What follows belongs to an exercise in optimizing a design on an open flow for small area and a short achievable clock period; a production flow would make more cautious choices. Where RTL was checked, it was by simulation tests only, not by an equivalence proof against the original. Not every run is shown, and edits may drop behaviour that the tests do not exercise. For runs 2, 3 and 6, only the layout was checked, not whether the RTL still works. Power figures rest on the tool's default switching activity, not on a simulated workload.

==> config.mk <==
export PLATFORM = sky130hd
export DESIGN_NAME = bolt_exec
export DESIGN_NICKNAME = bolt_exec
export VERILOG_FILES = /design/flow/design.v
export SDC_FILE = /design/flow/constraint.sdc
export NUM_CORES = 4
export LEC_CHECK = 0
export ABC_AREA = 1
export CAP_MARGIN = 20
export CORE_MARGIN = 2
export CORE_UTILIZATION = 40
export HOLD_SLACK_MARGIN = 0
export SETUP_SLACK_MARGIN = 2.3
export SLEW_MARGIN = 20
export DONT_USE_CELLS += sky130_fd_sc_hd__fa_1 sky130_fd_sc_hd__fa_2 sky130_fd_sc_hd__fa_4 sky130_fd_sc_hd__ha_1 sky130_fd_sc_hd__ha_2 sky130_fd_sc_hd__ha_4
export BUFFER_PORTS_ARGS = -buffer_cell sky130_fd_sc_hd__buf_2
==> constraint.sdc <==
create_clock -name core_clock -period 6.5 [get_ports {clk}]
set_input_delay 1.3000 -clock core_clock [delete_from_list [all_inputs] [get_ports {clk}]]
set_output_delay 1.3000 -clock core_clock [all_outputs]
set_load 0.01 [all_outputs]
==> design.v <==
module pfx_main (
    input  logic [31:0] g,
    input  logic [31:0] p,
    output logic [31:0] G
);
    wire g1_1 = g[1] | (p[1] & g[0]);
    wire p1_1 = p[1] & p[0];
    wire g1_3 = g[3] | (p[3] & g[2]);
    wire p1_3 = p[3] & p[2];
    wire g1_5 = g[5] | (p[5] & g[4]);
    wire p1_5 = p[5] & p[4];
    wire g1_7 = g[7] | (p[7] & g[6]);
    wire p1_7 = p[7] & p[6];
    wire g1_9 = g[9] | (p[9] & g[8]);
    wire p1_9 = p[9] & p[8];
    wire g1_11 = g[11] | (p[11] & g[10]);
    wire p1_11 = p[11] & p[10];
    wire g1_13 = g[13] | (p[13] & g[12]);
    wire p1_13 = p[13] & p[12];
    wire g1_15 = g[15] | (p[15] & g[14]);
    wire p1_15 = p[15] & p[14];
    wire g1_17 = g[17] | (p[17] & g[16]);
    wire p1_17 = p[17] & p[16];
    wire g1_19 = g[19] | (p[19] & g[18]);
    wire p1_19 = p[19] & p[18];
    wire g1_21 = g[21] | (p[21] & g[20]);
    wire p1_21 = p[21] & p[20];
    wire g1_23 = g[23] | (p[23] & g[22]);
    wire p1_23 = p[23] & p[22];
    wire g1_25 = g[25] | (p[25] & g[24]);
    wire p1_25 = p[25] & p[24];
    wire g1_27 = g[27] | (p[27] & g[26]);
    wire p1_27 = p[27] & p[26];
    wire g1_29 = g[29] | (p[29] & g[28]);
    wire p1_29 = p[29] & p[28];
    wire g1_31 = g[31] | (p[31] & g[30]);
    wire p1_31 = p[31] & p[30];
    wire g2_2 = g[2] | (p[2] & g1_1);
    wire p2_2 = p[2] & p1_1;
    wire g2_3 = g1_3 | (p1_3 & g1_1);
    wire p2_3 = p1_3 & p1_1;
    wire g2_6 = g[6] | (p[6] & g1_5);
    wire p2_6 = p[6] & p1_5;
    wire g2_7 = g1_7 | (p1_7 & g1_5);
    wire p2_7 = p1_7 & p1_5;
    wire g2_10 = g[10] | (p[10] & g1_9);
    wire p2_10 = p[10] & p1_9;
    wire g2_11 = g1_11 | (p1_11 & g1_9);
    wire p2_11 = p1_11 & p1_9;
    wire g2_14 = g[14] | (p[14] & g1_13);
    wire p2_14 = p[14] & p1_13;
    wire g2_15 = g1_15 | (p1_15 & g1_13);
    wire p2_15 = p1_15 & p1_13;
    wire g2_18 = g[18] | (p[18] & g1_17);
    wire p2_18 = p[18] & p1_17;
    wire g2_19 = g1_19 | (p1_19 & g1_17);
    wire p2_19 = p1_19 & p1_17;
    wire g2_22 = g[22] | (p[22] & g1_21);
    wire p2_22 = p[22] & p1_21;
    wire g2_23 = g1_23 | (p1_23 & g1_21);
    wire p2_23 = p1_23 & p1_21;
    wire g2_26 = g[26] | (p[26] & g1_25);
    wire p2_26 = p[26] & p1_25;
    wire g2_27 = g1_27 | (p1_27 & g1_25);
    wire p2_27 = p1_27 & p1_25;
    wire g2_30 = g[30] | (p[30] & g1_29);
    wire p2_30 = p[30] & p1_29;
    wire g2_31 = g1_31 | (p1_31 & g1_29);
    wire p2_31 = p1_31 & p1_29;
    wire g3_4 = g[4] | (p[4] & g2_3);
    wire p3_4 = p[4] & p2_3;
    wire g3_5 = g1_5 | (p1_5 & g2_3);
    wire p3_5 = p1_5 & p2_3;
    wire g3_6 = g2_6 | (p2_6 & g2_3);
    wire p3_6 = p2_6 & p2_3;
    wire g3_7 = g2_7 | (p2_7 & g2_3);
    wire p3_7 = p2_7 & p2_3;
    wire g3_12 = g[12] | (p[12] & g2_11);
    wire p3_12 = p[12] & p2_11;
    wire g3_13 = g1_13 | (p1_13 & g2_11);
    wire p3_13 = p1_13 & p2_11;
    wire g3_14 = g2_14 | (p2_14 & g2_11);
    wire p3_14 = p2_14 & p2_11;
    wire g3_15 = g2_15 | (p2_15 & g2_11);
    wire p3_15 = p2_15 & p2_11;
    wire g3_20 = g[20] | (p[20] & g2_19);
    wire p3_20 = p[20] & p2_19;
    wire g3_21 = g1_21 | (p1_21 & g2_19);
    wire p3_21 = p1_21 & p2_19;
    wire g3_22 = g2_22 | (p2_22 & g2_19);
    wire p3_22 = p2_22 & p2_19;
    wire g3_23 = g2_23 | (p2_23 & g2_19);
    wire p3_23 = p2_23 & p2_19;
    wire g3_28 = g[28] | (p[28] & g2_27);
    wire p3_28 = p[28] & p2_27;
    wire g3_29 = g1_29 | (p1_29 & g2_27);
    wire p3_29 = p1_29 & p2_27;
    wire g3_30 = g2_30 | (p2_30 & g2_27);
    wire p3_30 = p2_30 & p2_27;
    wire g3_31 = g2_31 | (p2_31 & g2_27);
    wire p3_31 = p2_31 & p2_27;
    wire g4_8 = g[8] | (p[8] & g3_7);
    wire p4_8 = p[8] & p3_7;
    wire g4_9 = g1_9 | (p1_9 & g3_7);
    wire p4_9 = p1_9 & p3_7;
    wire g4_10 = g2_10 | (p2_10 & g3_7);
    wire p4_10 = p2_10 & p3_7;
    wire g4_11 = g2_11 | (p2_11 & g3_7);
    wire p4_11 = p2_11 & p3_7;
    wire g4_12 = g3_12 | (p3_12 & g3_7);
    wire p4_12 = p3_12 & p3_7;
    wire g4_13 = g3_13 | (p3_13 & g3_7);
    wire p4_13 = p3_13 & p3_7;
    wire g4_14 = g3_14 | (p3_14 & g3_7);
    wire p4_14 = p3_14 & p3_7;
    wire g4_15 = g3_15 | (p3_15 & g3_7);
    wire p4_15 = p3_15 & p3_7;
    wire g4_24 = g[24] | (p[24] & g3_23);
    wire p4_24 = p[24] & p3_23;
    wire g4_25 = g1_25 | (p1_25 & g3_23);
    wire p4_25 = p1_25 & p3_23;
    wire g4_26 = g2_26 | (p2_26 & g3_23);
    wire p4_26 = p2_26 & p3_23;
    wire g4_27 = g2_27 | (p2_27 & g3_23);
    wire p4_27 = p2_27 & p3_23;
    wire g4_28 = g3_28 | (p3_28 & g3_23);
    wire p4_28 = p3_28 & p3_23;
    wire g4_29 = g3_29 | (p3_29 & g3_23);
    wire p4_29 = p3_29 & p3_23;
    wire g4_30 = g3_30 | (p3_30 & g3_23);
    wire p4_30 = p3_30 & p3_23;
    wire g4_31 = g3_31 | (p3_31 & g3_23);
    wire p4_31 = p3_31 & p3_23;
    wire g5_16 = g[16] | (p[16] & g4_15);
    wire p5_16 = p[16] & p4_15;
    wire g5_17 = g1_17 | (p1_17 & g4_15);
    wire p5_17 = p1_17 & p4_15;
    wire g5_18 = g2_18 | (p2_18 & g4_15);
    wire p5_18 = p2_18 & p4_15;
    wire g5_19 = g2_19 | (p2_19 & g4_15);
    wire p5_19 = p2_19 & p4_15;
    wire g5_20 = g3_20 | (p3_20 & g4_15);
    wire p5_20 = p3_20 & p4_15;
    wire g5_21 = g3_21 | (p3_21 & g4_15);
    wire p5_21 = p3_21 & p4_15;
    wire g5_22 = g3_22 | (p3_22 & g4_15);
    wire p5_22 = p3_22 & p4_15;
    wire g5_23 = g3_23 | (p3_23 & g4_15);
    wire p5_23 = p3_23 & p4_15;
    wire g5_24 = g4_24 | (p4_24 & g4_15);
    wire p5_24 = p4_24 & p4_15;
    wire g5_25 = g4_25 | (p4_25 & g4_15);
    wire p5_25 = p4_25 & p4_15;
    wire g5_26 = g4_26 | (p4_26 & g4_15);
    wire p5_26 = p4_26 & p4_15;
    wire g5_27 = g4_27 | (p4_27 & g4_15);
    wire p5_27 = p4_27 & p4_15;
    wire g5_28 = g4_28 | (p4_28 & g4_15);
    wire p5_28 = p4_28 & p4_15;
    wire g5_29 = g4_29 | (p4_29 & g4_15);
    wire p5_29 = p4_29 & p4_15;
    wire g5_30 = g4_30 | (p4_30 & g4_15);
    wire p5_30 = p4_30 & p4_15;
    wire g5_31 = g4_31 | (p4_31 & g4_15);
    wire p5_31 = p4_31 & p4_15;
    assign G[0] = g[0];
    assign G[1] = g1_1;
    assign G[2] = g2_2;
    assign G[3] = g2_3;
    assign G[4] = g3_4;
    assign G[5] = g3_5;
    assign G[6] = g3_6;
    assign G[7] = g3_7;
    assign G[8] = g4_8;
    assign G[9] = g4_9;
    assign G[10] = g4_10;
    assign G[11] = g4_11;
    assign G[12] = g4_12;
    assign G[13] = g4_13;
    assign G[14] = g4_14;
    assign G[15] = g4_15;
    assign G[16] = g5_16;
    assign G[17] = g5_17;
    assign G[18] = g5_18;
    assign G[19] = g5_19;
    assign G[20] = g5_20;
    assign G[21] = g5_21;
    assign G[22] = g5_22;
    assign G[23] = g5_23;
    assign G[24] = g5_24;
    assign G[25] = g5_25;
    assign G[26] = g5_26;
    assign G[27] = g5_27;
    assign G[28] = g5_28;
    assign G[29] = g5_29;
    assign G[30] = g5_30;
    assign G[31] = g5_31;
endmodule
module pfx_tgt (
    input  logic [30:0] g,
    input  logic [30:0] p,
    output logic [30:0] G
);
    wire g1_1 = g[1] | (p[1] & g[0]);
    wire p1_1 = p[1] & p[0];
    wire g1_3 = g[3] | (p[3] & g[2]);
    wire p1_3 = p[3] & p[2];
    wire g1_5 = g[5] | (p[5] & g[4]);
    wire p1_5 = p[5] & p[4];
    wire g1_7 = g[7] | (p[7] & g[6]);
    wire p1_7 = p[7] & p[6];
    wire g1_9 = g[9] | (p[9] & g[8]);
    wire p1_9 = p[9] & p[8];
    wire g1_11 = g[11] | (p[11] & g[10]);
    wire p1_11 = p[11] & p[10];
    wire g1_13 = g[13] | (p[13] & g[12]);
    wire p1_13 = p[13] & p[12];
    wire g1_15 = g[15] | (p[15] & g[14]);
    wire p1_15 = p[15] & p[14];
    wire g1_17 = g[17] | (p[17] & g[16]);
    wire p1_17 = p[17] & p[16];
    wire g1_19 = g[19] | (p[19] & g[18]);
    wire p1_19 = p[19] & p[18];
    wire g1_21 = g[21] | (p[21] & g[20]);
    wire p1_21 = p[21] & p[20];
    wire g1_23 = g[23] | (p[23] & g[22]);
    wire p1_23 = p[23] & p[22];
    wire g1_25 = g[25] | (p[25] & g[24]);
    wire p1_25 = p[25] & p[24];
    wire g1_27 = g[27] | (p[27] & g[26]);
    wire p1_27 = p[27] & p[26];
    wire g1_29 = g[29] | (p[29] & g[28]);
    wire p1_29 = p[29] & p[28];
    wire g2_3 = g1_3 | (p1_3 & g1_1);
    wire p2_3 = p1_3 & p1_1;
    wire g2_7 = g1_7 | (p1_7 & g1_5);
    wire p2_7 = p1_7 & p1_5;
    wire g2_11 = g1_11 | (p1_11 & g1_9);
    wire p2_11 = p1_11 & p1_9;
    wire g2_15 = g1_15 | (p1_15 & g1_13);
    wire p2_15 = p1_15 & p1_13;
    wire g2_19 = g1_19 | (p1_19 & g1_17);
    wire p2_19 = p1_19 & p1_17;
    wire g2_23 = g1_23 | (p1_23 & g1_21);
    wire p2_23 = p1_23 & p1_21;
    wire g2_27 = g1_27 | (p1_27 & g1_25);
    wire p2_27 = p1_27 & p1_25;
    wire g3_7 = g2_7 | (p2_7 & g2_3);
    wire p3_7 = p2_7 & p2_3;
    wire g3_15 = g2_15 | (p2_15 & g2_11);
    wire p3_15 = p2_15 & p2_11;
    wire g3_23 = g2_23 | (p2_23 & g2_19);
    wire p3_23 = p2_23 & p2_19;
    wire g4_15 = g3_15 | (p3_15 & g3_7);
    wire p4_15 = p3_15 & p3_7;
    wire g6_23 = g3_23 | (p3_23 & g4_15);
    wire p6_23 = p3_23 & p4_15;
    wire g7_11 = g2_11 | (p2_11 & g3_7);
    wire p7_11 = p2_11 & p3_7;
    wire g7_19 = g2_19 | (p2_19 & g4_15);
    wire p7_19 = p2_19 & p4_15;
    wire g7_27 = g2_27 | (p2_27 & g6_23);
    wire p7_27 = p2_27 & p6_23;
    wire g8_5 = g1_5 | (p1_5 & g2_3);
    wire p8_5 = p1_5 & p2_3;
    wire g8_9 = g1_9 | (p1_9 & g3_7);
    wire p8_9 = p1_9 & p3_7;
    wire g8_13 = g1_13 | (p1_13 & g7_11);
    wire p8_13 = p1_13 & p7_11;
    wire g8_17 = g1_17 | (p1_17 & g4_15);
    wire p8_17 = p1_17 & p4_15;
    wire g8_21 = g1_21 | (p1_21 & g7_19);
    wire p8_21 = p1_21 & p7_19;
    wire g8_25 = g1_25 | (p1_25 & g6_23);
    wire p8_25 = p1_25 & p6_23;
    wire g8_29 = g1_29 | (p1_29 & g7_27);
    wire p8_29 = p1_29 & p7_27;
    wire g9_2 = g[2] | (p[2] & g1_1);
    wire p9_2 = p[2] & p1_1;
    wire g9_4 = g[4] | (p[4] & g2_3);
    wire p9_4 = p[4] & p2_3;
    wire g9_6 = g[6] | (p[6] & g8_5);
    wire p9_6 = p[6] & p8_5;
    wire g9_8 = g[8] | (p[8] & g3_7);
    wire p9_8 = p[8] & p3_7;
    wire g9_10 = g[10] | (p[10] & g8_9);
    wire p9_10 = p[10] & p8_9;
    wire g9_12 = g[12] | (p[12] & g7_11);
    wire p9_12 = p[12] & p7_11;
    wire g9_14 = g[14] | (p[14] & g8_13);
    wire p9_14 = p[14] & p8_13;
    wire g9_16 = g[16] | (p[16] & g4_15);
    wire p9_16 = p[16] & p4_15;
    wire g9_18 = g[18] | (p[18] & g8_17);
    wire p9_18 = p[18] & p8_17;
    wire g9_20 = g[20] | (p[20] & g7_19);
    wire p9_20 = p[20] & p7_19;
    wire g9_22 = g[22] | (p[22] & g8_21);
    wire p9_22 = p[22] & p8_21;
    wire g9_24 = g[24] | (p[24] & g6_23);
    wire p9_24 = p[24] & p6_23;
    wire g9_26 = g[26] | (p[26] & g8_25);
    wire p9_26 = p[26] & p8_25;
    wire g9_28 = g[28] | (p[28] & g7_27);
    wire p9_28 = p[28] & p7_27;
    wire g9_30 = g[30] | (p[30] & g8_29);
    wire p9_30 = p[30] & p8_29;
    assign G[0] = g[0];
    assign G[1] = g1_1;
    assign G[2] = g9_2;
    assign G[3] = g2_3;
    assign G[4] = g9_4;
    assign G[5] = g8_5;
    assign G[6] = g9_6;
    assign G[7] = g3_7;
    assign G[8] = g9_8;
    assign G[9] = g8_9;
    assign G[10] = g9_10;
    assign G[11] = g7_11;
    assign G[12] = g9_12;
    assign G[13] = g8_13;
    assign G[14] = g9_14;
    assign G[15] = g4_15;
    assign G[16] = g9_16;
    assign G[17] = g8_17;
    assign G[18] = g9_18;
    assign G[19] = g7_19;
    assign G[20] = g9_20;
    assign G[21] = g8_21;
    assign G[22] = g9_22;
    assign G[23] = g6_23;
    assign G[24] = g9_24;
    assign G[25] = g8_25;
    assign G[26] = g9_26;
    assign G[27] = g7_27;
    assign G[28] = g9_28;
    assign G[29] = g8_29;
    assign G[30] = g9_30;
endmodule
module pfx_inc (
    input  logic [29:0] g,
    input  logic [29:0] p,
    output logic [29:0] G
);
    wire g1_1 = g[1] | (p[1] & g[0]);
    wire p1_1 = p[1] & p[0];
    wire g1_3 = g[3] | (p[3] & g[2]);
    wire p1_3 = p[3] & p[2];
    wire g1_5 = g[5] | (p[5] & g[4]);
    wire p1_5 = p[5] & p[4];
    wire g1_7 = g[7] | (p[7] & g[6]);
    wire p1_7 = p[7] & p[6];
    wire g1_9 = g[9] | (p[9] & g[8]);
    wire p1_9 = p[9] & p[8];
    wire g1_11 = g[11] | (p[11] & g[10]);
    wire p1_11 = p[11] & p[10];
    wire g1_13 = g[13] | (p[13] & g[12]);
    wire p1_13 = p[13] & p[12];
    wire g1_15 = g[15] | (p[15] & g[14]);
    wire p1_15 = p[15] & p[14];
    wire g1_17 = g[17] | (p[17] & g[16]);
    wire p1_17 = p[17] & p[16];
    wire g1_19 = g[19] | (p[19] & g[18]);
    wire p1_19 = p[19] & p[18];
    wire g1_21 = g[21] | (p[21] & g[20]);
    wire p1_21 = p[21] & p[20];
    wire g1_23 = g[23] | (p[23] & g[22]);
    wire p1_23 = p[23] & p[22];
    wire g1_25 = g[25] | (p[25] & g[24]);
    wire p1_25 = p[25] & p[24];
    wire g1_27 = g[27] | (p[27] & g[26]);
    wire p1_27 = p[27] & p[26];
    wire g1_29 = g[29] | (p[29] & g[28]);
    wire p1_29 = p[29] & p[28];
    wire g2_3 = g1_3 | (p1_3 & g1_1);
    wire p2_3 = p1_3 & p1_1;
    wire g2_7 = g1_7 | (p1_7 & g1_5);
    wire p2_7 = p1_7 & p1_5;
    wire g2_11 = g1_11 | (p1_11 & g1_9);
    wire p2_11 = p1_11 & p1_9;
    wire g2_15 = g1_15 | (p1_15 & g1_13);
    wire p2_15 = p1_15 & p1_13;
    wire g2_19 = g1_19 | (p1_19 & g1_17);
    wire p2_19 = p1_19 & p1_17;
    wire g2_23 = g1_23 | (p1_23 & g1_21);
    wire p2_23 = p1_23 & p1_21;
    wire g2_27 = g1_27 | (p1_27 & g1_25);
    wire p2_27 = p1_27 & p1_25;
    wire g3_7 = g2_7 | (p2_7 & g2_3);
    wire p3_7 = p2_7 & p2_3;
    wire g3_15 = g2_15 | (p2_15 & g2_11);
    wire p3_15 = p2_15 & p2_11;
    wire g3_23 = g2_23 | (p2_23 & g2_19);
    wire p3_23 = p2_23 & p2_19;
    wire g4_15 = g3_15 | (p3_15 & g3_7);
    wire p4_15 = p3_15 & p3_7;
    wire g6_23 = g3_23 | (p3_23 & g4_15);
    wire p6_23 = p3_23 & p4_15;
    wire g7_11 = g2_11 | (p2_11 & g3_7);
    wire p7_11 = p2_11 & p3_7;
    wire g7_19 = g2_19 | (p2_19 & g4_15);
    wire p7_19 = p2_19 & p4_15;
    wire g7_27 = g2_27 | (p2_27 & g6_23);
    wire p7_27 = p2_27 & p6_23;
    wire g8_5 = g1_5 | (p1_5 & g2_3);
    wire p8_5 = p1_5 & p2_3;
    wire g8_9 = g1_9 | (p1_9 & g3_7);
    wire p8_9 = p1_9 & p3_7;
    wire g8_13 = g1_13 | (p1_13 & g7_11);
    wire p8_13 = p1_13 & p7_11;
    wire g8_17 = g1_17 | (p1_17 & g4_15);
    wire p8_17 = p1_17 & p4_15;
    wire g8_21 = g1_21 | (p1_21 & g7_19);
    wire p8_21 = p1_21 & p7_19;
    wire g8_25 = g1_25 | (p1_25 & g6_23);
    wire p8_25 = p1_25 & p6_23;
    wire g8_29 = g1_29 | (p1_29 & g7_27);
    wire p8_29 = p1_29 & p7_27;
    wire g9_2 = g[2] | (p[2] & g1_1);
    wire p9_2 = p[2] & p1_1;
    wire g9_4 = g[4] | (p[4] & g2_3);
    wire p9_4 = p[4] & p2_3;
    wire g9_6 = g[6] | (p[6] & g8_5);
    wire p9_6 = p[6] & p8_5;
    wire g9_8 = g[8] | (p[8] & g3_7);
    wire p9_8 = p[8] & p3_7;
    wire g9_10 = g[10] | (p[10] & g8_9);
    wire p9_10 = p[10] & p8_9;
    wire g9_12 = g[12] | (p[12] & g7_11);
    wire p9_12 = p[12] & p7_11;
    wire g9_14 = g[14] | (p[14] & g8_13);
    wire p9_14 = p[14] & p8_13;
    wire g9_16 = g[16] | (p[16] & g4_15);
    wire p9_16 = p[16] & p4_15;
    wire g9_18 = g[18] | (p[18] & g8_17);
    wire p9_18 = p[18] & p8_17;
    wire g9_20 = g[20] | (p[20] & g7_19);
    wire p9_20 = p[20] & p7_19;
    wire g9_22 = g[22] | (p[22] & g8_21);
    wire p9_22 = p[22] & p8_21;
    wire g9_24 = g[24] | (p[24] & g6_23);
    wire p9_24 = p[24] & p6_23;
    wire g9_26 = g[26] | (p[26] & g8_25);
    wire p9_26 = p[26] & p8_25;
    wire g9_28 = g[28] | (p[28] & g7_27);
    wire p9_28 = p[28] & p7_27;
    assign G[0] = g[0];
    assign G[1] = g1_1;
    assign G[2] = g9_2;
    assign G[3] = g2_3;
    assign G[4] = g9_4;
    assign G[5] = g8_5;
    assign G[6] = g9_6;
    assign G[7] = g3_7;
    assign G[8] = g9_8;
    assign G[9] = g8_9;
    assign G[10] = g9_10;
    assign G[11] = g7_11;
    assign G[12] = g9_12;
    assign G[13] = g8_13;
    assign G[14] = g9_14;
    assign G[15] = g4_15;
    assign G[16] = g9_16;
    assign G[17] = g8_17;
    assign G[18] = g9_18;
    assign G[19] = g7_19;
    assign G[20] = g9_20;
    assign G[21] = g8_21;
    assign G[22] = g9_22;
    assign G[23] = g6_23;
    assign G[24] = g9_24;
    assign G[25] = g8_25;
    assign G[26] = g9_26;
    assign G[27] = g7_27;
    assign G[28] = g9_28;
    assign G[29] = g8_29;
endmodule
module bolt_exec (
    input  logic        clk,
    input  logic        rst,      
    input  logic [31:0] instr,    
    input  logic [31:0] rs1,      
    input  logic [31:0] rs2,      
    input  logic [31:0] pc,       
    output logic [31:0] result,   
    output logic [31:0] next_pc,  
    output logic        branch,   
    output logic        reg_wr,   
    output logic        mem_wr,   
    output logic        mem_rd    
);
    logic [6:0] op;
    logic [2:0] f3;
    logic [6:0] f7;
    assign op = instr[6:0];
    assign f3 = instr[14:12];
    assign f7 = instr[31:25];
    logic op03, op13, op17, op23, op33, op37, op63, op67, op6f, op1b, op3b;
    assign op03 = (op == 7'h03);
    assign op13 = (op == 7'h13);
    assign op17 = (op == 7'h17);
    assign op23 = (op == 7'h23);
    assign op33 = (op == 7'h33);
    assign op37 = (op == 7'h37);
    assign op63 = (op == 7'h63);
    assign op67 = (op == 7'h67);
    assign op6f = (op == 7'h6F);
    assign op1b = (op == 7'h1B);
    assign op3b = (op == 7'h3B);
    logic i31, f7z, f7s;
    assign i31 = instr[31];
    assign f7z = (f7 == 7'h00);
    assign f7s = (f7 == 7'h20);
    logic use_rs2, is_s, sub;
    assign use_rs2 = op[5] & (op[4] | (op[6] & ~op[2]));
    assign is_s    = ~op[6] & op[5] & ~op[4];
    assign sub     = (op[6] & ~op[2]) | (op[4] & ~f3[2] & f3[1]) | (op[4] & op[5] & instr[30]);
    logic [31:0] bv, bx, ap, ag, sum;
    logic        cout;
    assign bv = use_rs2 ? rs2 : {{20{i31}}, instr[31:25], is_s ? instr[11:7] : instr[24:20]};
    assign bx = bv ^ {32{sub}};
    assign ap = rs1 ^ bx;    
    assign ag = rs1 & bx;    
    logic [31:0] aG;
    pfx_main u_add (.g({ag[31:1], ag[0] | (ap[0] & sub)}), .p(ap), .G(aG));
    assign sum  = ap ^ {aG[30:0], sub};
    assign cout = aG[31];
    logic ltu, lts, eq;
    assign ltu = ~cout;
    assign lts = ltu ^ rs1[31] ^ bv[31];
    assign eq  = &ap;        
    logic        left;
    logic [31:0] shin, sho;
    logic [4:0]  sh;
    assign left = ~f3[2];
    assign sh   = bv[4:0];
    for (genvar i = 0; i < 32; i++) begin : rev
        assign shin[i] = left ? rs1[31-i] : rs1[i];
    end
    assign sho = $signed({instr[30] & rs1[31] & ~left, shin}) >>> sh;
    logic [31:0] timm, tgt, pc4;
    assign timm[0]     = 1'b0;
    assign timm[4:1]   = ~op[6] ? 4'd0 : (op[3] ? instr[24:21] : instr[11:8]);
    assign timm[10:5]  = ~op[6] ? 6'd0 : instr[30:25];
    assign timm[11]    = ~op[6] ? 1'b0 : (op[3] ? instr[20] : instr[7]);
    assign timm[19:12] = (op[6] & ~op[3]) ? {8{i31}} : instr[19:12];
    assign timm[30:20] = ~op[6] ? instr[30:20] : {11{i31}};
    assign timm[31]    = i31;
    assign tgt[0] = pc[0];
    logic [30:0] tp, tG;
    assign tp = pc[31:1] ^ timm[31:1];
    pfx_tgt u_tgt (.g(pc[31:1] & timm[31:1]), .p(tp), .G(tG));
    assign tgt[31:1] = tp ^ {tG[29:0], 1'b0};
    logic [29:0] iG;
    assign pc4[1:0] = pc[1:0];
    pfx_inc u_inc (.g({29'd0, pc[2]}), .p(pc[31:2]), .G(iG));
    assign pc4[31:2] = pc[31:2] ^ {iG[28:0], 1'b1};
    logic cond, taken;
    assign cond  = f3[2] ? ((f3[1] ? ltu : lts) ^ f3[0]) : (~f3[1] & (eq ^ f3[0]));
    assign taken = op63 & cond;
    logic alu_i, r_ok;
    logic s_sum, s_shl, s_shr, s_slt, s_sltu, s_xor, s_or, s_and, s_tgt, s_lui, s_pc4, s_hold;
    assign alu_i = op13 | op33;
    assign r_ok  = op13 | f7z;    
    assign s_sum  = ~rst & ((op03 & (f3 != 3'd7)) | (op23 & ~f3[2])
                          | (f3 == 3'd0 & (op13 | (op33 & (f7z | f7s))))) ;
    assign s_shl  = ~rst & alu_i & (f3 == 3'd1) & f7z;
    assign s_slt  = ~rst & alu_i & (f3 == 3'd2) & r_ok;
    assign s_sltu = ~rst & alu_i & (f3 == 3'd3) & r_ok;
    assign s_xor  = ~rst & alu_i & (f3 == 3'd4) & r_ok;
    assign s_shr  = ~rst & alu_i & (f3 == 3'd5) & (f7z | f7s);
    assign s_or   = ~rst & alu_i & (f3 == 3'd6) & r_ok;
    assign s_and  = ~rst & alu_i & (f3 == 3'd7) & r_ok;
    assign s_tgt  = ~rst & op17;
    assign s_lui  = ~rst & op37;
    assign s_pc4  = ~rst & (op6f | (op67 & (f3 == 3'd0)));
    assign s_hold = ~rst & ~(s_sum | s_shl | s_slt | s_sltu | s_xor | s_shr | s_or | s_and
                             | s_tgt | s_lui | s_pc4);
    logic [31:0] rval, luiv, shl;
    assign luiv = {instr[31:12], 12'd0};
    for (genvar i = 0; i < 32; i++) begin : rshl
        assign shl[i] = sho[31-i];
    end
    assign rval = ({32{s_sum}} & sum) | ({32{s_shl}} & shl) | ({32{s_shr}} & sho)
                | ({32{s_xor | s_or}} & ap) | ({32{s_or | s_and}} & ag)
                | ({32{s_tgt}} & tgt) | ({32{s_lui}} & luiv) | ({32{s_pc4}} & pc4)
                | ({32{s_hold}} & result)
                | {31'd0, (s_slt & lts) | (s_sltu & ltu)};
    logic jalr, n_tgt, n_sum, n_pc4;
    logic [31:0] nval;
    assign jalr  = op67 & (f3 == 3'd0);
    assign n_tgt = ~rst & (taken | op6f);
    assign n_sum = ~rst & jalr;
    assign n_pc4 = ~rst & ~(taken | op6f | jalr);
    assign nval  = ({32{n_tgt}} & tgt) | ({32{n_sum}} & {sum[31:1], 1'b0}) | ({32{n_pc4}} & pc4);
    logic wr;
    assign wr = op33 | op3b | op13 | op1b | op67 | op03 | op17 | op6f | op37;
    always_ff @(posedge clk) begin
        result  <= rval;
        next_pc <= nval;
        branch  <= ~rst & taken;
        reg_wr  <= ~rst & wr;
        mem_wr  <= ~rst & op23;
        mem_rd  <= ~rst & op03;
    end
endmodule
==> flow/run.sh <==
#!/bin/bash
# Layout flow: the standard layout (standard.sh), with two changes to how the
# cells are chosen:
#  - the full and half adder cells are not used, so Yosys does not pre-map adder
#    bits to them and abc maps the whole datapath itself;
#  - the buffer that buffer_ports puts on every input and output port is buf_2.
# Every tool's full output goes to standard.log (make) and the ORFS logs under orfs/logs.
set -euo pipefail
cat >> config.mk <<'CFG'
export DONT_USE_CELLS += sky130_fd_sc_hd__fa_1 sky130_fd_sc_hd__fa_2 sky130_fd_sc_hd__fa_4 sky130_fd_sc_hd__ha_1 sky130_fd_sc_hd__ha_2 sky130_fd_sc_hd__ha_4
export BUFFER_PORTS_ARGS = -buffer_cell sky130_fd_sc_hd__buf_2
CFG
bash standard.sh > standard.log 2>&1
==> standard.sh <==
#!/bin/bash
# synth_recipe.tcl (not shown) runs the flow's synth.tcl, then flattens the netlist and writes it again
# the make line also repeats each setting of config.mk as NAME=value (left out here)
make -C /OpenROAD-flow-scripts/flow DESIGN_CONFIG=/design/flow/config.mk WORK_HOME=/design/flow/orfs CLKGATE_MAP_FILE= SYNTH_SCRIPT=/design/flow/synth_recipe.tcl "${@:-finish}"
Fig. 1: run 1, placed standard cells
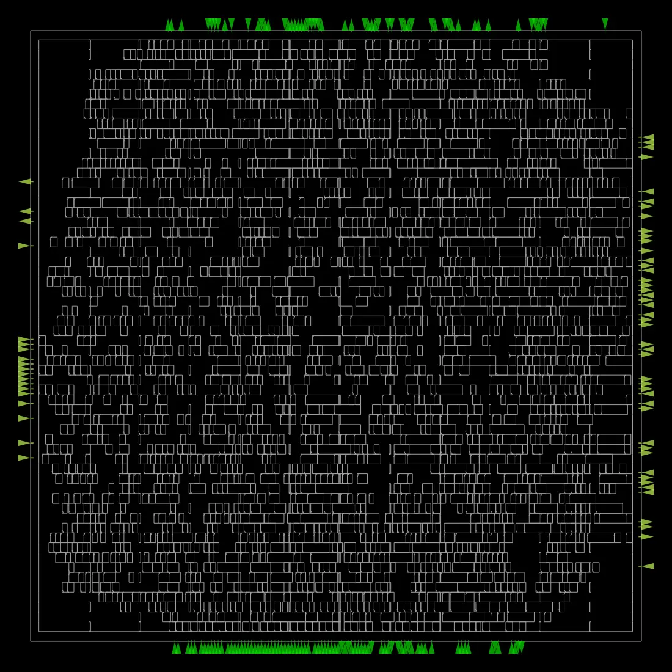
area of the core: 26700 µm²
# rows: 60
fraction of area in registers: 9.85%

Fig. 2: run 1, metal 1
Scale bar: 50 µm.
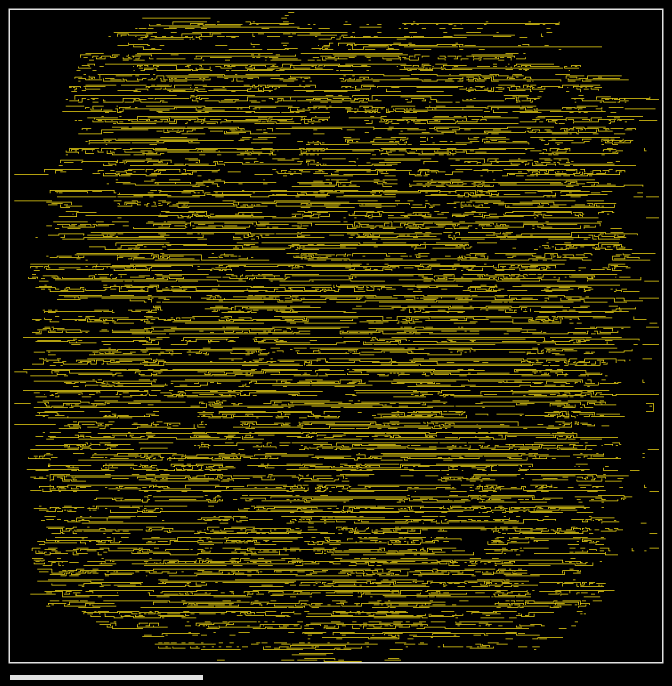
The longest straight run is 57.0 µm. 2298 nets have wire on it. The wires run mostly horizontal. The layer holds 40% of the routed length.
wirelength, routed: 57.8 mm
global-route track usage on met1: 49.2%

==> results_dict.tcl, run 1 <==
set metrics [dict create \
    clockRootBuffer "sky130_fd_sc_hd__clkbuf_16" \
    antenna_cells 0 \
    cts-root-to-sink-buffers 2 \
    die_w_um 169 \
    timing.setup.critical_path_class "in -> reg" \
    numCtsBuffers 9 \
    run_status "finished clean" \
    ys_ff_latch 68 \
    floorplan.initialDensity_pct 40.5 \
    place.detailed.hpwl_mm 44.9 \
    rsz0062_at_grt "yes" \
    worst_slew_pin_slew_ns 0.973 \
    placed_area_um2 12100 \
    hold_path.class "reg -> reg" \
    gp_routability_congestion 1.11 \
    grt_max_degree 73 \
    most_common_cell_in_the_netlist "sky130_fd_sc_hd__nand2_1" \
    firstDrtPassIters 6 \
    number_of_nets_produced_by_synthesis 2229 \
    finalClockSkew_ns 0 \
    ctsHtreeMaxLevel 3 \
    critPathRequiredTime_ns 6.74 \
    cell_count_after_synthesis 2099 \
    synth_seq_area_share_pct 12.6 \
    post-synth-top-area-cell "sky130_fd_sc_hd__nand2_1" \
    clk_transition_reported_paths_ns 0.07 \
    leakagePower_nw 7.44 \
    postSynth.asyncResetShare_pct 0 \
    powerDensity_nw_per_um2 165 \
    leading_register_cell_type_out_of_synthesis "sky130_fd_sc_hd__dfxtp_1" \
    finish.net_count 2439 \
    ys_types 56 \
    grt_pass1_vias 13477 \
    final_hold_violations 0 \
    numPortBuffers 197 \
    fin_crit_sh_pct 63.5 \
    layout-drive-gt1-share_pct 21.9 \
    synth.top_cells.by_count "sky130_fd_sc_hd__nand2_1 (770), sky130_fd_sc_hd__inv_1 (309), sky130_fd_sc_hd__o21ai_0 (187)" \
    insertion_delay_ns 0.35 \
    sum_of_negative_setup_slack_ns 0 \
    timing.critical_path.from_type "input port" \
    final_max_slew_viol_count 0 \
    globalRouteOverflowTotal 0 \
    tmin_final_ns 4.13 \
    maxCapViolations 0 \
    setup_viol 0 \
    tritoncts "built" \
    synth_largest_type_area_fraction_pct 26.7 \
    max_slew_margin_pct 34.6 \
    avgRoutedWirePerCell_um 21.8 \
    grt_first_pass_wirelength_mm 81.9 \
    synth-edff-count 0 \
    syn-mean-instance-area_um2 5.16 \
    groute.usage.overall_pct 38.3 \
    route.antenna.remaining_nets 0 \
    ios 198 \
    detail_route.vias_per_cell 5.78 \
    timing.critical_path.fanout_max 15 \
    vdd_ir_drop_max_uv 144 \
]
Fig. 3: run 1, selected gate families
Scale bar: 50 µm.
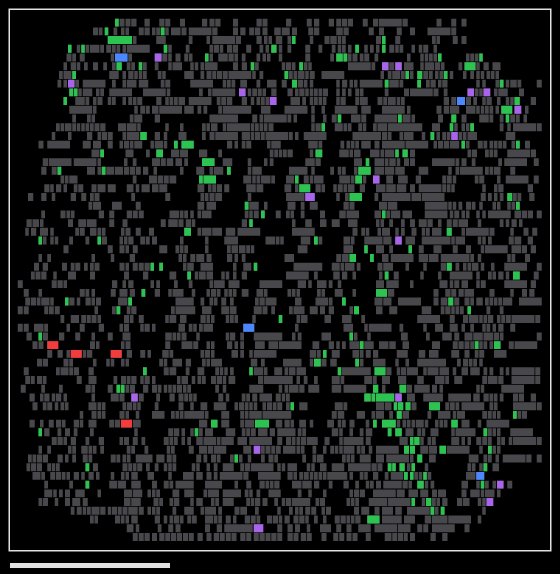
Key: blue = non-inverting ao/oa cells [cells 4]; red = mux cells [cells 4]; green = nor cells [cells 159, where all over the die]; purple = and/or cells [cells 19, where all over the die]
proportion of cell area occupied by multi-input gates: 62.7%
non-filler instance count after layout: 2655

Fig. 4: run 1, the whole layout, all layers
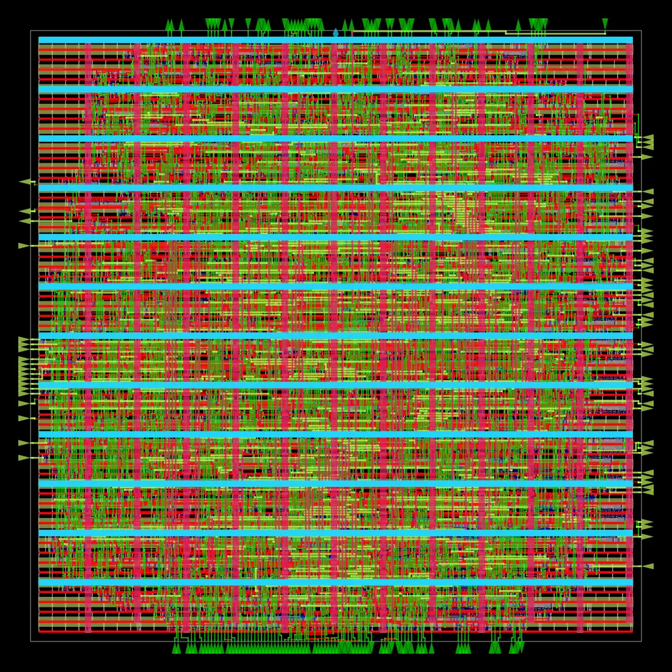
final core occ: 51.7%
die height: 169 µm
overall die area: 28400 µm²
post-route cell area: 13800 µm²

==> run 1: worst max-delay path, cell delays in order <==
cell                         delay [ns]
sky130_fd_sc_hd__buf_6             0.18
sky130_fd_sc_hd__inv_2             0.11
sky130_fd_sc_hd__a21oi_4           0.16
sky130_fd_sc_hd__buf_12            0.15
sky130_fd_sc_hd__buf_8             0.13
sky130_fd_sc_hd__nand2_1           0.08
sky130_fd_sc_hd__nand2_2           0.16
sky130_fd_sc_hd__clkinvlp_4        0.19
sky130_fd_sc_hd__buf_4             0.22
sky130_fd_sc_hd__nand2_1           0.07
sky130_fd_sc_hd__o21ai_0           0.18
sky130_fd_sc_hd__nor2_1            0.13
sky130_fd_sc_hd__o21ai_0           0.17
sky130_fd_sc_hd__nand2_1           0.11
sky130_fd_sc_hd__a31oi_1           0.06
sky130_fd_sc_hd__a21oi_1           0.43
sky130_fd_sc_hd__o21bai_1          0.10
sky130_fd_sc_hd__a211oi_1          0.28
sky130_fd_sc_hd__nand3_1           0.12
==> run 1: sequential cells by signal (all words and copies together) (netlist names) <==
name     flops
next_pc     32
result      32
branch       1
mem_rd       1
mem_wr       1
reg_wr       1
==> run 1: worst paths after layout <==
kind | start | to | slack, ns | depth (start not counted)
setup reg to reg | result[1] | result[1] | 5.00 | 3
setup / recovery | instr[5] | result[28] | 2.37 | 19
hold / removal | result[8] | result[8] | 0.55 | 2
hold reg to reg | result[8] | result[8] | 0.55 | 2
==> run 1: cells by family (layout without fill, tap and decap cells) <==
kind of cell / count (synthesis) / after routing / synth area share, %
compound gates: 413 / 413 / 22.8
flops: 68 / 68 / 12.6
simple gates: 1137 / 1145 / 43.7
buf+inv: 410 / 617 / 15.2
xor+xnor: 67 / 67 / 5.42
mux: 4 / 4 / 0.370
==> run 1: metal layers <==
layer  wire (µm)  up-vias  global-route usage (%)
li1            -     7191                       -
met4        4060        0                    22.0
met1       22900     7009                    49.2
met5           0        -                       0
met2       24900      948                    60.3
met3        5960      207                    7.27
==> run 1: placed cells by master, fill, tap and decap left out, drive strengths merged, types with 6 or more instances in the layout <==
cell	count
nand2	792
inv	315
buf	268
o21ai	208
nand3	154
nor2	121
a21oi	81
dfxtp	68
xor2	60
nor3	29
o211ai	26
nand4	19
clkbuf	19
o221ai	17
o2111ai	16
o22ai	15
or2	14
a221oi	11
a211oi	10
nor4	9
a21boi	8
clkinv	8
xnor2	7
clkinvlp	6
==> run 1: cell type report <==
type | instances | area [µm²]
fill | 2941 | 12900
multi-input combinational | 1629 | 8670
timing repair buffer | 276 | 1800
sequential | 68 | 1360
inverter | 322 | 1240
tap | 341 | 427
clock buffer | 11 | 243
clock inverter | 5 | 60.1
timing repair inverter | 3 | 26.3
==> run 1: metrics by stage <==
step,setup slack (ns),std cells,hold WS (ns),total power [W]
after CTS,2.28,2609,0.536,0.00210
after global placement,1.27,2583,0.508,0.00153
after detailed placement,1.24,2583,0.521,0.00153
after global routing,2.24,2655,0.575,0.00239
after floorplan,2.75,2099,0.526,0.00115
final,2.37,2655,0.547,0.00229
==> run 1: what timing repair did <==
action                                  in CTS  in global routing
resized for setup                           61                186
endpoints found under the setup margin      63                 62
pin swaps                                    6                 33
hold buffers                                 0                  0
gates cloned                                 4                 12
setup buffers                                6                 34
==> run 1: report_power, final <==
group / total [W] / internal [W] / switching [W]
registers: 0.000440 / 0.000433 / 0.00000709
logic: 0.00129 / 0.000400 / 0.000894
clock network: 0.000552 / 0.000311 / 0.000242
total: 0.00229 / 0.00114 / 0.00114
Fig. 5: run 1, sizing map
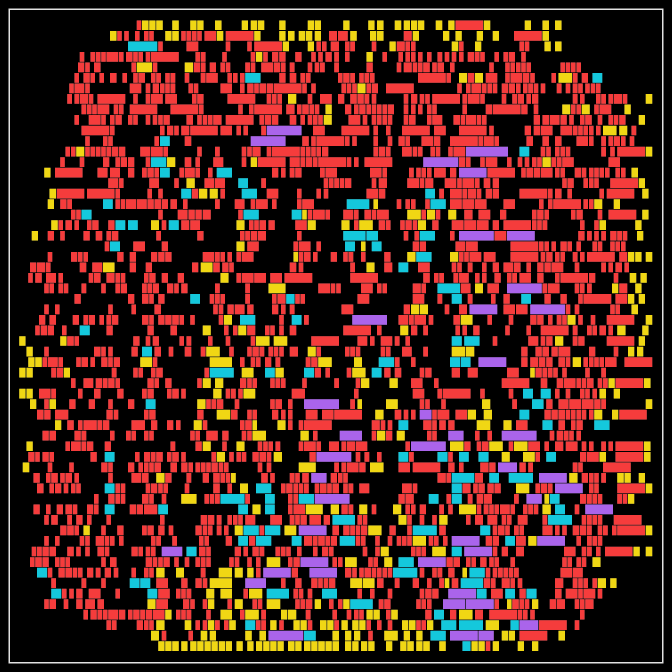

==> run 2, diff against run 1 <==
--- a/design.v
+++ b/design.v
@@ -477,2 +477,200 @@
 endmodule
+module pfx_cmp (
+    input  logic [31:0] g,
+    input  logic [31:0] p,
+    output logic [31:0] G
+);
+    wire g1_1 = g[1] | (p[1] & g[0]);
+    wire p1_1 = p[1] & p[0];
+    wire g1_3 = g[3] | (p[3] & g[2]);
+    wire p1_3 = p[3] & p[2];
+    wire g1_5 = g[5] | (p[5] & g[4]);
+    wire p1_5 = p[5] & p[4];
+    wire g1_7 = g[7] | (p[7] & g[6]);
+    wire p1_7 = p[7] & p[6];
+    wire g1_9 = g[9] | (p[9] & g[8]);
+    wire p1_9 = p[9] & p[8];
+    wire g1_11 = g[11] | (p[11] & g[10]);
+    wire p1_11 = p[11] & p[10];
+    wire g1_13 = g[13] | (p[13] & g[12]);
+    wire p1_13 = p[13] & p[12];
+    wire g1_15 = g[15] | (p[15] & g[14]);
+    wire p1_15 = p[15] & p[14];
+    wire g1_17 = g[17] | (p[17] & g[16]);
+    wire p1_17 = p[17] & p[16];
+    wire g1_19 = g[19] | (p[19] & g[18]);
+    wire p1_19 = p[19] & p[18];
+    wire g1_21 = g[21] | (p[21] & g[20]);
+    wire p1_21 = p[21] & p[20];
+    wire g1_23 = g[23] | (p[23] & g[22]);
+    wire p1_23 = p[23] & p[22];
+    wire g1_25 = g[25] | (p[25] & g[24]);
+    wire p1_25 = p[25] & p[24];
+    wire g1_27 = g[27] | (p[27] & g[26]);
+    wire p1_27 = p[27] & p[26];
+    wire g1_29 = g[29] | (p[29] & g[28]);
+    wire p1_29 = p[29] & p[28];
+    wire g1_31 = g[31] | (p[31] & g[30]);
+    wire p1_31 = p[31] & p[30];
+    wire g2_2 = g[2] | (p[2] & g1_1);
+    wire p2_2 = p[2] & p1_1;
+    wire g2_3 = g1_3 | (p1_3 & g1_1);
+    wire p2_3 = p1_3 & p1_1;
+    wire g2_6 = g[6] | (p[6] & g1_5);
+    wire p2_6 = p[6] & p1_5;
+    wire g2_7 = g1_7 | (p1_7 & g1_5);
+    wire p2_7 = p1_7 & p1_5;
+    wire g2_10 = g[10] | (p[10] & g1_9);
+    wire p2_10 = p[10] & p1_9;
+    wire g2_11 = g1_11 | (p1_11 & g1_9);
+    wire p2_11 = p1_11 & p1_9;
+    wire g2_14 = g[14] | (p[14] & g1_13);
+    wire p2_14 = p[14] & p1_13;
+    wire g2_15 = g1_15 | (p1_15 & g1_13);
+    wire p2_15 = p1_15 & p1_13;
+    wire g2_18 = g[18] | (p[18] & g1_17);
+    wire p2_18 = p[18] & p1_17;
+    wire g2_19 = g1_19 | (p1_19 & g1_17);
+    wire p2_19 = p1_19 & p1_17;
+    wire g2_22 = g[22] | (p[22] & g1_21);
+    wire p2_22 = p[22] & p1_21;
+    wire g2_23 = g1_23 | (p1_23 & g1_21);
+    wire p2_23 = p1_23 & p1_21;
+    wire g2_26 = g[26] | (p[26] & g1_25);
+    wire p2_26 = p[26] & p1_25;
+    wire g2_27 = g1_27 | (p1_27 & g1_25);
+    wire p2_27 = p1_27 & p1_25;
+    wire g2_30 = g[30] | (p[30] & g1_29);
+    wire p2_30 = p[30] & p1_29;
+    wire g2_31 = g1_31 | (p1_31 & g1_29);
+    wire p2_31 = p1_31 & p1_29;
+    wire g3_4 = g[4] | (p[4] & g2_3);
+    wire p3_4 = p[4] & p2_3;
+    wire g3_5 = g1_5 | (p1_5 & g2_3);
+    wire p3_5 = p1_5 & p2_3;
+    wire g3_6 = g2_6 | (p2_6 & g2_3);
+    wire p3_6 = p2_6 & p2_3;
+    wire g3_7 = g2_7 | (p2_7 & g2_3);
+    wire p3_7 = p2_7 & p2_3;
+    wire g3_12 = g[12] | (p[12] & g2_11);
+    wire p3_12 = p[12] & p2_11;
+    wire g3_13 = g1_13 | (p1_13 & g2_11);
+    wire p3_13 = p1_13 & p2_11;
+    wire g3_14 = g2_14 | (p2_14 & g2_11);
+    wire p3_14 = p2_14 & p2_11;
+    wire g3_15 = g2_15 | (p2_15 & g2_11);
+    wire p3_15 = p2_15 & p2_11;
+    wire g3_20 = g[20] | (p[20] & g2_19);
+    wire p3_20 = p[20] & p2_19;
+    wire g3_21 = g1_21 | (p1_21 & g2_19);
+    wire p3_21 = p1_21 & p2_19;
+    wire g3_22 = g2_22 | (p2_22 & g2_19);
+    wire p3_22 = p2_22 & p2_19;
+    wire g3_23 = g2_23 | (p2_23 & g2_19);
+    wire p3_23 = p2_23 & p2_19;
+    wire g3_28 = g[28] | (p[28] & g2_27);
+    wire p3_28 = p[28] & p2_27;
+    wire g3_29 = g1_29 | (p1_29 & g2_27);
+    wire p3_29 = p1_29 & p2_27;
+    wire g3_30 = g2_30 | (p2_30 & g2_27);
+    wire p3_30 = p2_30 & p2_27;
+    wire g3_31 = g2_31 | (p2_31 & g2_27);
+    wire p3_31 = p2_31 & p2_27;
+    wire g4_8 = g[8] | (p[8] & g3_7);
+    wire p4_8 = p[8] & p3_7;
+    wire g4_9 = g1_9 | (p1_9 & g3_7);
+    wire p4_9 = p1_9 & p3_7;
+    wire g4_10 = g2_10 | (p2_10 & g3_7);
+    wire p4_10 = p2_10 & p3_7;
+    wire g4_11 = g2_11 | (p2_11 & g3_7);
+    wire p4_11 = p2_11 & p3_7;
+    wire g4_12 = g3_12 | (p3_12 & g3_7);
+    wire p4_12 = p3_12 & p3_7;
+    wire g4_13 = g3_13 | (p3_13 & g3_7);
+    wire p4_13 = p3_13 & p3_7;
+    wire g4_14 = g3_14 | (p3_14 & g3_7);
+    wire p4_14 = p3_14 & p3_7;
+    wire g4_15 = g3_15 | (p3_15 & g3_7);
+    wire p4_15 = p3_15 & p3_7;
+    wire g4_24 = g[24] | (p[24] & g3_23);
+    wire p4_24 = p[24] & p3_23;
+    wire g4_25 = g1_25 | (p1_25 & g3_23);
+    wire p4_25 = p1_25 & p3_23;
+    wire g4_26 = g2_26 | (p2_26 & g3_23);
+    wire p4_26 = p2_26 & p3_23;
+    wire g4_27 = g2_27 | (p2_27 & g3_23);
+    wire p4_27 = p2_27 & p3_23;
+    wire g4_28 = g3_28 | (p3_28 & g3_23);
+    wire p4_28 = p3_28 & p3_23;
+    wire g4_29 = g3_29 | (p3_29 & g3_23);
+    wire p4_29 = p3_29 & p3_23;
+    wire g4_30 = g3_30 | (p3_30 & g3_23);
+    wire p4_30 = p3_30 & p3_23;
+    wire g4_31 = g3_31 | (p3_31 & g3_23);
+    wire p4_31 = p3_31 & p3_23;
+    wire g5_16 = g[16] | (p[16] & g4_15);
+    wire p5_16 = p[16] & p4_15;
+    wire g5_17 = g1_17 | (p1_17 & g4_15);
+    wire p5_17 = p1_17 & p4_15;
+    wire g5_18 = g2_18 | (p2_18 & g4_15);
+    wire p5_18 = p2_18 & p4_15;
+    wire g5_19 = g2_19 | (p2_19 & g4_15);
+    wire p5_19 = p2_19 & p4_15;
+    wire g5_20 = g3_20 | (p3_20 & g4_15);
+    wire p5_20 = p3_20 & p4_15;
+    wire g5_21 = g3_21 | (p3_21 & g4_15);
+    wire p5_21 = p3_21 & p4_15;
+    wire g5_22 = g3_22 | (p3_22 & g4_15);
+    wire p5_22 = p3_22 & p4_15;
+    wire g5_23 = g3_23 | (p3_23 & g4_15);
+    wire p5_23 = p3_23 & p4_15;
+    wire g5_24 = g4_24 | (p4_24 & g4_15);
+    wire p5_24 = p4_24 & p4_15;
+    wire g5_25 = g4_25 | (p4_25 & g4_15);
+    wire p5_25 = p4_25 & p4_15;
+    wire g5_26 = g4_26 | (p4_26 & g4_15);
+    wire p5_26 = p4_26 & p4_15;
+    wire g5_27 = g4_27 | (p4_27 & g4_15);
+    wire p5_27 = p4_27 & p4_15;
+    wire g5_28 = g4_28 | (p4_28 & g4_15);
+    wire p5_28 = p4_28 & p4_15;
+    wire g5_29 = g4_29 | (p4_29 & g4_15);
+    wire p5_29 = p4_29 & p4_15;
+    wire g5_30 = g4_30 | (p4_30 & g4_15);
+    wire p5_30 = p4_30 & p4_15;
+    wire g5_31 = g4_31 | (p4_31 & g4_15);
+    wire p5_31 = p4_31 & p4_15;
+    assign G[0] = g[0];
+    assign G[1] = g1_1;
+    assign G[2] = g2_2;
+    assign G[3] = g2_3;
+    assign G[4] = g3_4;
+    assign G[5] = g3_5;
+    assign G[6] = g3_6;
+    assign G[7] = g3_7;
+    assign G[8] = g4_8;
+    assign G[9] = g4_9;
+    assign G[10] = g4_10;
+    assign G[11] = g4_11;
+    assign G[12] = g4_12;
+    assign G[13] = g4_13;
+    assign G[14] = g4_14;
+    assign G[15] = g4_15;
+    assign G[16] = g5_16;
+    assign G[17] = g5_17;
+    assign G[18] = g5_18;
+    assign G[19] = g5_19;
+    assign G[20] = g5_20;
+    assign G[21] = g5_21;
+    assign G[22] = g5_22;
+    assign G[23] = g5_23;
+    assign G[24] = g5_24;
+    assign G[25] = g5_25;
+    assign G[26] = g5_26;
+    assign G[27] = g5_27;
+    assign G[28] = g5_28;
+    assign G[29] = g5_29;
+    assign G[30] = g5_30;
+    assign G[31] = g5_31;
+endmodule
 module bolt_exec (
@@ -516,5 +714,4 @@
     assign is_s    = ~op[6] & op[5] & ~op[4];
-    assign sub     = (op[6] & ~op[2]) | (op[4] & ~f3[2] & f3[1]) | (op[4] & op[5] & instr[30]);
-    logic [31:0] bv, bx, ap, ag, sum;
-    logic        cout;
+    assign sub     = op[5] & op[4] & instr[30];
+    logic [31:0] bv, bx, ap, ag, sum, aG;
     assign bv = use_rs2 ? rs2 : {{20{i31}}, instr[31:25], is_s ? instr[11:7] : instr[24:20]};
@@ -523,10 +720,12 @@
     assign ag = rs1 & bx;    
-    logic [31:0] aG;
     pfx_main u_add (.g({ag[31:1], ag[0] | (ap[0] & sub)}), .p(ap), .G(aG));
-    assign sum  = ap ^ {aG[30:0], sub};
-    assign cout = aG[31];
+    assign sum = ap ^ {aG[30:0], sub};
+    logic [31:0] xe, cl, cG;
     logic ltu, lts, eq;
-    assign ltu = ~cout;
+    assign xe = rs1 ^ bv;
+    assign cl = xe & bv;
+    pfx_cmp u_cmp (.g(cl), .p(~xe), .G(cG));
+    assign ltu = cG[31];
     assign lts = ltu ^ rs1[31] ^ bv[31];
-    assign eq  = &ap;        
+    assign eq  = ~|xe;
     logic        left;
--- a/config.mk
+++ b/config.mk
@@ -12,3 +12,3 @@
 export HOLD_SLACK_MARGIN = 0
-export SETUP_SLACK_MARGIN = 2.3
+export SETUP_SLACK_MARGIN = 0.5
 export SLEW_MARGIN = 20
Fig. 6: run 2, sizing map
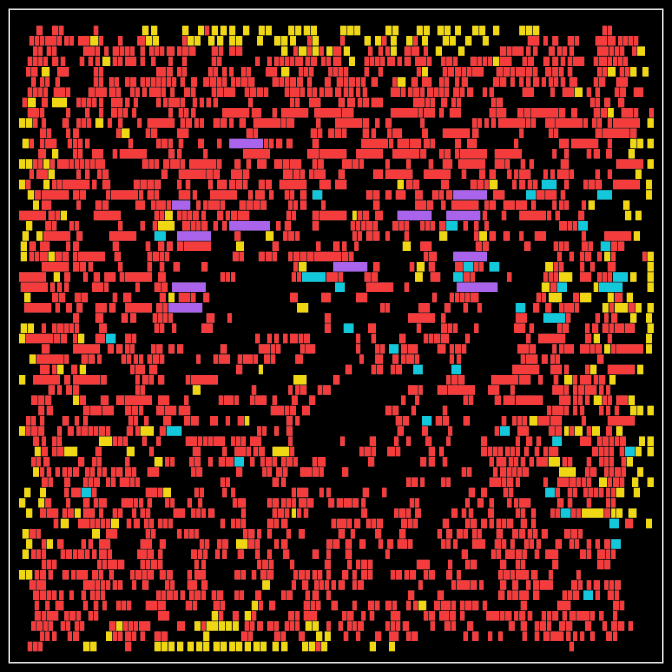
Key: yellow = x2 [cells 265]; cyan = x3 and x4 [cells 35]; red = x1 and smaller [cells 2025]; purple = x6 and larger [cells 12]
area added between synthesis and finish: 14.1%
post-route cell area: 13000 µm²
Plain + repair buffers: 223

Fig. 7: run 2, placed standard cells
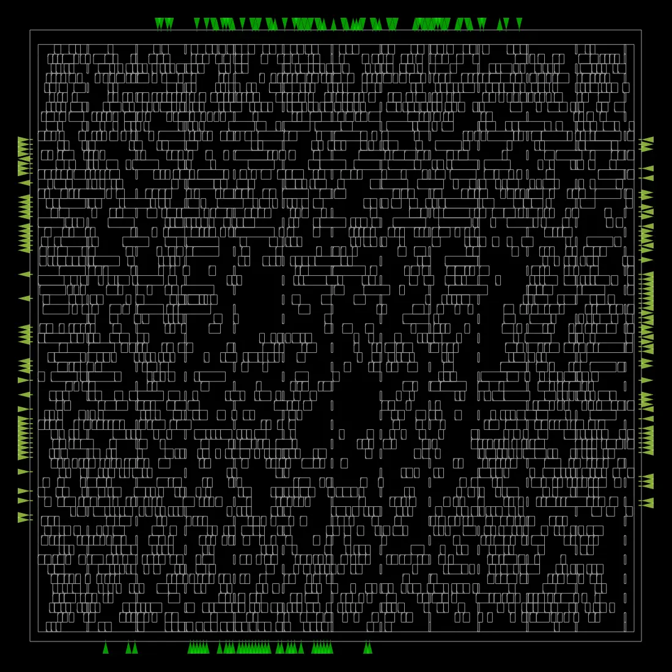
final sequential cell count: 68
final core occ: 46.5%
number of tap cells added at floorplan: 378

Fig. 8: run 2, metal 1
Scale bar: 50 µm.
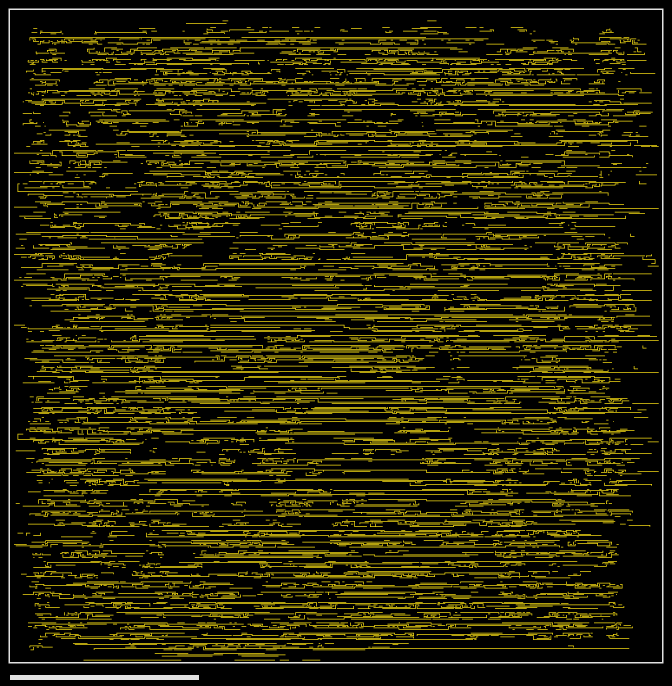
The layer carries 25.2 mm of wire. The layer holds 41% of the routed length.
global-route track usage on met1: 50.1%
total vias in the final route: 15.8k
wirelength, routed: 61.0 mm

==> run 2 against run 1 <==
Effect of this change: synthesized cell count increased by 3.9%; critical path type unchanged; cell count grew 2.4%; largest cell class unchanged; combinational power fell by 11%; count of clock-buffer cells in the layout shrank 1; sequential power about the same.
==> results_dict.tcl, run 2 <==
set metrics [dict create \
    run_status "finished clean" \
    number_of_nets_produced_by_synthesis 2311 \
    vdd_ir_drop_max_uv 109 \
    route.antenna.remaining_nets 0 \
    reg_to_reg_startpoint "result[26]" \
    hold_path.class "reg -> reg" \
    clockRootBuffer "sky130_fd_sc_hd__clkbuf_16" \
    layout.filler_cells 3184 \
    dp_slack_ns 1.28 \
    mostFrequentLayoutCells "sky130_fd_sc_hd__nand2_1 (700), sky130_fd_sc_hd__inv_1 (293), sky130_fd_sc_hd__nand3_1 (232), sky130_fd_sc_hd__buf_2 (197), sky130_fd_sc_hd__o21ai_0 (188)" \
    numPortBuffers 197 \
    reg_top3 "next_pc: 32 flops, result: 32 flops" \
    power.share.switching_pct 49.2 \
    firstDrtPassIters 6 \
    final_common_cell "sky130_fd_sc_hd__nand2_1" \
    timing.critical_path.fanout_max 31 \
    ios 198 \
    finalClockSkew_ns 0 \
    ctsHtreeMaxLevel 3 \
    power.net_switching_w 0.00106 \
    crit_family "simple AND/OR/NAND/NOR gates" \
    synth_largest_type_area_fraction_pct 23.1 \
    max_slew_margin_pct 24.1 \
    path_depth 24 \
    postSynth.asyncResetShare_pct 0 \
    timing.critical_path.from_type "input port" \
    share_of_total_power_in_combinational_logic_pct 53.3 \
    numCtsBuffers 9 \
    tritoncts "built" \
    maxCapViolations 0 \
    buffers_plus_inverters_on_the_worst_setup_path 5 \
    globalRouteOverflowTotal 0 \
    insertion_delay_ns 0.34 \
    power_frac_clock_pct 26.3 \
    layout-drive-gt1-share_pct 13.4 \
    postLayoutSetupSlackWorst_ns 1.55 \
    total_internal_power_w 0.00110 \
    grt_max_degree 72 \
    leakagePower_nw 6.98 \
    detail_route.vias_per_cell 5.80 \
]
[run 2: how the worst max path moves through the flow]
stage                  endpoint  slack (ns)      from
floorplan            result[29]        2.71  instr[6]
global placement    next_pc[16]        1.34  instr[6]
detailed placement  next_pc[16]        1.28  instr[6]
CTS                 next_pc[16]        1.61  instr[6]
global route        next_pc[16]        1.09  instr[6]
finish              next_pc[16]        1.55  instr[6]
[run 2: stage by stage]
step	hold WS [ns]	power, W	instances	util, %
CTS	0.533	0.00213	2715	46.5
global route	0.594	0.00228	2715	46.5
finish	0.552	0.00216	2718	46.5
floorplan	0.529	0.00118	2181	-
detailed placement	0.514	0.00157	2699	45.3
global placement	0.522	0.00156	2699	45.3
[run 2: worst reg2reg max path: cells and delay by family (launching register included)]
kind            cells  cell delay, ns
compound gates      3            0.73
flops               1            0.33
buf+inv             1            0.17
simple gates        1            0.15
[run 2: metal layers]
layer,routed length (µm),track usage [%],vias up,part of all wire [%]
li1,-,-,7428,-
met1,25200,50.1,7276,41
met2,26700,63.1,885,44
met3,5850,9.39,166,9.6
met5,27,0,-,0.044
met4,3330,18.0,4,5.5
[run 2: final cells by class]
class	count	area share [%]
Inverter	304	8.79
Timing Repair Buffer	223	9.09
Clock buffer	10	1.84
Tap cell	378	3.64
Multi-Input combinational cell	1726	65.4
Antenna cell	3	0.0578
Sequential cell	68	10.5
Clock inverter	6	0.674
[run 2: cells by family after synthesis]
logic type | synth area share [%]
xor gates and xnor gates | 5.68
buffers and inverters | 13.6
AOI/OAI and AO/OA | 21.5
and+or+nand+nor | 46.4
muxes | 0.967
DFF | 12.0
[run 2: power groups by stage]
stage	Combinational, W	Sequential (W)	Clock [W]
floorplan	0.000724	0.000456	0
finish	0.00115	0.000442	0.000568
detailed placement	0.00111	0.000451	0
CTS	0.00112	0.000442	0.000567
global placement	0.00111	0.000452	0
global route	0.00126	0.000443	0.000584
Fig. 9: run 2, the whole layout, all layers
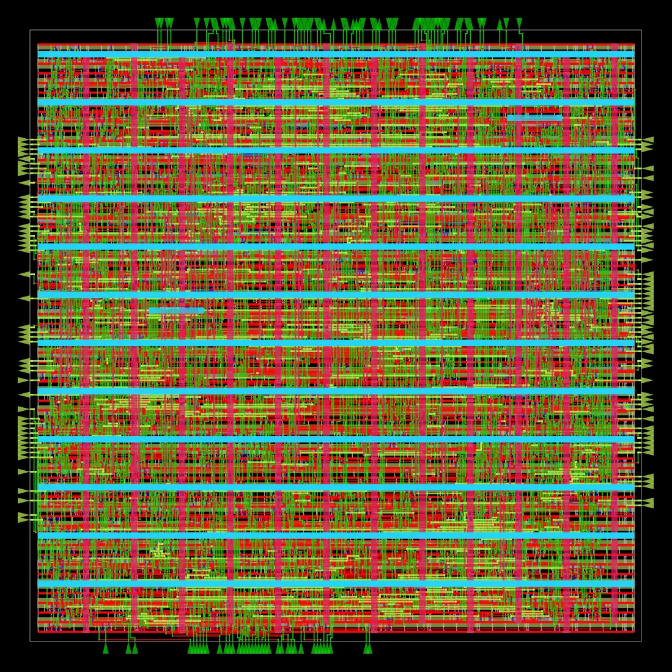

==> run 3, diff against run 2 <==
--- a/config.mk
+++ b/config.mk
@@ -12,3 +12,3 @@
 export HOLD_SLACK_MARGIN = 0
-export SETUP_SLACK_MARGIN = 0.5
+export SETUP_SLACK_MARGIN = 2.5
 export SLEW_MARGIN = 20
Fig. 10: run 3, the whole layout, all layers
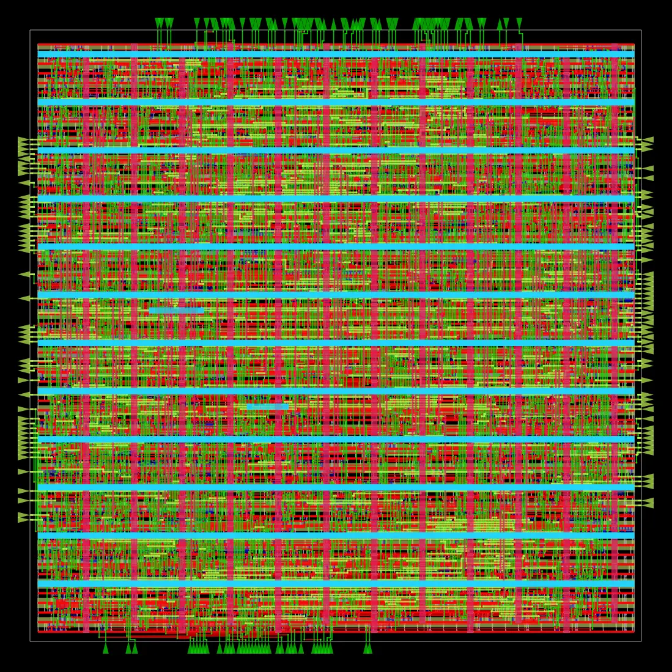
I/O pins: 198
die height: 173 µm
overall die area: 29800 µm²
# rows: 61

Fig. 11: run 3, selected gate families
Scale bar: 50 µm.
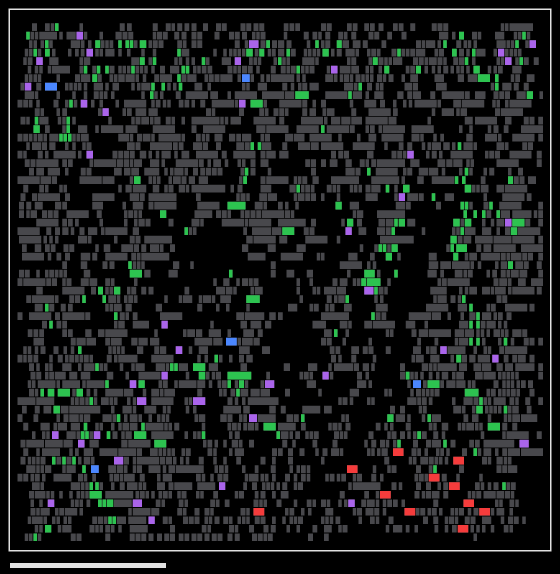
Key: purple = and/or cells [cells 40, where all over the die]; blue = non-inverting ao/oa cells [cells 5]; red = mux cells [cells 11, where lower right]; green = nor cells [cells 199, where all over the die]

==> run 3 against run 2 <==
Effect of this change: clock skew stayed put; first-iteration DRC count increased by 17%; synthesized cell count unchanged; largest cell class unchanged; highest routed layer unchanged; still clean.
==> results_dict.tcl, run 3 <==
set metrics [dict create \
    timing.critical_path.fanout_max 11 \
    postLayoutSetupSlackWorst_ns 2.49 \
    insertion_delay_ns 0.34 \
    synthSimpleGateAreaFrac_pct 46.4 \
    vdd_ir_drop_max_uv 111 \
    tritoncts "built" \
    synth_compound_gate_area_share_pct 21.5 \
    area_growth_syn_to_layout_pct 32.7 \
    globalRouteOverflowTotal 0 \
    route.antenna.remaining_nets 0 \
    detail_route.vias_per_cell 5.97 \
    grt_max_degree 72 \
    layout-drive-gt1-share_pct 24.2 \
    dp_slack_ns 1.28 \
    synthXorXnorAreaFrac_pct 5.68 \
    muxShareOfSynthArea_pct 0.967 \
    synth_fa_ha_area_share_pct 0 \
    final_common_cell "sky130_fd_sc_hd__nand2_1" \
    number_of_nets_produced_by_synthesis 2311 \
    drt_wl_total_mm 65.9 \
    leakagePower_nw 7.73 \
    mostFrequentLayoutCells "sky130_fd_sc_hd__nand2_1 (634), sky130_fd_sc_hd__inv_1 (286), sky130_fd_sc_hd__nand3_1 (202), sky130_fd_sc_hd__buf_2 (193), sky130_fd_sc_hd__o21ai_0 (147)" \
    numCtsBuffers 9 \
    run_status "finished clean" \
    synth_top_family_by_area "simple AND/OR/NAND/NOR gates" \
    clockRootBuffer "sky130_fd_sc_hd__clkbuf_16" \
    hold_path.class "reg -> reg" \
    ctsHtreeMaxLevel 3 \
    max_slew_margin_pct 19.7 \
]
Fig. 12: run 3, metal 1
Scale bar: 50 µm.
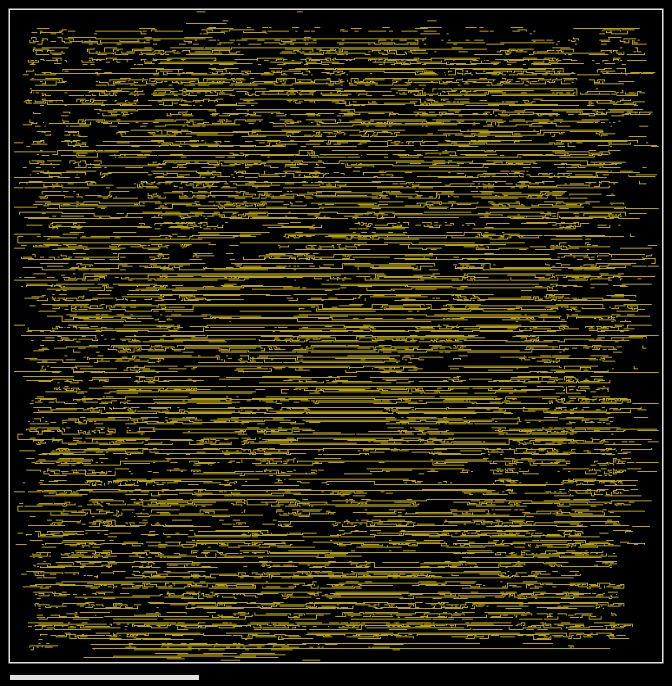
The longest straight run is 137 µm. The layer carries 26.3 mm of wire.
global-route track usage on met1: 52.5%
total vias in the final route: 16.6k

[run 3: path summary, 6_finish.rpt]
check,start,end,slack [ns],cells after the start
setup / recovery,instr[6],result[30],2.49,19
hold / removal,result[3],result[3],0.55,2
setup reg to reg,result[26],result[26],5.15,5
hold reg to reg,result[3],result[3],0.55,2
[run 3: metal layers]
metal / track usage (%) / share of wire (%) / vias to the layer above
met5: 0 / 0.035 / -
met4: 19.8 / 6.0 / 4
met3: 9.48 / 11 / 221
met2: 64.4 / 43 / 1056
met1: 52.5 / 40 / 7730
li1: - / - / 7598
[run 3: cell type report]
class / instances / area, µm²
fillers: 2992 / 12800
repair buffers: 276 / 1860
diodes: 2 / 5.00
clock inverters: 6 / 87.6
clock buffers: 10 / 239
multi-input cells: 1738 / 9900
well taps: 378 / 473
flip-flops and latches: 68 / 1360
inverters: 304 / 1190
[run 3: kinds of logic (layout without fill, tap and decap cells)]
family | Yosys count | after routing
AOI/OAI and AO/OA | 419 | 420
xor gates and xnor gates | 73 | 73
buffers and inverters | 387 | 596
DFF | 68 | 68
muxes | 11 | 11
other | 0 | 2
and+or+nand+nor | 1223 | 1234
[run 3: power breakdown]
group / total (W) / switching [W] / internal [W]
registers: 0.000443 / 0.00000928 / 0.000433
clock network: 0.000569 / 0.000222 / 0.000347
logic: 0.00140 / 0.000973 / 0.000430
[run 3: what timing repair did]
action                                  4_1_cts  5_1_grt
hold buffers                                  0        0
gates resized for setup                      91      283
cloned                                        6       10
endpoints found under the setup margin       64       63
buffers inserted                             11       38
pin swaps                                    10       50
[run 3: worst min-delay path, cell delays in order (launching register included)]
cell	delay [ns]
sky130_fd_sc_hd__dfxtp_1	0.35
sky130_fd_sc_hd__a221oi_1	0.10
sky130_fd_sc_hd__o2111ai_1	0.07
[run 3: metrics by stage]
stage / utilization (%) / cells / total power [W] / area [µm²] / hold WS, ns
5_1_grt: 54.1 / 2780 / 0.00253 / 15100 / 0.595
2_1_floorplan: - / 2181 / 0.00118 / 11400 / 0.529
3_3_place_gp: 45.3 / 2699 / 0.00156 / 12700 / 0.522
4_1_cts: 48.1 / 2732 / 0.00218 / 13400 / 0.533
6_report: 54.1 / 2782 / 0.00241 / 15100 / 0.548
3_5_place_dp: 45.3 / 2699 / 0.00157 / 12700 / 0.514
Fig. 13: run 3, sizing map
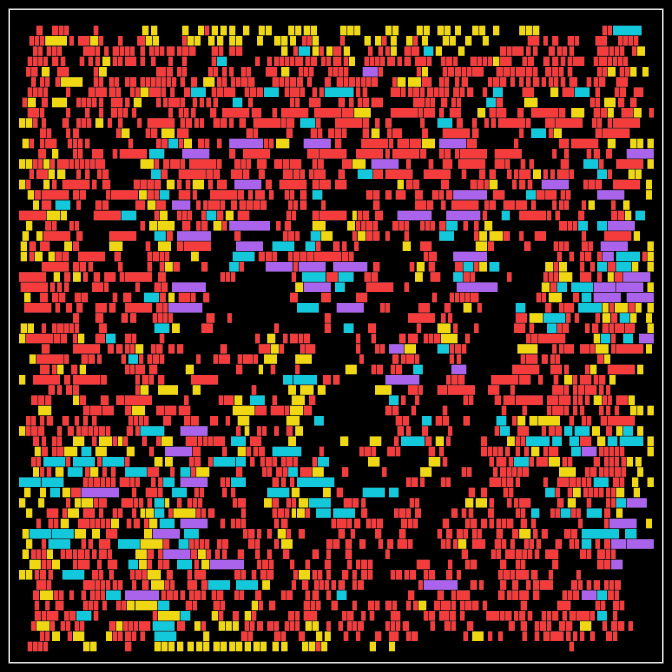

==> run 4, diff against run 3 <==
--- a/design.v
+++ b/design.v
@@ -477,200 +477,2 @@
 endmodule
-module pfx_cmp (
-    input  logic [31:0] g,
-    input  logic [31:0] p,
-    output logic [31:0] G
-);
-    wire g1_1 = g[1] | (p[1] & g[0]);
-    wire p1_1 = p[1] & p[0];
-    wire g1_3 = g[3] | (p[3] & g[2]);
-    wire p1_3 = p[3] & p[2];
-    wire g1_5 = g[5] | (p[5] & g[4]);
-    wire p1_5 = p[5] & p[4];
-    wire g1_7 = g[7] | (p[7] & g[6]);
-    wire p1_7 = p[7] & p[6];
-    wire g1_9 = g[9] | (p[9] & g[8]);
-    wire p1_9 = p[9] & p[8];
-    wire g1_11 = g[11] | (p[11] & g[10]);
-    wire p1_11 = p[11] & p[10];
-    wire g1_13 = g[13] | (p[13] & g[12]);
-    wire p1_13 = p[13] & p[12];
-    wire g1_15 = g[15] | (p[15] & g[14]);
-    wire p1_15 = p[15] & p[14];
-    wire g1_17 = g[17] | (p[17] & g[16]);
-    wire p1_17 = p[17] & p[16];
-    wire g1_19 = g[19] | (p[19] & g[18]);
-    wire p1_19 = p[19] & p[18];
-    wire g1_21 = g[21] | (p[21] & g[20]);
-    wire p1_21 = p[21] & p[20];
-    wire g1_23 = g[23] | (p[23] & g[22]);
-    wire p1_23 = p[23] & p[22];
-    wire g1_25 = g[25] | (p[25] & g[24]);
-    wire p1_25 = p[25] & p[24];
-    wire g1_27 = g[27] | (p[27] & g[26]);
-    wire p1_27 = p[27] & p[26];
-    wire g1_29 = g[29] | (p[29] & g[28]);
-    wire p1_29 = p[29] & p[28];
-    wire g1_31 = g[31] | (p[31] & g[30]);
-    wire p1_31 = p[31] & p[30];
-    wire g2_2 = g[2] | (p[2] & g1_1);
-    wire p2_2 = p[2] & p1_1;
-    wire g2_3 = g1_3 | (p1_3 & g1_1);
-    wire p2_3 = p1_3 & p1_1;
-    wire g2_6 = g[6] | (p[6] & g1_5);
-    wire p2_6 = p[6] & p1_5;
-    wire g2_7 = g1_7 | (p1_7 & g1_5);
-    wire p2_7 = p1_7 & p1_5;
-    wire g2_10 = g[10] | (p[10] & g1_9);
-    wire p2_10 = p[10] & p1_9;
-    wire g2_11 = g1_11 | (p1_11 & g1_9);
-    wire p2_11 = p1_11 & p1_9;
-    wire g2_14 = g[14] | (p[14] & g1_13);
-    wire p2_14 = p[14] & p1_13;
-    wire g2_15 = g1_15 | (p1_15 & g1_13);
-    wire p2_15 = p1_15 & p1_13;
-    wire g2_18 = g[18] | (p[18] & g1_17);
-    wire p2_18 = p[18] & p1_17;
-    wire g2_19 = g1_19 | (p1_19 & g1_17);
-    wire p2_19 = p1_19 & p1_17;
-    wire g2_22 = g[22] | (p[22] & g1_21);
-    wire p2_22 = p[22] & p1_21;
-    wire g2_23 = g1_23 | (p1_23 & g1_21);
-    wire p2_23 = p1_23 & p1_21;
-    wire g2_26 = g[26] | (p[26] & g1_25);
-    wire p2_26 = p[26] & p1_25;
-    wire g2_27 = g1_27 | (p1_27 & g1_25);
-    wire p2_27 = p1_27 & p1_25;
-    wire g2_30 = g[30] | (p[30] & g1_29);
-    wire p2_30 = p[30] & p1_29;
-    wire g2_31 = g1_31 | (p1_31 & g1_29);
-    wire p2_31 = p1_31 & p1_29;
-    wire g3_4 = g[4] | (p[4] & g2_3);
-    wire p3_4 = p[4] & p2_3;
-    wire g3_5 = g1_5 | (p1_5 & g2_3);
-    wire p3_5 = p1_5 & p2_3;
-    wire g3_6 = g2_6 | (p2_6 & g2_3);
-    wire p3_6 = p2_6 & p2_3;
-    wire g3_7 = g2_7 | (p2_7 & g2_3);
-    wire p3_7 = p2_7 & p2_3;
-    wire g3_12 = g[12] | (p[12] & g2_11);
-    wire p3_12 = p[12] & p2_11;
-    wire g3_13 = g1_13 | (p1_13 & g2_11);
-    wire p3_13 = p1_13 & p2_11;
-    wire g3_14 = g2_14 | (p2_14 & g2_11);
-    wire p3_14 = p2_14 & p2_11;
-    wire g3_15 = g2_15 | (p2_15 & g2_11);
-    wire p3_15 = p2_15 & p2_11;
-    wire g3_20 = g[20] | (p[20] & g2_19);
-    wire p3_20 = p[20] & p2_19;
-    wire g3_21 = g1_21 | (p1_21 & g2_19);
-    wire p3_21 = p1_21 & p2_19;
-    wire g3_22 = g2_22 | (p2_22 & g2_19);
-    wire p3_22 = p2_22 & p2_19;
-    wire g3_23 = g2_23 | (p2_23 & g2_19);
-    wire p3_23 = p2_23 & p2_19;
-    wire g3_28 = g[28] | (p[28] & g2_27);
-    wire p3_28 = p[28] & p2_27;
-    wire g3_29 = g1_29 | (p1_29 & g2_27);
-    wire p3_29 = p1_29 & p2_27;
-    wire g3_30 = g2_30 | (p2_30 & g2_27);
-    wire p3_30 = p2_30 & p2_27;
-    wire g3_31 = g2_31 | (p2_31 & g2_27);
-    wire p3_31 = p2_31 & p2_27;
-    wire g4_8 = g[8] | (p[8] & g3_7);
-    wire p4_8 = p[8] & p3_7;
-    wire g4_9 = g1_9 | (p1_9 & g3_7);
-    wire p4_9 = p1_9 & p3_7;
-    wire g4_10 = g2_10 | (p2_10 & g3_7);
-    wire p4_10 = p2_10 & p3_7;
-    wire g4_11 = g2_11 | (p2_11 & g3_7);
-    wire p4_11 = p2_11 & p3_7;
-    wire g4_12 = g3_12 | (p3_12 & g3_7);
-    wire p4_12 = p3_12 & p3_7;
-    wire g4_13 = g3_13 | (p3_13 & g3_7);
-    wire p4_13 = p3_13 & p3_7;
-    wire g4_14 = g3_14 | (p3_14 & g3_7);
-    wire p4_14 = p3_14 & p3_7;
-    wire g4_15 = g3_15 | (p3_15 & g3_7);
-    wire p4_15 = p3_15 & p3_7;
-    wire g4_24 = g[24] | (p[24] & g3_23);
-    wire p4_24 = p[24] & p3_23;
-    wire g4_25 = g1_25 | (p1_25 & g3_23);
-    wire p4_25 = p1_25 & p3_23;
-    wire g4_26 = g2_26 | (p2_26 & g3_23);
-    wire p4_26 = p2_26 & p3_23;
-    wire g4_27 = g2_27 | (p2_27 & g3_23);
-    wire p4_27 = p2_27 & p3_23;
-    wire g4_28 = g3_28 | (p3_28 & g3_23);
-    wire p4_28 = p3_28 & p3_23;
-    wire g4_29 = g3_29 | (p3_29 & g3_23);
-    wire p4_29 = p3_29 & p3_23;
-    wire g4_30 = g3_30 | (p3_30 & g3_23);
-    wire p4_30 = p3_30 & p3_23;
-    wire g4_31 = g3_31 | (p3_31 & g3_23);
-    wire p4_31 = p3_31 & p3_23;
-    wire g5_16 = g[16] | (p[16] & g4_15);
-    wire p5_16 = p[16] & p4_15;
-    wire g5_17 = g1_17 | (p1_17 & g4_15);
-    wire p5_17 = p1_17 & p4_15;
-    wire g5_18 = g2_18 | (p2_18 & g4_15);
-    wire p5_18 = p2_18 & p4_15;
-    wire g5_19 = g2_19 | (p2_19 & g4_15);
-    wire p5_19 = p2_19 & p4_15;
-    wire g5_20 = g3_20 | (p3_20 & g4_15);
-    wire p5_20 = p3_20 & p4_15;
-    wire g5_21 = g3_21 | (p3_21 & g4_15);
-    wire p5_21 = p3_21 & p4_15;
-    wire g5_22 = g3_22 | (p3_22 & g4_15);
-    wire p5_22 = p3_22 & p4_15;
-    wire g5_23 = g3_23 | (p3_23 & g4_15);
-    wire p5_23 = p3_23 & p4_15;
-    wire g5_24 = g4_24 | (p4_24 & g4_15);
-    wire p5_24 = p4_24 & p4_15;
-    wire g5_25 = g4_25 | (p4_25 & g4_15);
-    wire p5_25 = p4_25 & p4_15;
-    wire g5_26 = g4_26 | (p4_26 & g4_15);
-    wire p5_26 = p4_26 & p4_15;
-    wire g5_27 = g4_27 | (p4_27 & g4_15);
-    wire p5_27 = p4_27 & p4_15;
-    wire g5_28 = g4_28 | (p4_28 & g4_15);
-    wire p5_28 = p4_28 & p4_15;
-    wire g5_29 = g4_29 | (p4_29 & g4_15);
-    wire p5_29 = p4_29 & p4_15;
-    wire g5_30 = g4_30 | (p4_30 & g4_15);
-    wire p5_30 = p4_30 & p4_15;
-    wire g5_31 = g4_31 | (p4_31 & g4_15);
-    wire p5_31 = p4_31 & p4_15;
-    assign G[0] = g[0];
-    assign G[1] = g1_1;
-    assign G[2] = g2_2;
-    assign G[3] = g2_3;
-    assign G[4] = g3_4;
-    assign G[5] = g3_5;
-    assign G[6] = g3_6;
-    assign G[7] = g3_7;
-    assign G[8] = g4_8;
-    assign G[9] = g4_9;
-    assign G[10] = g4_10;
-    assign G[11] = g4_11;
-    assign G[12] = g4_12;
-    assign G[13] = g4_13;
-    assign G[14] = g4_14;
-    assign G[15] = g4_15;
-    assign G[16] = g5_16;
-    assign G[17] = g5_17;
-    assign G[18] = g5_18;
-    assign G[19] = g5_19;
-    assign G[20] = g5_20;
-    assign G[21] = g5_21;
-    assign G[22] = g5_22;
-    assign G[23] = g5_23;
-    assign G[24] = g5_24;
-    assign G[25] = g5_25;
-    assign G[26] = g5_26;
-    assign G[27] = g5_27;
-    assign G[28] = g5_28;
-    assign G[29] = g5_29;
-    assign G[30] = g5_30;
-    assign G[31] = g5_31;
-endmodule
 module bolt_exec (
@@ -714,4 +516,6 @@
     assign is_s    = ~op[6] & op[5] & ~op[4];
-    assign sub     = op[5] & op[4] & instr[30];
-    logic [31:0] bv, bx, ap, ag, sum, aG;
+    assign sub     = (op[6] & ~op[2]) | (op[4] & ~f3[2] & f3[1])
+                   | (op[4] & op[5] & ~f3[2] & ~f3[1] & ~f3[0] & instr[30]);
+    logic [31:0] bv, bx, ap, ag, sum;
+    logic        cout;
     assign bv = use_rs2 ? rs2 : {{20{i31}}, instr[31:25], is_s ? instr[11:7] : instr[24:20]};
@@ -720,12 +524,10 @@
     assign ag = rs1 & bx;    
+    logic [31:0] aG;
     pfx_main u_add (.g({ag[31:1], ag[0] | (ap[0] & sub)}), .p(ap), .G(aG));
-    assign sum = ap ^ {aG[30:0], sub};
-    logic [31:0] xe, cl, cG;
+    assign sum  = ap ^ {aG[30:0], sub};
+    assign cout = aG[31];
     logic ltu, lts, eq;
-    assign xe = rs1 ^ bv;
-    assign cl = xe & bv;
-    pfx_cmp u_cmp (.g(cl), .p(~xe), .G(cG));
-    assign ltu = cG[31];
+    assign ltu = ~cout;
     assign lts = ltu ^ rs1[31] ^ bv[31];
-    assign eq  = ~|xe;
+    assign eq  = &ap;        
     logic        left;
--- a/flow/run.sh
+++ b/flow/run.sh
@@ -5,3 +5,3 @@
 #    bits to them and abc maps the whole datapath itself;
-#  - the buffer that buffer_ports puts on every input and output port is buf_2.
+#  - the buffer that buffer_ports puts on every input and output port is buf_1.
 # Every tool's full output goes to standard.log (make) and the ORFS logs under orfs/logs.
@@ -10,3 +10,3 @@
 export DONT_USE_CELLS += sky130_fd_sc_hd__fa_1 sky130_fd_sc_hd__fa_2 sky130_fd_sc_hd__fa_4 sky130_fd_sc_hd__ha_1 sky130_fd_sc_hd__ha_2 sky130_fd_sc_hd__ha_4
-export BUFFER_PORTS_ARGS = -buffer_cell sky130_fd_sc_hd__buf_2
+export BUFFER_PORTS_ARGS = -buffer_cell sky130_fd_sc_hd__buf_1
 CFG
--- a/config.mk
+++ b/config.mk
@@ -10,7 +10,8 @@
 export CORE_MARGIN = 2
-export CORE_UTILIZATION = 40
+export CORE_UTILIZATION = 60
+export CTS_BUF_LIST = sky130_fd_sc_hd__clkbuf_4 sky130_fd_sc_hd__clkbuf_8
 export HOLD_SLACK_MARGIN = 0
-export SETUP_SLACK_MARGIN = 2.5
+export SETUP_SLACK_MARGIN = 2.0
 export SLEW_MARGIN = 20
 export DONT_USE_CELLS += sky130_fd_sc_hd__fa_1 sky130_fd_sc_hd__fa_2 sky130_fd_sc_hd__fa_4 sky130_fd_sc_hd__ha_1 sky130_fd_sc_hd__ha_2 sky130_fd_sc_hd__ha_4
-export BUFFER_PORTS_ARGS = -buffer_cell sky130_fd_sc_hd__buf_2
+export BUFFER_PORTS_ARGS = -buffer_cell sky130_fd_sc_hd__buf_1
Fig. 14: run 4, sizing map
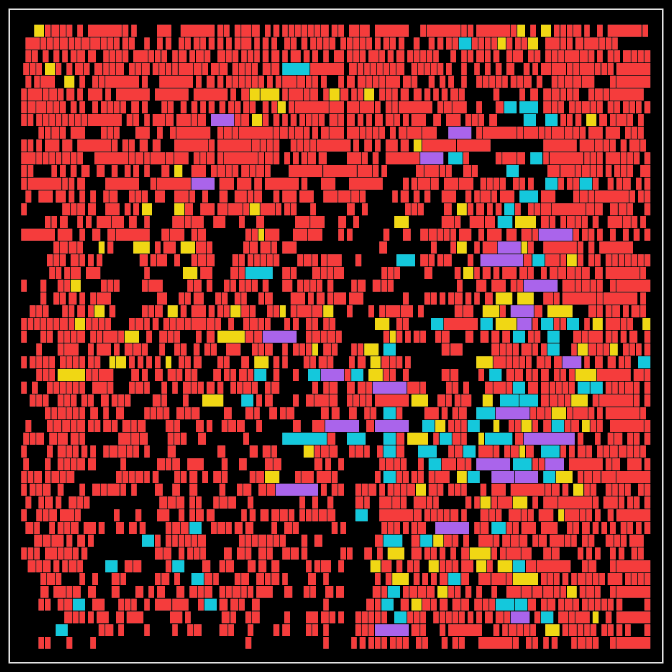
Key: cyan = x3 and x4 [cells 75]; purple = x6 and larger [cells 26]; red = x1 and smaller [cells 2109]; yellow = x2 [cells 97]
Plain + repair buffers: 253
final worst slack: 1.84 ns
area added between synthesis and finish: 15.1%
post-route cell area: 12600 µm²

Fig. 15: run 4, metal 1
Scale bar: 50 µm.
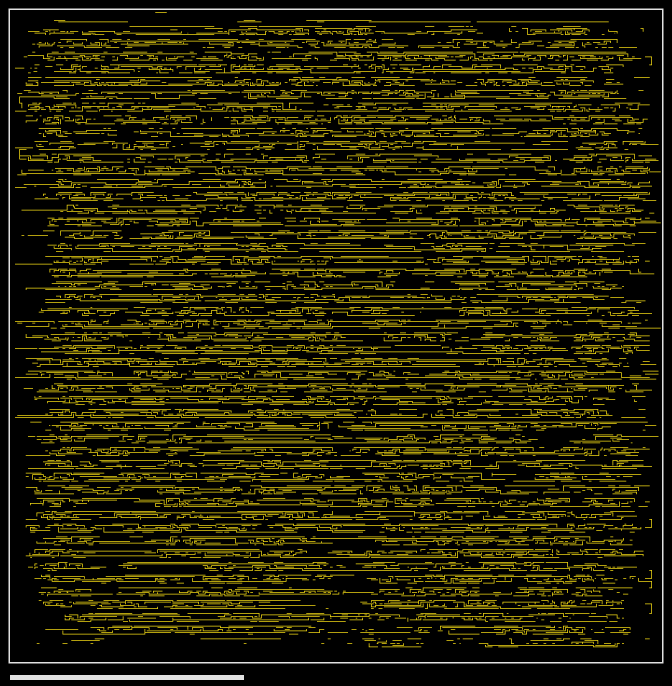
The wires run mostly horizontal. The layer holds 34% of the routed length. 2274 nets have wire on it.

==> run 4 against run 3 <==
Effect of this change: critical path depth is 2 higher; sequential power hardly changed; global-route usage is 12 points higher; largest cell class unchanged; largest power group unchanged; fmax is 14% lower; cell count is 8.8% lower; area after synthesis is 3.9% lower; die area is 35% lower; via count is 1.4% lower.
==> results_dict.tcl, run 4 <==
set metrics [dict create \
    floorplan.initialDensity_pct 61.1 \
    power_frac_clock_pct 19.9 \
    holdWs_ns 0.554 \
    die_height_um 139 \
    fp.dieArea_um2 19300 \
    final_common_cell "sky130_fd_sc_hd__nand2_1" \
    route.antenna.remaining_nets 0 \
    reg_to_reg_slack_setup_ns 5.13 \
    total_vias_in_the_final_route 16374 \
    ctsHtreeMaxLevel 3 \
    total_internal_power_w 0.000937 \
    share_of_total_power_in_combinational_logic_pct 58.2 \
    ios 198 \
    mostFrequentLayoutCells "sky130_fd_sc_hd__nand2_1 (767), sky130_fd_sc_hd__inv_1 (299), sky130_fd_sc_hd__buf_1 (189), sky130_fd_sc_hd__o21ai_0 (183), sky130_fd_sc_hd__nand3_1 (166)" \
    globalRouteOverflowTotal 0 \
    hold_path.class "reg -> reg" \
    drt_wl_total_mm 54.7 \
    numCtsBuffers 9 \
    timing.critical_path.to_type "flop" \
    leakagePower_nw 6.56 \
    number_of_nets_produced_by_synthesis 2249 \
    cell_count_after_synthesis 2119 \
    timing.critical_path.fanout_max 29 \
    seq_power_share_pct 21.9 \
    clockRootBuffer "sky130_fd_sc_hd__clkbuf_8" \
    synth.top_cells.by_area "sky130_fd_sc_hd__nand2_1 (27%), sky130_fd_sc_hd__dfxtp_1 (12%), sky130_fd_sc_hd__inv_1 (10%)" \
    postSynth.asyncResetShare_pct 0 \
    drt_drc_violations_left 0 \
    groute.usage.overall_pct 52.6 \
    insertion_delay_ns 0.37 \
    tmin_final_ns 4.66 \
    grt_pass1_vias 14120 \
    tritoncts "built" \
    power.net_switching_w 0.00107 \
    run_status "finished clean" \
    grt_max_degree 67 \
    vdd_ir_drop_max_uv 127 \
    detail_route.vias_per_cell 6.45 \
    layout-drive-gt1-share_pct 8.58 \
    synth.top_cells.by_count "sky130_fd_sc_hd__nand2_1 (774), sky130_fd_sc_hd__inv_1 (305), sky130_fd_sc_hd__o21ai_0 (190)" \
    max_slew_margin_pct 40.0 \
    syn-mean-instance-area_um2 5.16 \
]
Fig. 16: run 4, placed standard cells
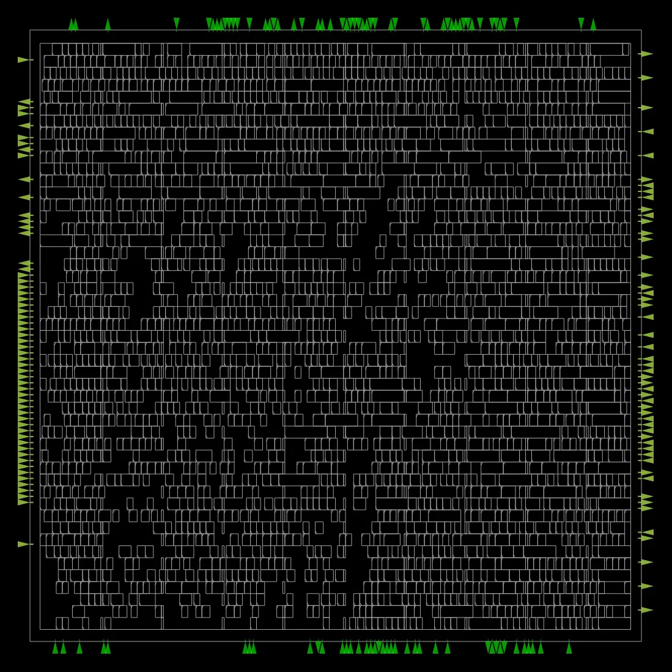
# rows: 49
FILL cells: 1672
fraction of area in registers: 10.8%
number of tap cells added at floorplan: 229
area of the core: 17900 µm²

-- run 4: cell types whose count changed in the layout (fill, tap and decap cells not counted), sizes merged, moves of 6 or more --
cell,previous run,this run
nand3,241,173
mux2i,11,5
nand2,725,800
nand3b,17,3
o21ai,220,209
or2,32,18
nor2,165,127
o2111ai,7,15
a221oi,15,24
o221ai,20,14
buf,271,247
a21oi,82,73
inv,298,314
-- run 4: timing repair --
action,CTS,global route
endpoints found under the hold margin,0,0
hold buffers,0,0
gates cloned,1,7
setup endpoints to repair,58,59
resized for setup,21,60
pin swaps,1,10
setup buffers,7,16
-- run 4: layer usage --
metal / up-vias / share of wire, % / global-route usage (%)
met3: 470 / 18 / 20.4
met1: 7058 / 34 / 64.7
met4: 2 / 9.8 / 33.7
met5: - / 0.020 / 0
li1: 7209 / - / -
met2: 1635 / 39 / 76.6
-- run 4: worst max-delay path: stages --
cell and delay [ns]:
sky130_fd_sc_hd__buf_1 0.13, sky130_fd_sc_hd__inv_2 0.11, sky130_fd_sc_hd__nand2_4 0.07, sky130_fd_sc_hd__nand2_4 0.14, sky130_fd_sc_hd__nand2_8 0.12, sky130_fd_sc_hd__or2_2 0.33
sky130_fd_sc_hd__nand2_2 0.12, sky130_fd_sc_hd__clkinvlp_4 0.27, sky130_fd_sc_hd__nand2_1 0.18, sky130_fd_sc_hd__nand2_1 0.06, sky130_fd_sc_hd__nand2_1 0.06, sky130_fd_sc_hd__nand2_1 0.11
sky130_fd_sc_hd__nor4_2 0.58, sky130_fd_sc_hd__nand4_1 0.19, sky130_fd_sc_hd__xor2_1 0.16, sky130_fd_sc_hd__nor2_1 0.09, sky130_fd_sc_hd__nor2_1 0.31, sky130_fd_sc_hd__nand3_2 0.20
sky130_fd_sc_hd__nand2_8 0.25, sky130_fd_sc_hd__nand2_1 0.10, sky130_fd_sc_hd__nand2_1 0.10
-- run 4: area by class of cell --
type | instances | area, µm² | area share (%)
Multi-Input combinational cell | 1646 | 8220 | 65.2
Sequential cell | 68 | 1360 | 10.8
Timing Repair Buffer | 253 | 1290 | 10.2
Inverter | 322 | 1230 | 9.76
Tap cell | 229 | 287 | 2.27
Clock buffer | 9 | 124 | 0.983
Clock inverter | 7 | 75.1 | 0.596
Timing Repair inverter | 2 | 12.5 | 0.0993
Antenna cell | 2 | 5.00 | 0.0397
-- run 4: through the flow --
step	instances	worst slack, ns	power [W]	instance area [µm²]	utilization (%)
3_3_place_gp	2489	0.986	0.00146	11800	65.9
5_1_grt	2536	1.85	0.00208	12600	70.4
4_1_cts	2513	2.02	0.00187	12100	67.8
6_report	2538	1.84	0.00201	12600	70.4
2_1_floorplan	2119	2.66	0.00115	10900	-
3_5_place_dp	2489	0.826	0.00147	11800	65.9
-- run 4: cells by family (layout without fill, tap and decap cells) --
family,after synthesis,after routing,share of synthesized area (%)
DFF,68,68,12.4
xor gates and xnor gates,66,66,5.42
AOI/OAI and AO/OA,407,407,22.2
buffers and inverters,409,593,14.9
muxes,5,5,0.457
and+or+nand+nor,1164,1168,44.5
other,0,2,0
-- run 4: power groups by stage --
stage / logic [W] / clock network [W] / registers [W]
final: 0.00117 / 0.000399 / 0.000440
after CTS: 0.00104 / 0.000387 / 0.000440
after detailed placement: 0.00102 / 0 / 0.000450
after global routing: 0.00124 / 0.000402 / 0.000441
after floorplan: 0.000697 / 0 / 0.000456
after global placement: 0.00101 / 0 / 0.000450
-- run 4: final timing paths --
check                  start         end  cells after the start
setup / recovery    instr[2]  next_pc[9]                     21
hold / removal     result[8]   result[8]                      2
setup reg to reg  result[13]  result[13]                      4
hold reg to reg    result[8]   result[8]                      2
Fig. 17: run 4, selected gate families
Scale bar: 50 µm.
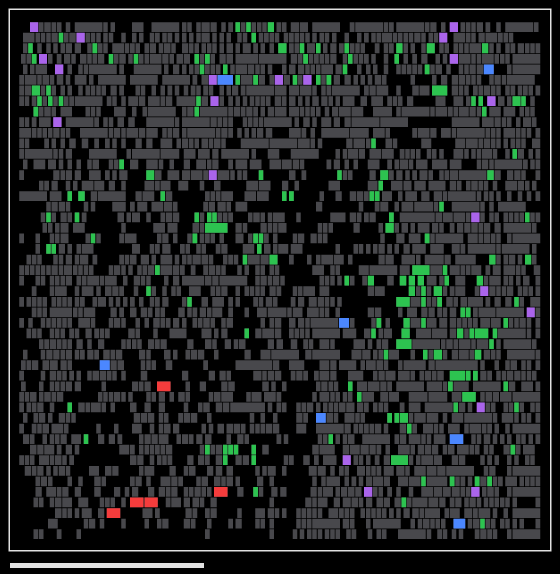

==> run 5, diff against run 4 <==
--- a/design.v
+++ b/design.v
@@ -516,4 +516,3 @@
     assign is_s    = ~op[6] & op[5] & ~op[4];
-    assign sub     = (op[6] & ~op[2]) | (op[4] & ~f3[2] & f3[1])
-                   | (op[4] & op[5] & ~f3[2] & ~f3[1] & ~f3[0] & instr[30]);
+    assign sub     = (op[6] & ~op[2]) | (op[4] & ~f3[2] & f3[1]) | (op[4] & op[5] & instr[30]);
     logic [31:0] bv, bx, ap, ag, sum;
--- a/config.mk
+++ b/config.mk
@@ -10,4 +10,3 @@
 export CORE_MARGIN = 2
-export CORE_UTILIZATION = 60
-export CTS_BUF_LIST = sky130_fd_sc_hd__clkbuf_4 sky130_fd_sc_hd__clkbuf_8
+export CORE_UTILIZATION = 40
 export HOLD_SLACK_MARGIN = 0
Fig. 18: run 5, selected gate families
Scale bar: 50 µm.
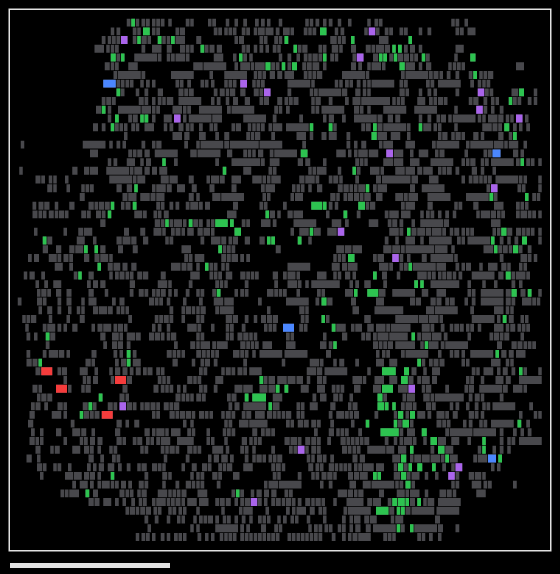
Key: purple = and/or cells [cells 19]; blue = non-inverting ao/oa cells [cells 4]; green = nor cells [cells 159, where all over the die]; red = mux cells [cells 4]
most frequent standard cell in the layout excluding fill and tap cells: sky130_fd_sc_hd__nand2_1
proportion of cell area occupied by multi-input gates: 64.1%

Fig. 19: run 5, metal 1
Scale bar: 50 µm.
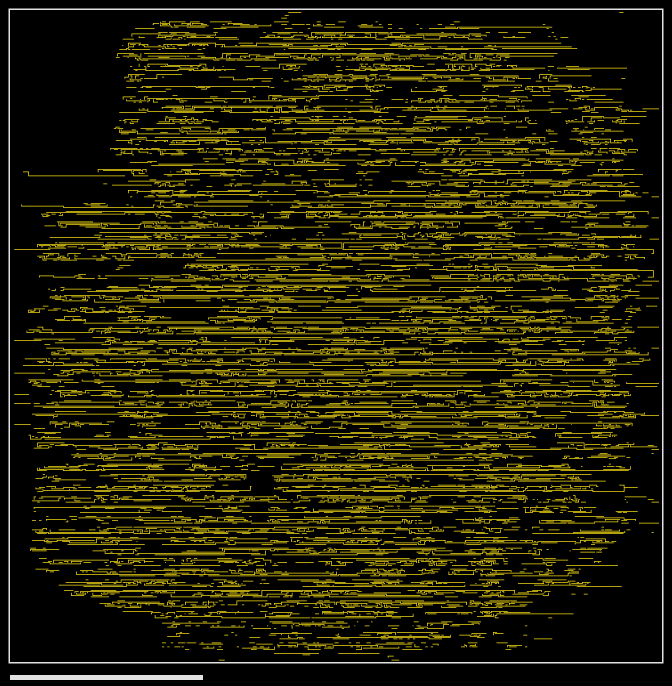
The wires run mostly horizontal. The layer holds 39% of the routed length. 2248 nets have wire on it.

==> run 5 against run 4 <==
Effect of this change: still clean; worst setup slack better by 0.26 ns; area after synthesis down 1.1%; count of clock-buffer cells in the layout unchanged; non-clock buffer count down 7; worst hold slack better by 0.0023 ns; utilization down 23 points; sequential power about the same; clock skew unchanged; fmax up 6.0%; cell area down 0.51%; critical path type unchanged; critical endpoint is now result[10].
==> results_dict.tcl, run 5 <==
set metrics [dict create \
    run_status "finished clean" \
    cell_count_after_synthesis 2099 \
    groute.usage.overall_pct 37.7 \
    antenna_cells 0 \
    leakagePower_nw 6.45 \
    floorplan.initialDensity_pct 40.5 \
    ios 198 \
    die_height_um 169 \
    synth.top_cells.by_area "sky130_fd_sc_hd__nand2_1 (27%), sky130_fd_sc_hd__dfxtp_1 (13%), sky130_fd_sc_hd__inv_1 (11%)" \
    insertion_delay_ns 0.34 \
    crit_path_max_incr_delay_ns 0.55 \
    reg_to_reg_startpoint "result[0]" \
    grt_max_degree 73 \
    ctsHtreeMaxLevel 3 \
    tmin_final_ns 4.40 \
    stdcell_count 2619 \
    placed_area_um2 11900 \
    tritoncts "built" \
    critical_path.cell_chain "buf_1 > inv_2 > nand2_8 > nand2_2 > nand2_8 > or2_2 > nand2_2 > buf_8 > o21ai_0 > nand2_1 > o21ai_0 > o21ai_0 > o21ai_0 > o21ai_1 > nor2_1 > a221oi_1 > o2111ai_1" \
    timing.critical_path.fanout_max 44 \
    critical_path.most_common_cell "sky130_fd_sc_hd__o21ai_0" \
    total_internal_power_w 0.00101 \
    total_power_w 0.00209 \
    globalRouteOverflowTotal 0 \
    numCtsBuffers 9 \
    seq_power_share_pct 21.1 \
    detail_route.vias_per_cell 5.76 \
    holdCritStartpoint "result[26]" \
    total_vias_in_the_final_route 15084 \
    drt_drc_violations_left 0 \
    power.net_switching_w 0.00108 \
    hold_path.class "reg -> reg" \
    timing.critical_path.slowest_stage_cell "sky130_fd_sc_hd__o21ai_1" \
    drt_wl_total_mm 55.6 \
    timing.critical_path.to_type "flop" \
    mostFrequentLayoutCells "sky130_fd_sc_hd__nand2_1 (764), sky130_fd_sc_hd__inv_1 (306), sky130_fd_sc_hd__buf_1 (189), sky130_fd_sc_hd__o21ai_0 (180), sky130_fd_sc_hd__nand3_1 (148)" \
    fp.dieArea_um2 28400 \
    numPlacedInstances 2588 \
    setup.worst_path.start "instr[2]" \
    floorplan.rows 60 \
    postSynth.asyncResetShare_pct 0 \
    power_frac_clock_pct 23.7 \
    vdd_ir_drop_max_uv 125 \
    max_slew_margin_pct 22.6 \
    dp_slack_ns 1.10 \
    clockRootBuffer "sky130_fd_sc_hd__clkbuf_16" \
]
Fig. 20: run 5, sizing map
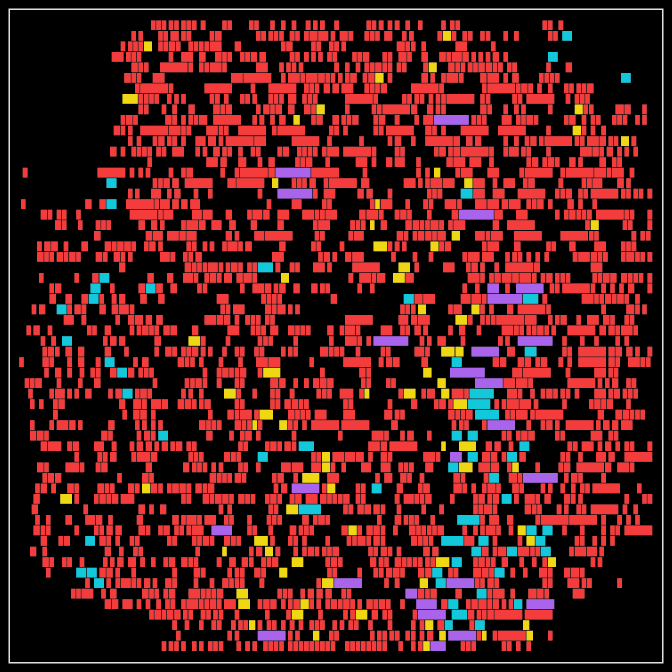
Key: cyan = x3 and x4 [cells 59]; red = x1 and smaller [cells 2118]; yellow = x2 [cells 75]; purple = x6 and larger [cells 26]
Plain + repair buffers: 246
post-route cell area: 12500 µm²
final worst slack: 2.10 ns
area added between synthesis and finish: 15.8%

run 5: critical path, delay by kind of cell:
kind	cells	cell delay (ns)
buf+inv	3	0.47
simple gates	7	0.99
compound gates	7	1.83
run 5: final cells by class:
class / instances / area (µm²)
Clock buffer: 9 / 225
Clock inverter: 7 / 50.0
Fill cell: 2977 / 14200
Inverter: 322 / 1230
Multi-Input combinational cell: 1625 / 8040
Sequential cell: 68 / 1360
Tap cell: 341 / 427
Timing Repair Buffer: 246 / 1200
Timing Repair inverter: 1 / 5.00
run 5: repair_timing:
action / CTS / global route
setup endpoints to repair: 52 / 57
pin swaps: 0 / 6
endpoints found under the hold margin: 0 / 0
cloned: 2 / 3
gates resized for setup: 26 / 46
buffers inserted: 4 / 6
run 5: kinds of logic after synthesis:
group                     Yosys count  synth area share (%)
muxes                               4                 0.370
xor gates and xnor gates           67                  5.42
and+or+nand+nor                  1137                  43.7
buffers and inverters             410                  15.2
AOI/OAI and AO/OA                 413                  22.8
DFF                                68                  12.6
run 5: path summary, 6_finish.rpt:
kind,slack (ns),endpoint
setup / recovery,2.10,result[10]
hold / removal,0.56,result[26]
setup reg to reg,4.99,result[0]
hold reg to reg,0.56,result[26]
run 5: power by group through the flow:
stage	Combinational [W]	Sequential (W)	Clock (W)
3_5_place_dp	0.00107	0.000451	0
5_1_grt	0.00124	0.000443	0.000516
6_report	0.00115	0.000442	0.000495
3_3_place_gp	0.00106	0.000451	0
2_1_floorplan	0.000693	0.000456	0
4_1_cts	0.00108	0.000442	0.000496
run 5: layer usage:
| layer | global-route usage [%] | routed length, µm |
|---|---|---|
| met2 | 60.0 | 24100 |
| met4 | 22.5 | 3720 |
| met3 | 5.03 | 5990 |
| met1 | 48.8 | 21700 |
| met5 | 0 | 0 |
run 5: through the flow:
step,utilization [%],hold WS (ns)
6_report,46.9,0.556
3_3_place_gp,44.4,0.514
4_1_cts,46.0,0.553
3_5_place_dp,44.4,0.520
2_1_floorplan,-,0.526
5_1_grt,46.9,0.559
Fig. 21: run 5, placed standard cells
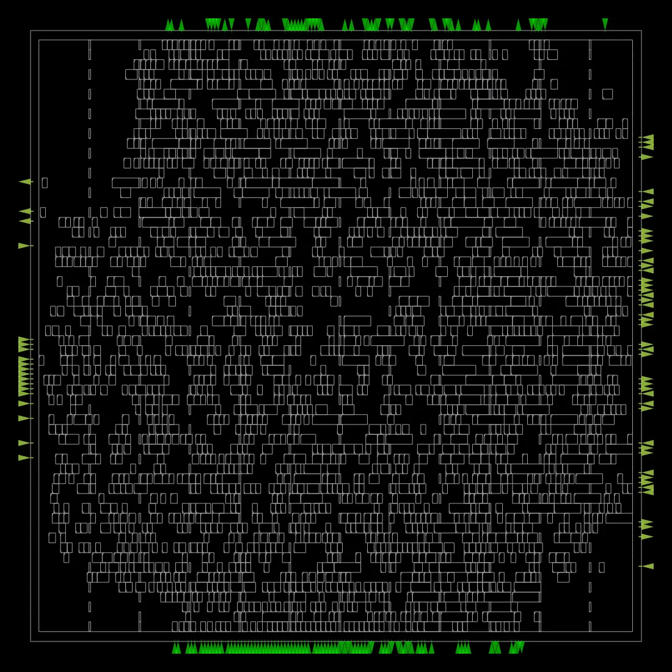

==> run 6, diff against run 5 <==
--- a/design.v
+++ b/design.v
@@ -477,2 +477,200 @@
 endmodule
+module pfx_cmp (
+    input  logic [31:0] g,
+    input  logic [31:0] p,
+    output logic [31:0] G
+);
+    wire g1_1 = g[1] | (p[1] & g[0]);
+    wire p1_1 = p[1] & p[0];
+    wire g1_3 = g[3] | (p[3] & g[2]);
+    wire p1_3 = p[3] & p[2];
+    wire g1_5 = g[5] | (p[5] & g[4]);
+    wire p1_5 = p[5] & p[4];
+    wire g1_7 = g[7] | (p[7] & g[6]);
+    wire p1_7 = p[7] & p[6];
+    wire g1_9 = g[9] | (p[9] & g[8]);
+    wire p1_9 = p[9] & p[8];
+    wire g1_11 = g[11] | (p[11] & g[10]);
+    wire p1_11 = p[11] & p[10];
+    wire g1_13 = g[13] | (p[13] & g[12]);
+    wire p1_13 = p[13] & p[12];
+    wire g1_15 = g[15] | (p[15] & g[14]);
+    wire p1_15 = p[15] & p[14];
+    wire g1_17 = g[17] | (p[17] & g[16]);
+    wire p1_17 = p[17] & p[16];
+    wire g1_19 = g[19] | (p[19] & g[18]);
+    wire p1_19 = p[19] & p[18];
+    wire g1_21 = g[21] | (p[21] & g[20]);
+    wire p1_21 = p[21] & p[20];
+    wire g1_23 = g[23] | (p[23] & g[22]);
+    wire p1_23 = p[23] & p[22];
+    wire g1_25 = g[25] | (p[25] & g[24]);
+    wire p1_25 = p[25] & p[24];
+    wire g1_27 = g[27] | (p[27] & g[26]);
+    wire p1_27 = p[27] & p[26];
+    wire g1_29 = g[29] | (p[29] & g[28]);
+    wire p1_29 = p[29] & p[28];
+    wire g1_31 = g[31] | (p[31] & g[30]);
+    wire p1_31 = p[31] & p[30];
+    wire g2_2 = g[2] | (p[2] & g1_1);
+    wire p2_2 = p[2] & p1_1;
+    wire g2_3 = g1_3 | (p1_3 & g1_1);
+    wire p2_3 = p1_3 & p1_1;
+    wire g2_6 = g[6] | (p[6] & g1_5);
+    wire p2_6 = p[6] & p1_5;
+    wire g2_7 = g1_7 | (p1_7 & g1_5);
+    wire p2_7 = p1_7 & p1_5;
+    wire g2_10 = g[10] | (p[10] & g1_9);
+    wire p2_10 = p[10] & p1_9;
+    wire g2_11 = g1_11 | (p1_11 & g1_9);
+    wire p2_11 = p1_11 & p1_9;
+    wire g2_14 = g[14] | (p[14] & g1_13);
+    wire p2_14 = p[14] & p1_13;
+    wire g2_15 = g1_15 | (p1_15 & g1_13);
+    wire p2_15 = p1_15 & p1_13;
+    wire g2_18 = g[18] | (p[18] & g1_17);
+    wire p2_18 = p[18] & p1_17;
+    wire g2_19 = g1_19 | (p1_19 & g1_17);
+    wire p2_19 = p1_19 & p1_17;
+    wire g2_22 = g[22] | (p[22] & g1_21);
+    wire p2_22 = p[22] & p1_21;
+    wire g2_23 = g1_23 | (p1_23 & g1_21);
+    wire p2_23 = p1_23 & p1_21;
+    wire g2_26 = g[26] | (p[26] & g1_25);
+    wire p2_26 = p[26] & p1_25;
+    wire g2_27 = g1_27 | (p1_27 & g1_25);
+    wire p2_27 = p1_27 & p1_25;
+    wire g2_30 = g[30] | (p[30] & g1_29);
+    wire p2_30 = p[30] & p1_29;
+    wire g2_31 = g1_31 | (p1_31 & g1_29);
+    wire p2_31 = p1_31 & p1_29;
+    wire g3_4 = g[4] | (p[4] & g2_3);
+    wire p3_4 = p[4] & p2_3;
+    wire g3_5 = g1_5 | (p1_5 & g2_3);
+    wire p3_5 = p1_5 & p2_3;
+    wire g3_6 = g2_6 | (p2_6 & g2_3);
+    wire p3_6 = p2_6 & p2_3;
+    wire g3_7 = g2_7 | (p2_7 & g2_3);
+    wire p3_7 = p2_7 & p2_3;
+    wire g3_12 = g[12] | (p[12] & g2_11);
+    wire p3_12 = p[12] & p2_11;
+    wire g3_13 = g1_13 | (p1_13 & g2_11);
+    wire p3_13 = p1_13 & p2_11;
+    wire g3_14 = g2_14 | (p2_14 & g2_11);
+    wire p3_14 = p2_14 & p2_11;
+    wire g3_15 = g2_15 | (p2_15 & g2_11);
+    wire p3_15 = p2_15 & p2_11;
+    wire g3_20 = g[20] | (p[20] & g2_19);
+    wire p3_20 = p[20] & p2_19;
+    wire g3_21 = g1_21 | (p1_21 & g2_19);
+    wire p3_21 = p1_21 & p2_19;
+    wire g3_22 = g2_22 | (p2_22 & g2_19);
+    wire p3_22 = p2_22 & p2_19;
+    wire g3_23 = g2_23 | (p2_23 & g2_19);
+    wire p3_23 = p2_23 & p2_19;
+    wire g3_28 = g[28] | (p[28] & g2_27);
+    wire p3_28 = p[28] & p2_27;
+    wire g3_29 = g1_29 | (p1_29 & g2_27);
+    wire p3_29 = p1_29 & p2_27;
+    wire g3_30 = g2_30 | (p2_30 & g2_27);
+    wire p3_30 = p2_30 & p2_27;
+    wire g3_31 = g2_31 | (p2_31 & g2_27);
+    wire p3_31 = p2_31 & p2_27;
+    wire g4_8 = g[8] | (p[8] & g3_7);
+    wire p4_8 = p[8] & p3_7;
+    wire g4_9 = g1_9 | (p1_9 & g3_7);
+    wire p4_9 = p1_9 & p3_7;
+    wire g4_10 = g2_10 | (p2_10 & g3_7);
+    wire p4_10 = p2_10 & p3_7;
+    wire g4_11 = g2_11 | (p2_11 & g3_7);
+    wire p4_11 = p2_11 & p3_7;
+    wire g4_12 = g3_12 | (p3_12 & g3_7);
+    wire p4_12 = p3_12 & p3_7;
+    wire g4_13 = g3_13 | (p3_13 & g3_7);
+    wire p4_13 = p3_13 & p3_7;
+    wire g4_14 = g3_14 | (p3_14 & g3_7);
+    wire p4_14 = p3_14 & p3_7;
+    wire g4_15 = g3_15 | (p3_15 & g3_7);
+    wire p4_15 = p3_15 & p3_7;
+    wire g4_24 = g[24] | (p[24] & g3_23);
+    wire p4_24 = p[24] & p3_23;
+    wire g4_25 = g1_25 | (p1_25 & g3_23);
+    wire p4_25 = p1_25 & p3_23;
+    wire g4_26 = g2_26 | (p2_26 & g3_23);
+    wire p4_26 = p2_26 & p3_23;
+    wire g4_27 = g2_27 | (p2_27 & g3_23);
+    wire p4_27 = p2_27 & p3_23;
+    wire g4_28 = g3_28 | (p3_28 & g3_23);
+    wire p4_28 = p3_28 & p3_23;
+    wire g4_29 = g3_29 | (p3_29 & g3_23);
+    wire p4_29 = p3_29 & p3_23;
+    wire g4_30 = g3_30 | (p3_30 & g3_23);
+    wire p4_30 = p3_30 & p3_23;
+    wire g4_31 = g3_31 | (p3_31 & g3_23);
+    wire p4_31 = p3_31 & p3_23;
+    wire g5_16 = g[16] | (p[16] & g4_15);
+    wire p5_16 = p[16] & p4_15;
+    wire g5_17 = g1_17 | (p1_17 & g4_15);
+    wire p5_17 = p1_17 & p4_15;
+    wire g5_18 = g2_18 | (p2_18 & g4_15);
+    wire p5_18 = p2_18 & p4_15;
+    wire g5_19 = g2_19 | (p2_19 & g4_15);
+    wire p5_19 = p2_19 & p4_15;
+    wire g5_20 = g3_20 | (p3_20 & g4_15);
+    wire p5_20 = p3_20 & p4_15;
+    wire g5_21 = g3_21 | (p3_21 & g4_15);
+    wire p5_21 = p3_21 & p4_15;
+    wire g5_22 = g3_22 | (p3_22 & g4_15);
+    wire p5_22 = p3_22 & p4_15;
+    wire g5_23 = g3_23 | (p3_23 & g4_15);
+    wire p5_23 = p3_23 & p4_15;
+    wire g5_24 = g4_24 | (p4_24 & g4_15);
+    wire p5_24 = p4_24 & p4_15;
+    wire g5_25 = g4_25 | (p4_25 & g4_15);
+    wire p5_25 = p4_25 & p4_15;
+    wire g5_26 = g4_26 | (p4_26 & g4_15);
+    wire p5_26 = p4_26 & p4_15;
+    wire g5_27 = g4_27 | (p4_27 & g4_15);
+    wire p5_27 = p4_27 & p4_15;
+    wire g5_28 = g4_28 | (p4_28 & g4_15);
+    wire p5_28 = p4_28 & p4_15;
+    wire g5_29 = g4_29 | (p4_29 & g4_15);
+    wire p5_29 = p4_29 & p4_15;
+    wire g5_30 = g4_30 | (p4_30 & g4_15);
+    wire p5_30 = p4_30 & p4_15;
+    wire g5_31 = g4_31 | (p4_31 & g4_15);
+    wire p5_31 = p4_31 & p4_15;
+    assign G[0] = g[0];
+    assign G[1] = g1_1;
+    assign G[2] = g2_2;
+    assign G[3] = g2_3;
+    assign G[4] = g3_4;
+    assign G[5] = g3_5;
+    assign G[6] = g3_6;
+    assign G[7] = g3_7;
+    assign G[8] = g4_8;
+    assign G[9] = g4_9;
+    assign G[10] = g4_10;
+    assign G[11] = g4_11;
+    assign G[12] = g4_12;
+    assign G[13] = g4_13;
+    assign G[14] = g4_14;
+    assign G[15] = g4_15;
+    assign G[16] = g5_16;
+    assign G[17] = g5_17;
+    assign G[18] = g5_18;
+    assign G[19] = g5_19;
+    assign G[20] = g5_20;
+    assign G[21] = g5_21;
+    assign G[22] = g5_22;
+    assign G[23] = g5_23;
+    assign G[24] = g5_24;
+    assign G[25] = g5_25;
+    assign G[26] = g5_26;
+    assign G[27] = g5_27;
+    assign G[28] = g5_28;
+    assign G[29] = g5_29;
+    assign G[30] = g5_30;
+    assign G[31] = g5_31;
+endmodule
 module bolt_exec (
@@ -516,3 +714,3 @@
     assign is_s    = ~op[6] & op[5] & ~op[4];
-    assign sub     = (op[6] & ~op[2]) | (op[4] & ~f3[2] & f3[1]) | (op[4] & op[5] & instr[30]);
+    assign sub     = (op[4] & ~f3[2] & f3[1]) | (op[4] & op[5] & instr[30]);
     logic [31:0] bv, bx, ap, ag, sum;
@@ -527,6 +725,12 @@
     assign cout = aG[31];
-    logic ltu, lts, eq;
+    logic ltu, lts;          
     assign ltu = ~cout;
     assign lts = ltu ^ rs1[31] ^ bv[31];
-    assign eq  = &ap;        
+    logic [31:0] bxe, bG;
+    logic bltu, blts, beq;
+    assign bxe  = rs1 ^ rs2;
+    pfx_cmp u_cmp (.g(bxe & rs2), .p(~bxe), .G(bG));
+    assign bltu = bG[31];
+    assign blts = bltu ^ rs1[31] ^ rs2[31];
+    assign beq  = ~|bxe;
     logic        left;
@@ -558,3 +762,3 @@
     logic cond, taken;
-    assign cond  = f3[2] ? ((f3[1] ? ltu : lts) ^ f3[0]) : (~f3[1] & (eq ^ f3[0]));
+    assign cond  = f3[2] ? ((f3[1] ? bltu : blts) ^ f3[0]) : (~f3[1] & (beq ^ f3[0]));
     assign taken = op63 & cond;
--- a/config.mk
+++ b/config.mk
@@ -12,3 +12,3 @@
 export HOLD_SLACK_MARGIN = 0
-export SETUP_SLACK_MARGIN = 2.0
+export SETUP_SLACK_MARGIN = 2.5
 export SLEW_MARGIN = 20
Fig. 22: run 6, placed standard cells
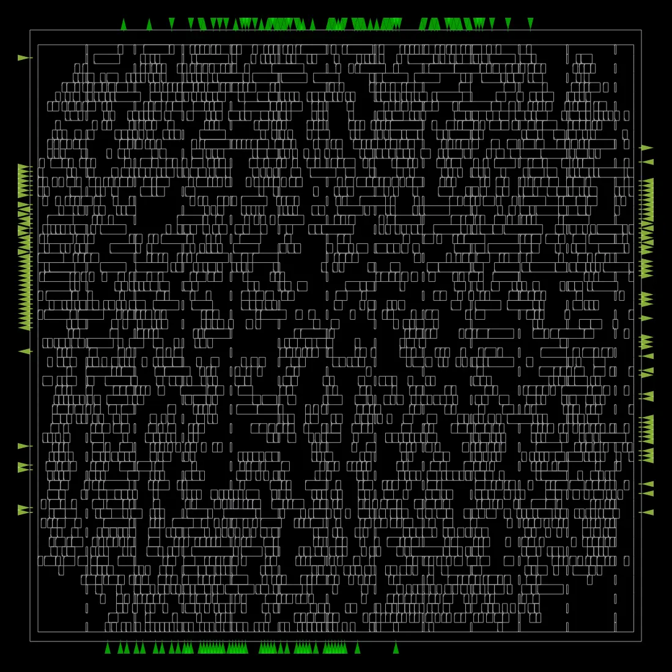
# rows: 62
area of the core: 28900 µm²

Fig. 23: run 6, selected gate families
Scale bar: 50 µm.
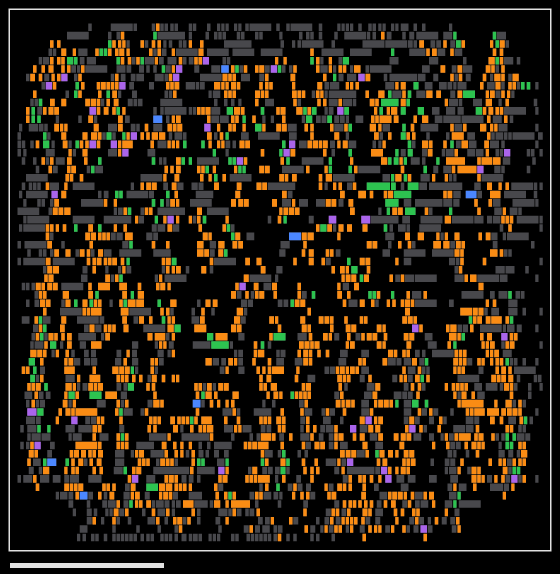
Key: orange = nand cells [cells 1239, where all over the die]; green = nor cells [cells 193, where all over the die]; purple = and/or cells [cells 40, where all over the die]; blue = non-inverting ao/oa cells [cells 7]

==> run 6 against run 5 <==
Effect of this change: global-route usage rose by 1.9 points; worst hold slack worse by 0.0026 ns; cell count grew 10%; utilization is 1.6 points higher; highest routed layer is now met5; via count rose by 13%; clock power grew about 10%; combinational power rose by about 10%; sequential share of layout area fell by 1.1 points; cell area is 12% higher; critical path depth rose by 5.
==> results_dict.tcl, run 6 <==
set metrics [dict create \
    run_status "finished clean" \
    tritoncts "built" \
    fp.dieArea_um2 30800 \
    met3_wirelength_mm 6.98 \
    tmin_final_ns 3.98 \
    grt_max_degree 67 \
    ctsHtreeMaxLevel 3 \
    groute.usage.overall_pct 39.6 \
    clockRootBuffer "sky130_fd_sc_hd__clkbuf_16" \
    antenna_cells 0 \
    path_depth 22 \
    numCtsBuffers 9 \
    area_growth_syn_to_layout_pct 18.8 \
    detail_route.vias_per_cell 5.91 \
    critical_path.cell_chain "clkbuf_2 > buf_8 > clkinv_8 > nand2_4 > nand3_4 > buf_12 > buf_12 > bufbuf_16 > o21ai_2 > nand2_1 > nand2_1 > nand2_1 > nand2_2 > inv_1 > nand2_2 > nor2_2 > a21oi_4 > nand2_4 > nand3_1 > nand3_1 > nand3_1 > nand3_2" \
    route.top_layer_used "met5" \
    vdd_ir_drop_max_uv 114 \
    drt_wl_total_mm 64.4 \
    crit_path_max_incr_delay_ns 0.30 \
    postLayoutCoreUtil_pct 48.5 \
    stdcell_area_um2 14000 \
    ios 198 \
    timing.critical_path.to_type "flop" \
    area.sequential_um2 1360 \
    wirelength_met1_mm 24.6 \
    total_vias_in_the_final_route 17059 \
    cell_count_after_synthesis 2316 \
    die_height_um 176 \
    insertion_delay_ns 0.37 \
    timing.critical_path.slowest_stage_cell "sky130_fd_sc_hd__bufbuf_16" \
]
Fig. 24: run 6, the metal 3 layer
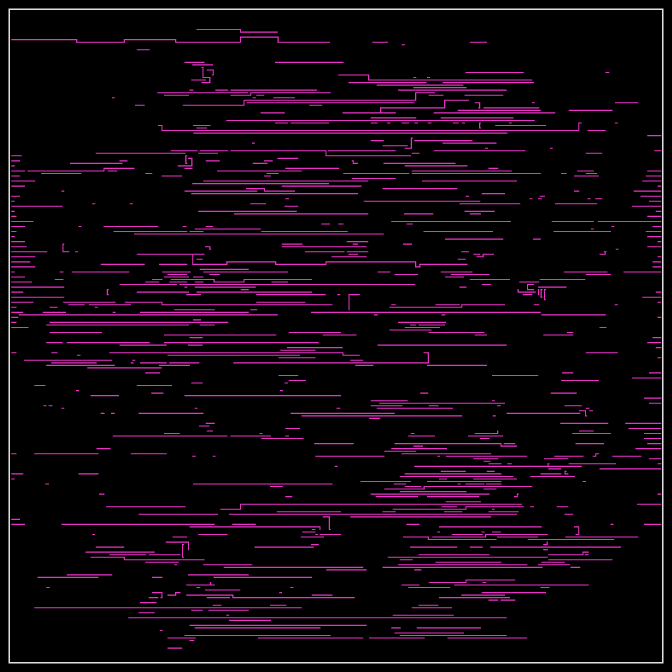
The layer holds 11% of the routed length. The layer carries 6980 µm of wire. The longest straight run is 112 µm. The wires run mostly horizontal. 426 nets have wire on it.

[run 6: metrics by stage]
stage / instances / worst slack, ns / power, W / hold slack (ns)
floorplan: 2316 / 3.15 / 0.00121 / 0.518
global placement: 2828 / 1.26 / 0.00155 / 0.531
detailed placement: 2828 / 1.21 / 0.00156 / 0.522
CTS: 2861 / 2.49 / 0.00214 / 0.541
global route: 2888 / 2.32 / 0.00237 / 0.618
finish: 2888 / 2.52 / 0.00225 / 0.554
[run 6: final cells by class]
class,instances,share of cell area (%)
clock inverter,7,0.581
clock buffer,9,1.61
timing repair buffer,249,9.22
tap,384,3.43
timing repair inverter,8,0.420
inverter,280,7.95
multi-input combinational,1883,67.1
sequential,68,9.73
[run 6: worst register-to-register path: cells and delay by family (launching register included)]
family                 cells  cell delay, ns
AND/OR/NAND/NOR            5            0.61
flip-flops                 1            0.35
buffers and inverters      1            0.11
[run 6: layer usage]
layer | vias to the layer above | track usage, %
li1 | 7943 | -
met1 | 7847 | 48.7
met2 | 1051 | 65.0
met3 | 216 | 8.07
met4 | 2 | 21.4
met5 | - | 0
[run 6: worst paths after layout]
kind                                     to  startpoint  slack, ns
worst max-delay path            next_pc[23]    instr[6]       2.52
worst min-delay path              result[2]   result[2]       0.55
worst max register to register   result[30]  result[30]       5.31
worst min register to register    result[2]   result[2]       0.55
[run 6: repair_timing]
item / CTS / global route
setup endpoints to repair: 64 / 64
endpoints found under the hold margin: 0 / 0
gates resized for setup: 64 / 99
hold buffers: 0 / 0
cloned: 9 / 7
setup buffers: 8 / 20
pin swaps: 5 / 13
[run 6: cells by family after synthesis]
family,count (synthesis),synth area share [%]
DFF,68,11.6
muxes,1,0.0850
xor gates and xnor gates,59,4.39
buffers and inverters,369,12.6
AOI/OAI and AO/OA,351,17.8
and+or+nand+nor,1468,53.5
[run 6: where the power goes]
group          leakage [nW]  total, W  internal [W]  switching, W
clock network         0.147  0.000545      0.000303      0.000242
registers             0.557  0.000441      0.000433    0.00000763
logic                  6.25   0.00127      0.000365      0.000901
total                  6.95   0.00225       0.00110       0.00115

==> layout pictures side by side <==
The metal 3 layer.
shot_01.png
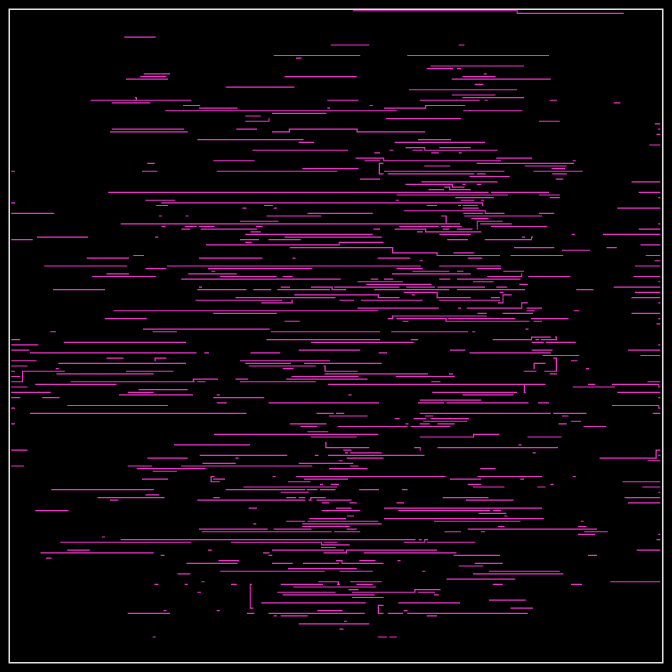
shot_02.png
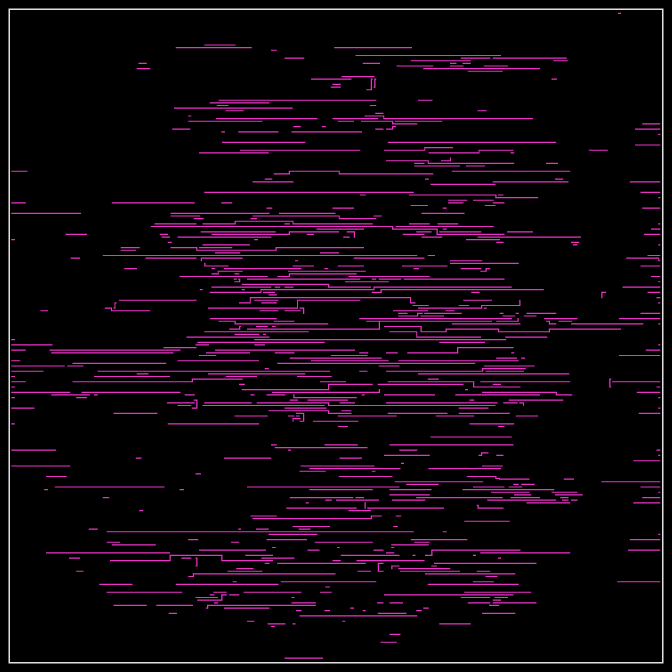
shot_03.png
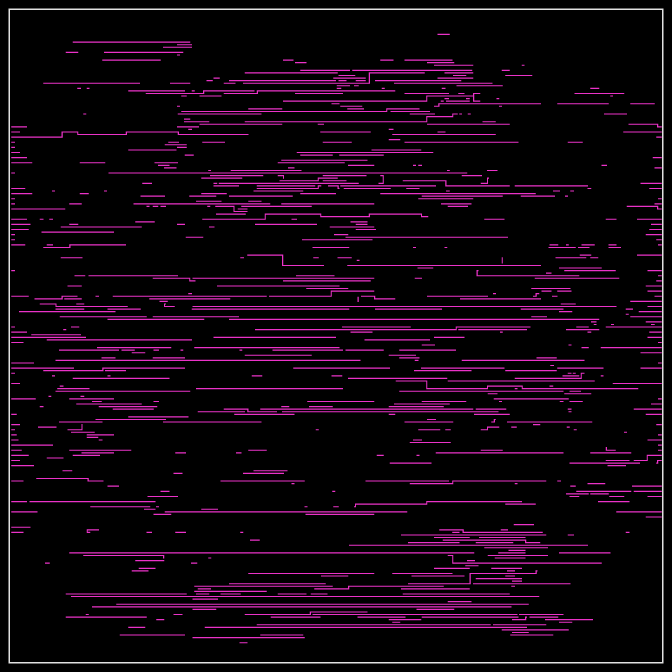
shot_04.png
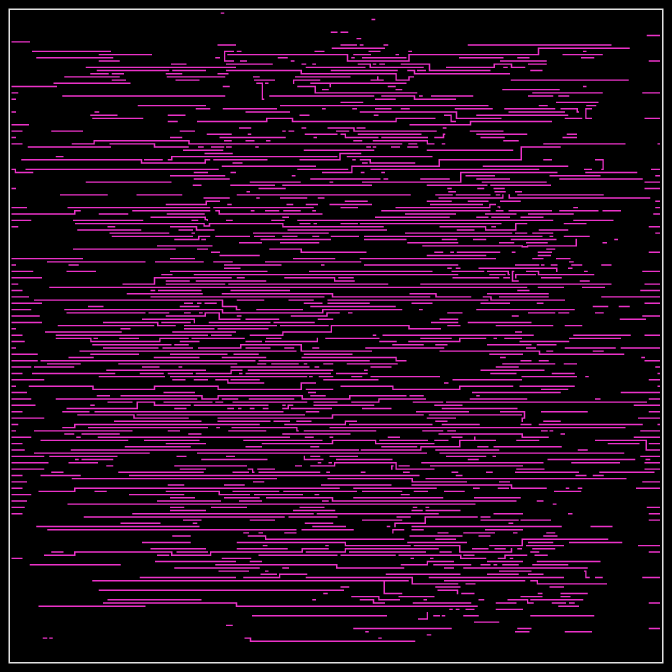
run 1: shot_01.png
run 5: shot_02.png
run 4: shot_04.png
run 3: shot_03.png


==> gallery <==
The whole layout, all layers.
panel A
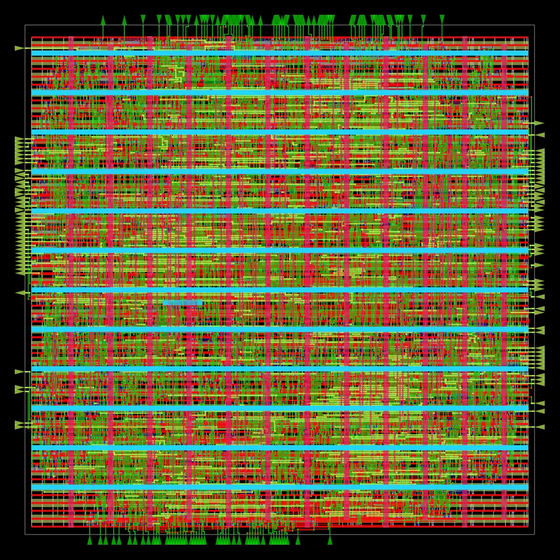
panel B
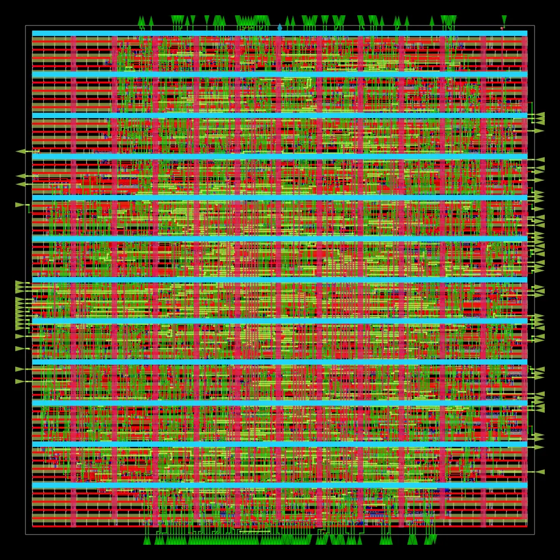
panel C
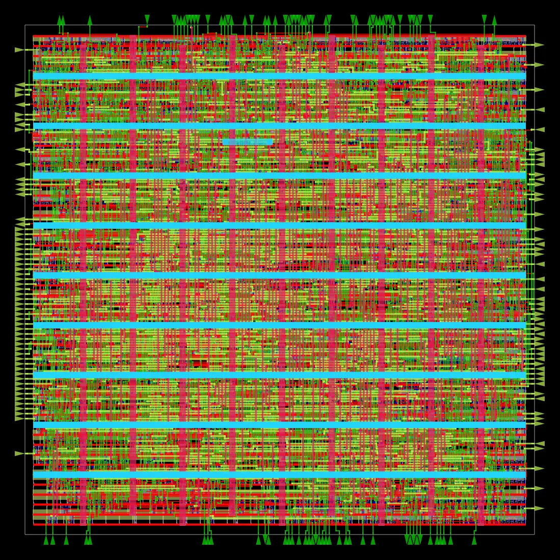
panel C -> run 4
panel A -> run 6
panel B -> run 5
- smallest die: panel C
- highest utilization: panel C

[what the ideal ports hide]
No port has a modelled driver above. Below, the same layouts with a new extraction and two added sets of constraints.
Step 1: set_driving_cell puts a clkbuf_16 on clk and a buf_2 on each other input, an assumption about the parent block.
Step 2, shift: input delay + t, output delay - t, t = (earliest + latest rising clock arrival at the registers) / 2. This alone moves slack from input paths to output paths.
Three values: ideal, step 1, step 2; two values: the first two.
run | t (ns) | slack for setup (ns) | worst setup path at the end | worst slew at a driven data input, ns
run 1 | 0.402 | 2.373 / 2.372 / 1.970 | input to register | 0.08
run 2 | 0.385 | 1.548 / 1.573 / 1.189 | input to register | 0.05
run 3 | 0.384 | 2.491 / 2.479 / 2.095 | input to register | 0.07
run 4 | 0.431 | 1.838 / 1.857 / 1.426 | input to register | 0.05
run 5 | 0.402 | 2.103 / 2.134 / 1.732 | input to register | 0.04
run 6 | 0.408 | 2.523 / 2.540 / 2.132 | input to register | 0.07
After both steps setup and hold are still met in every run listed. For run 4, which loses most, drivers alone change the setup slack by +0.019 ns; drivers and shift together by -0.412 ns.
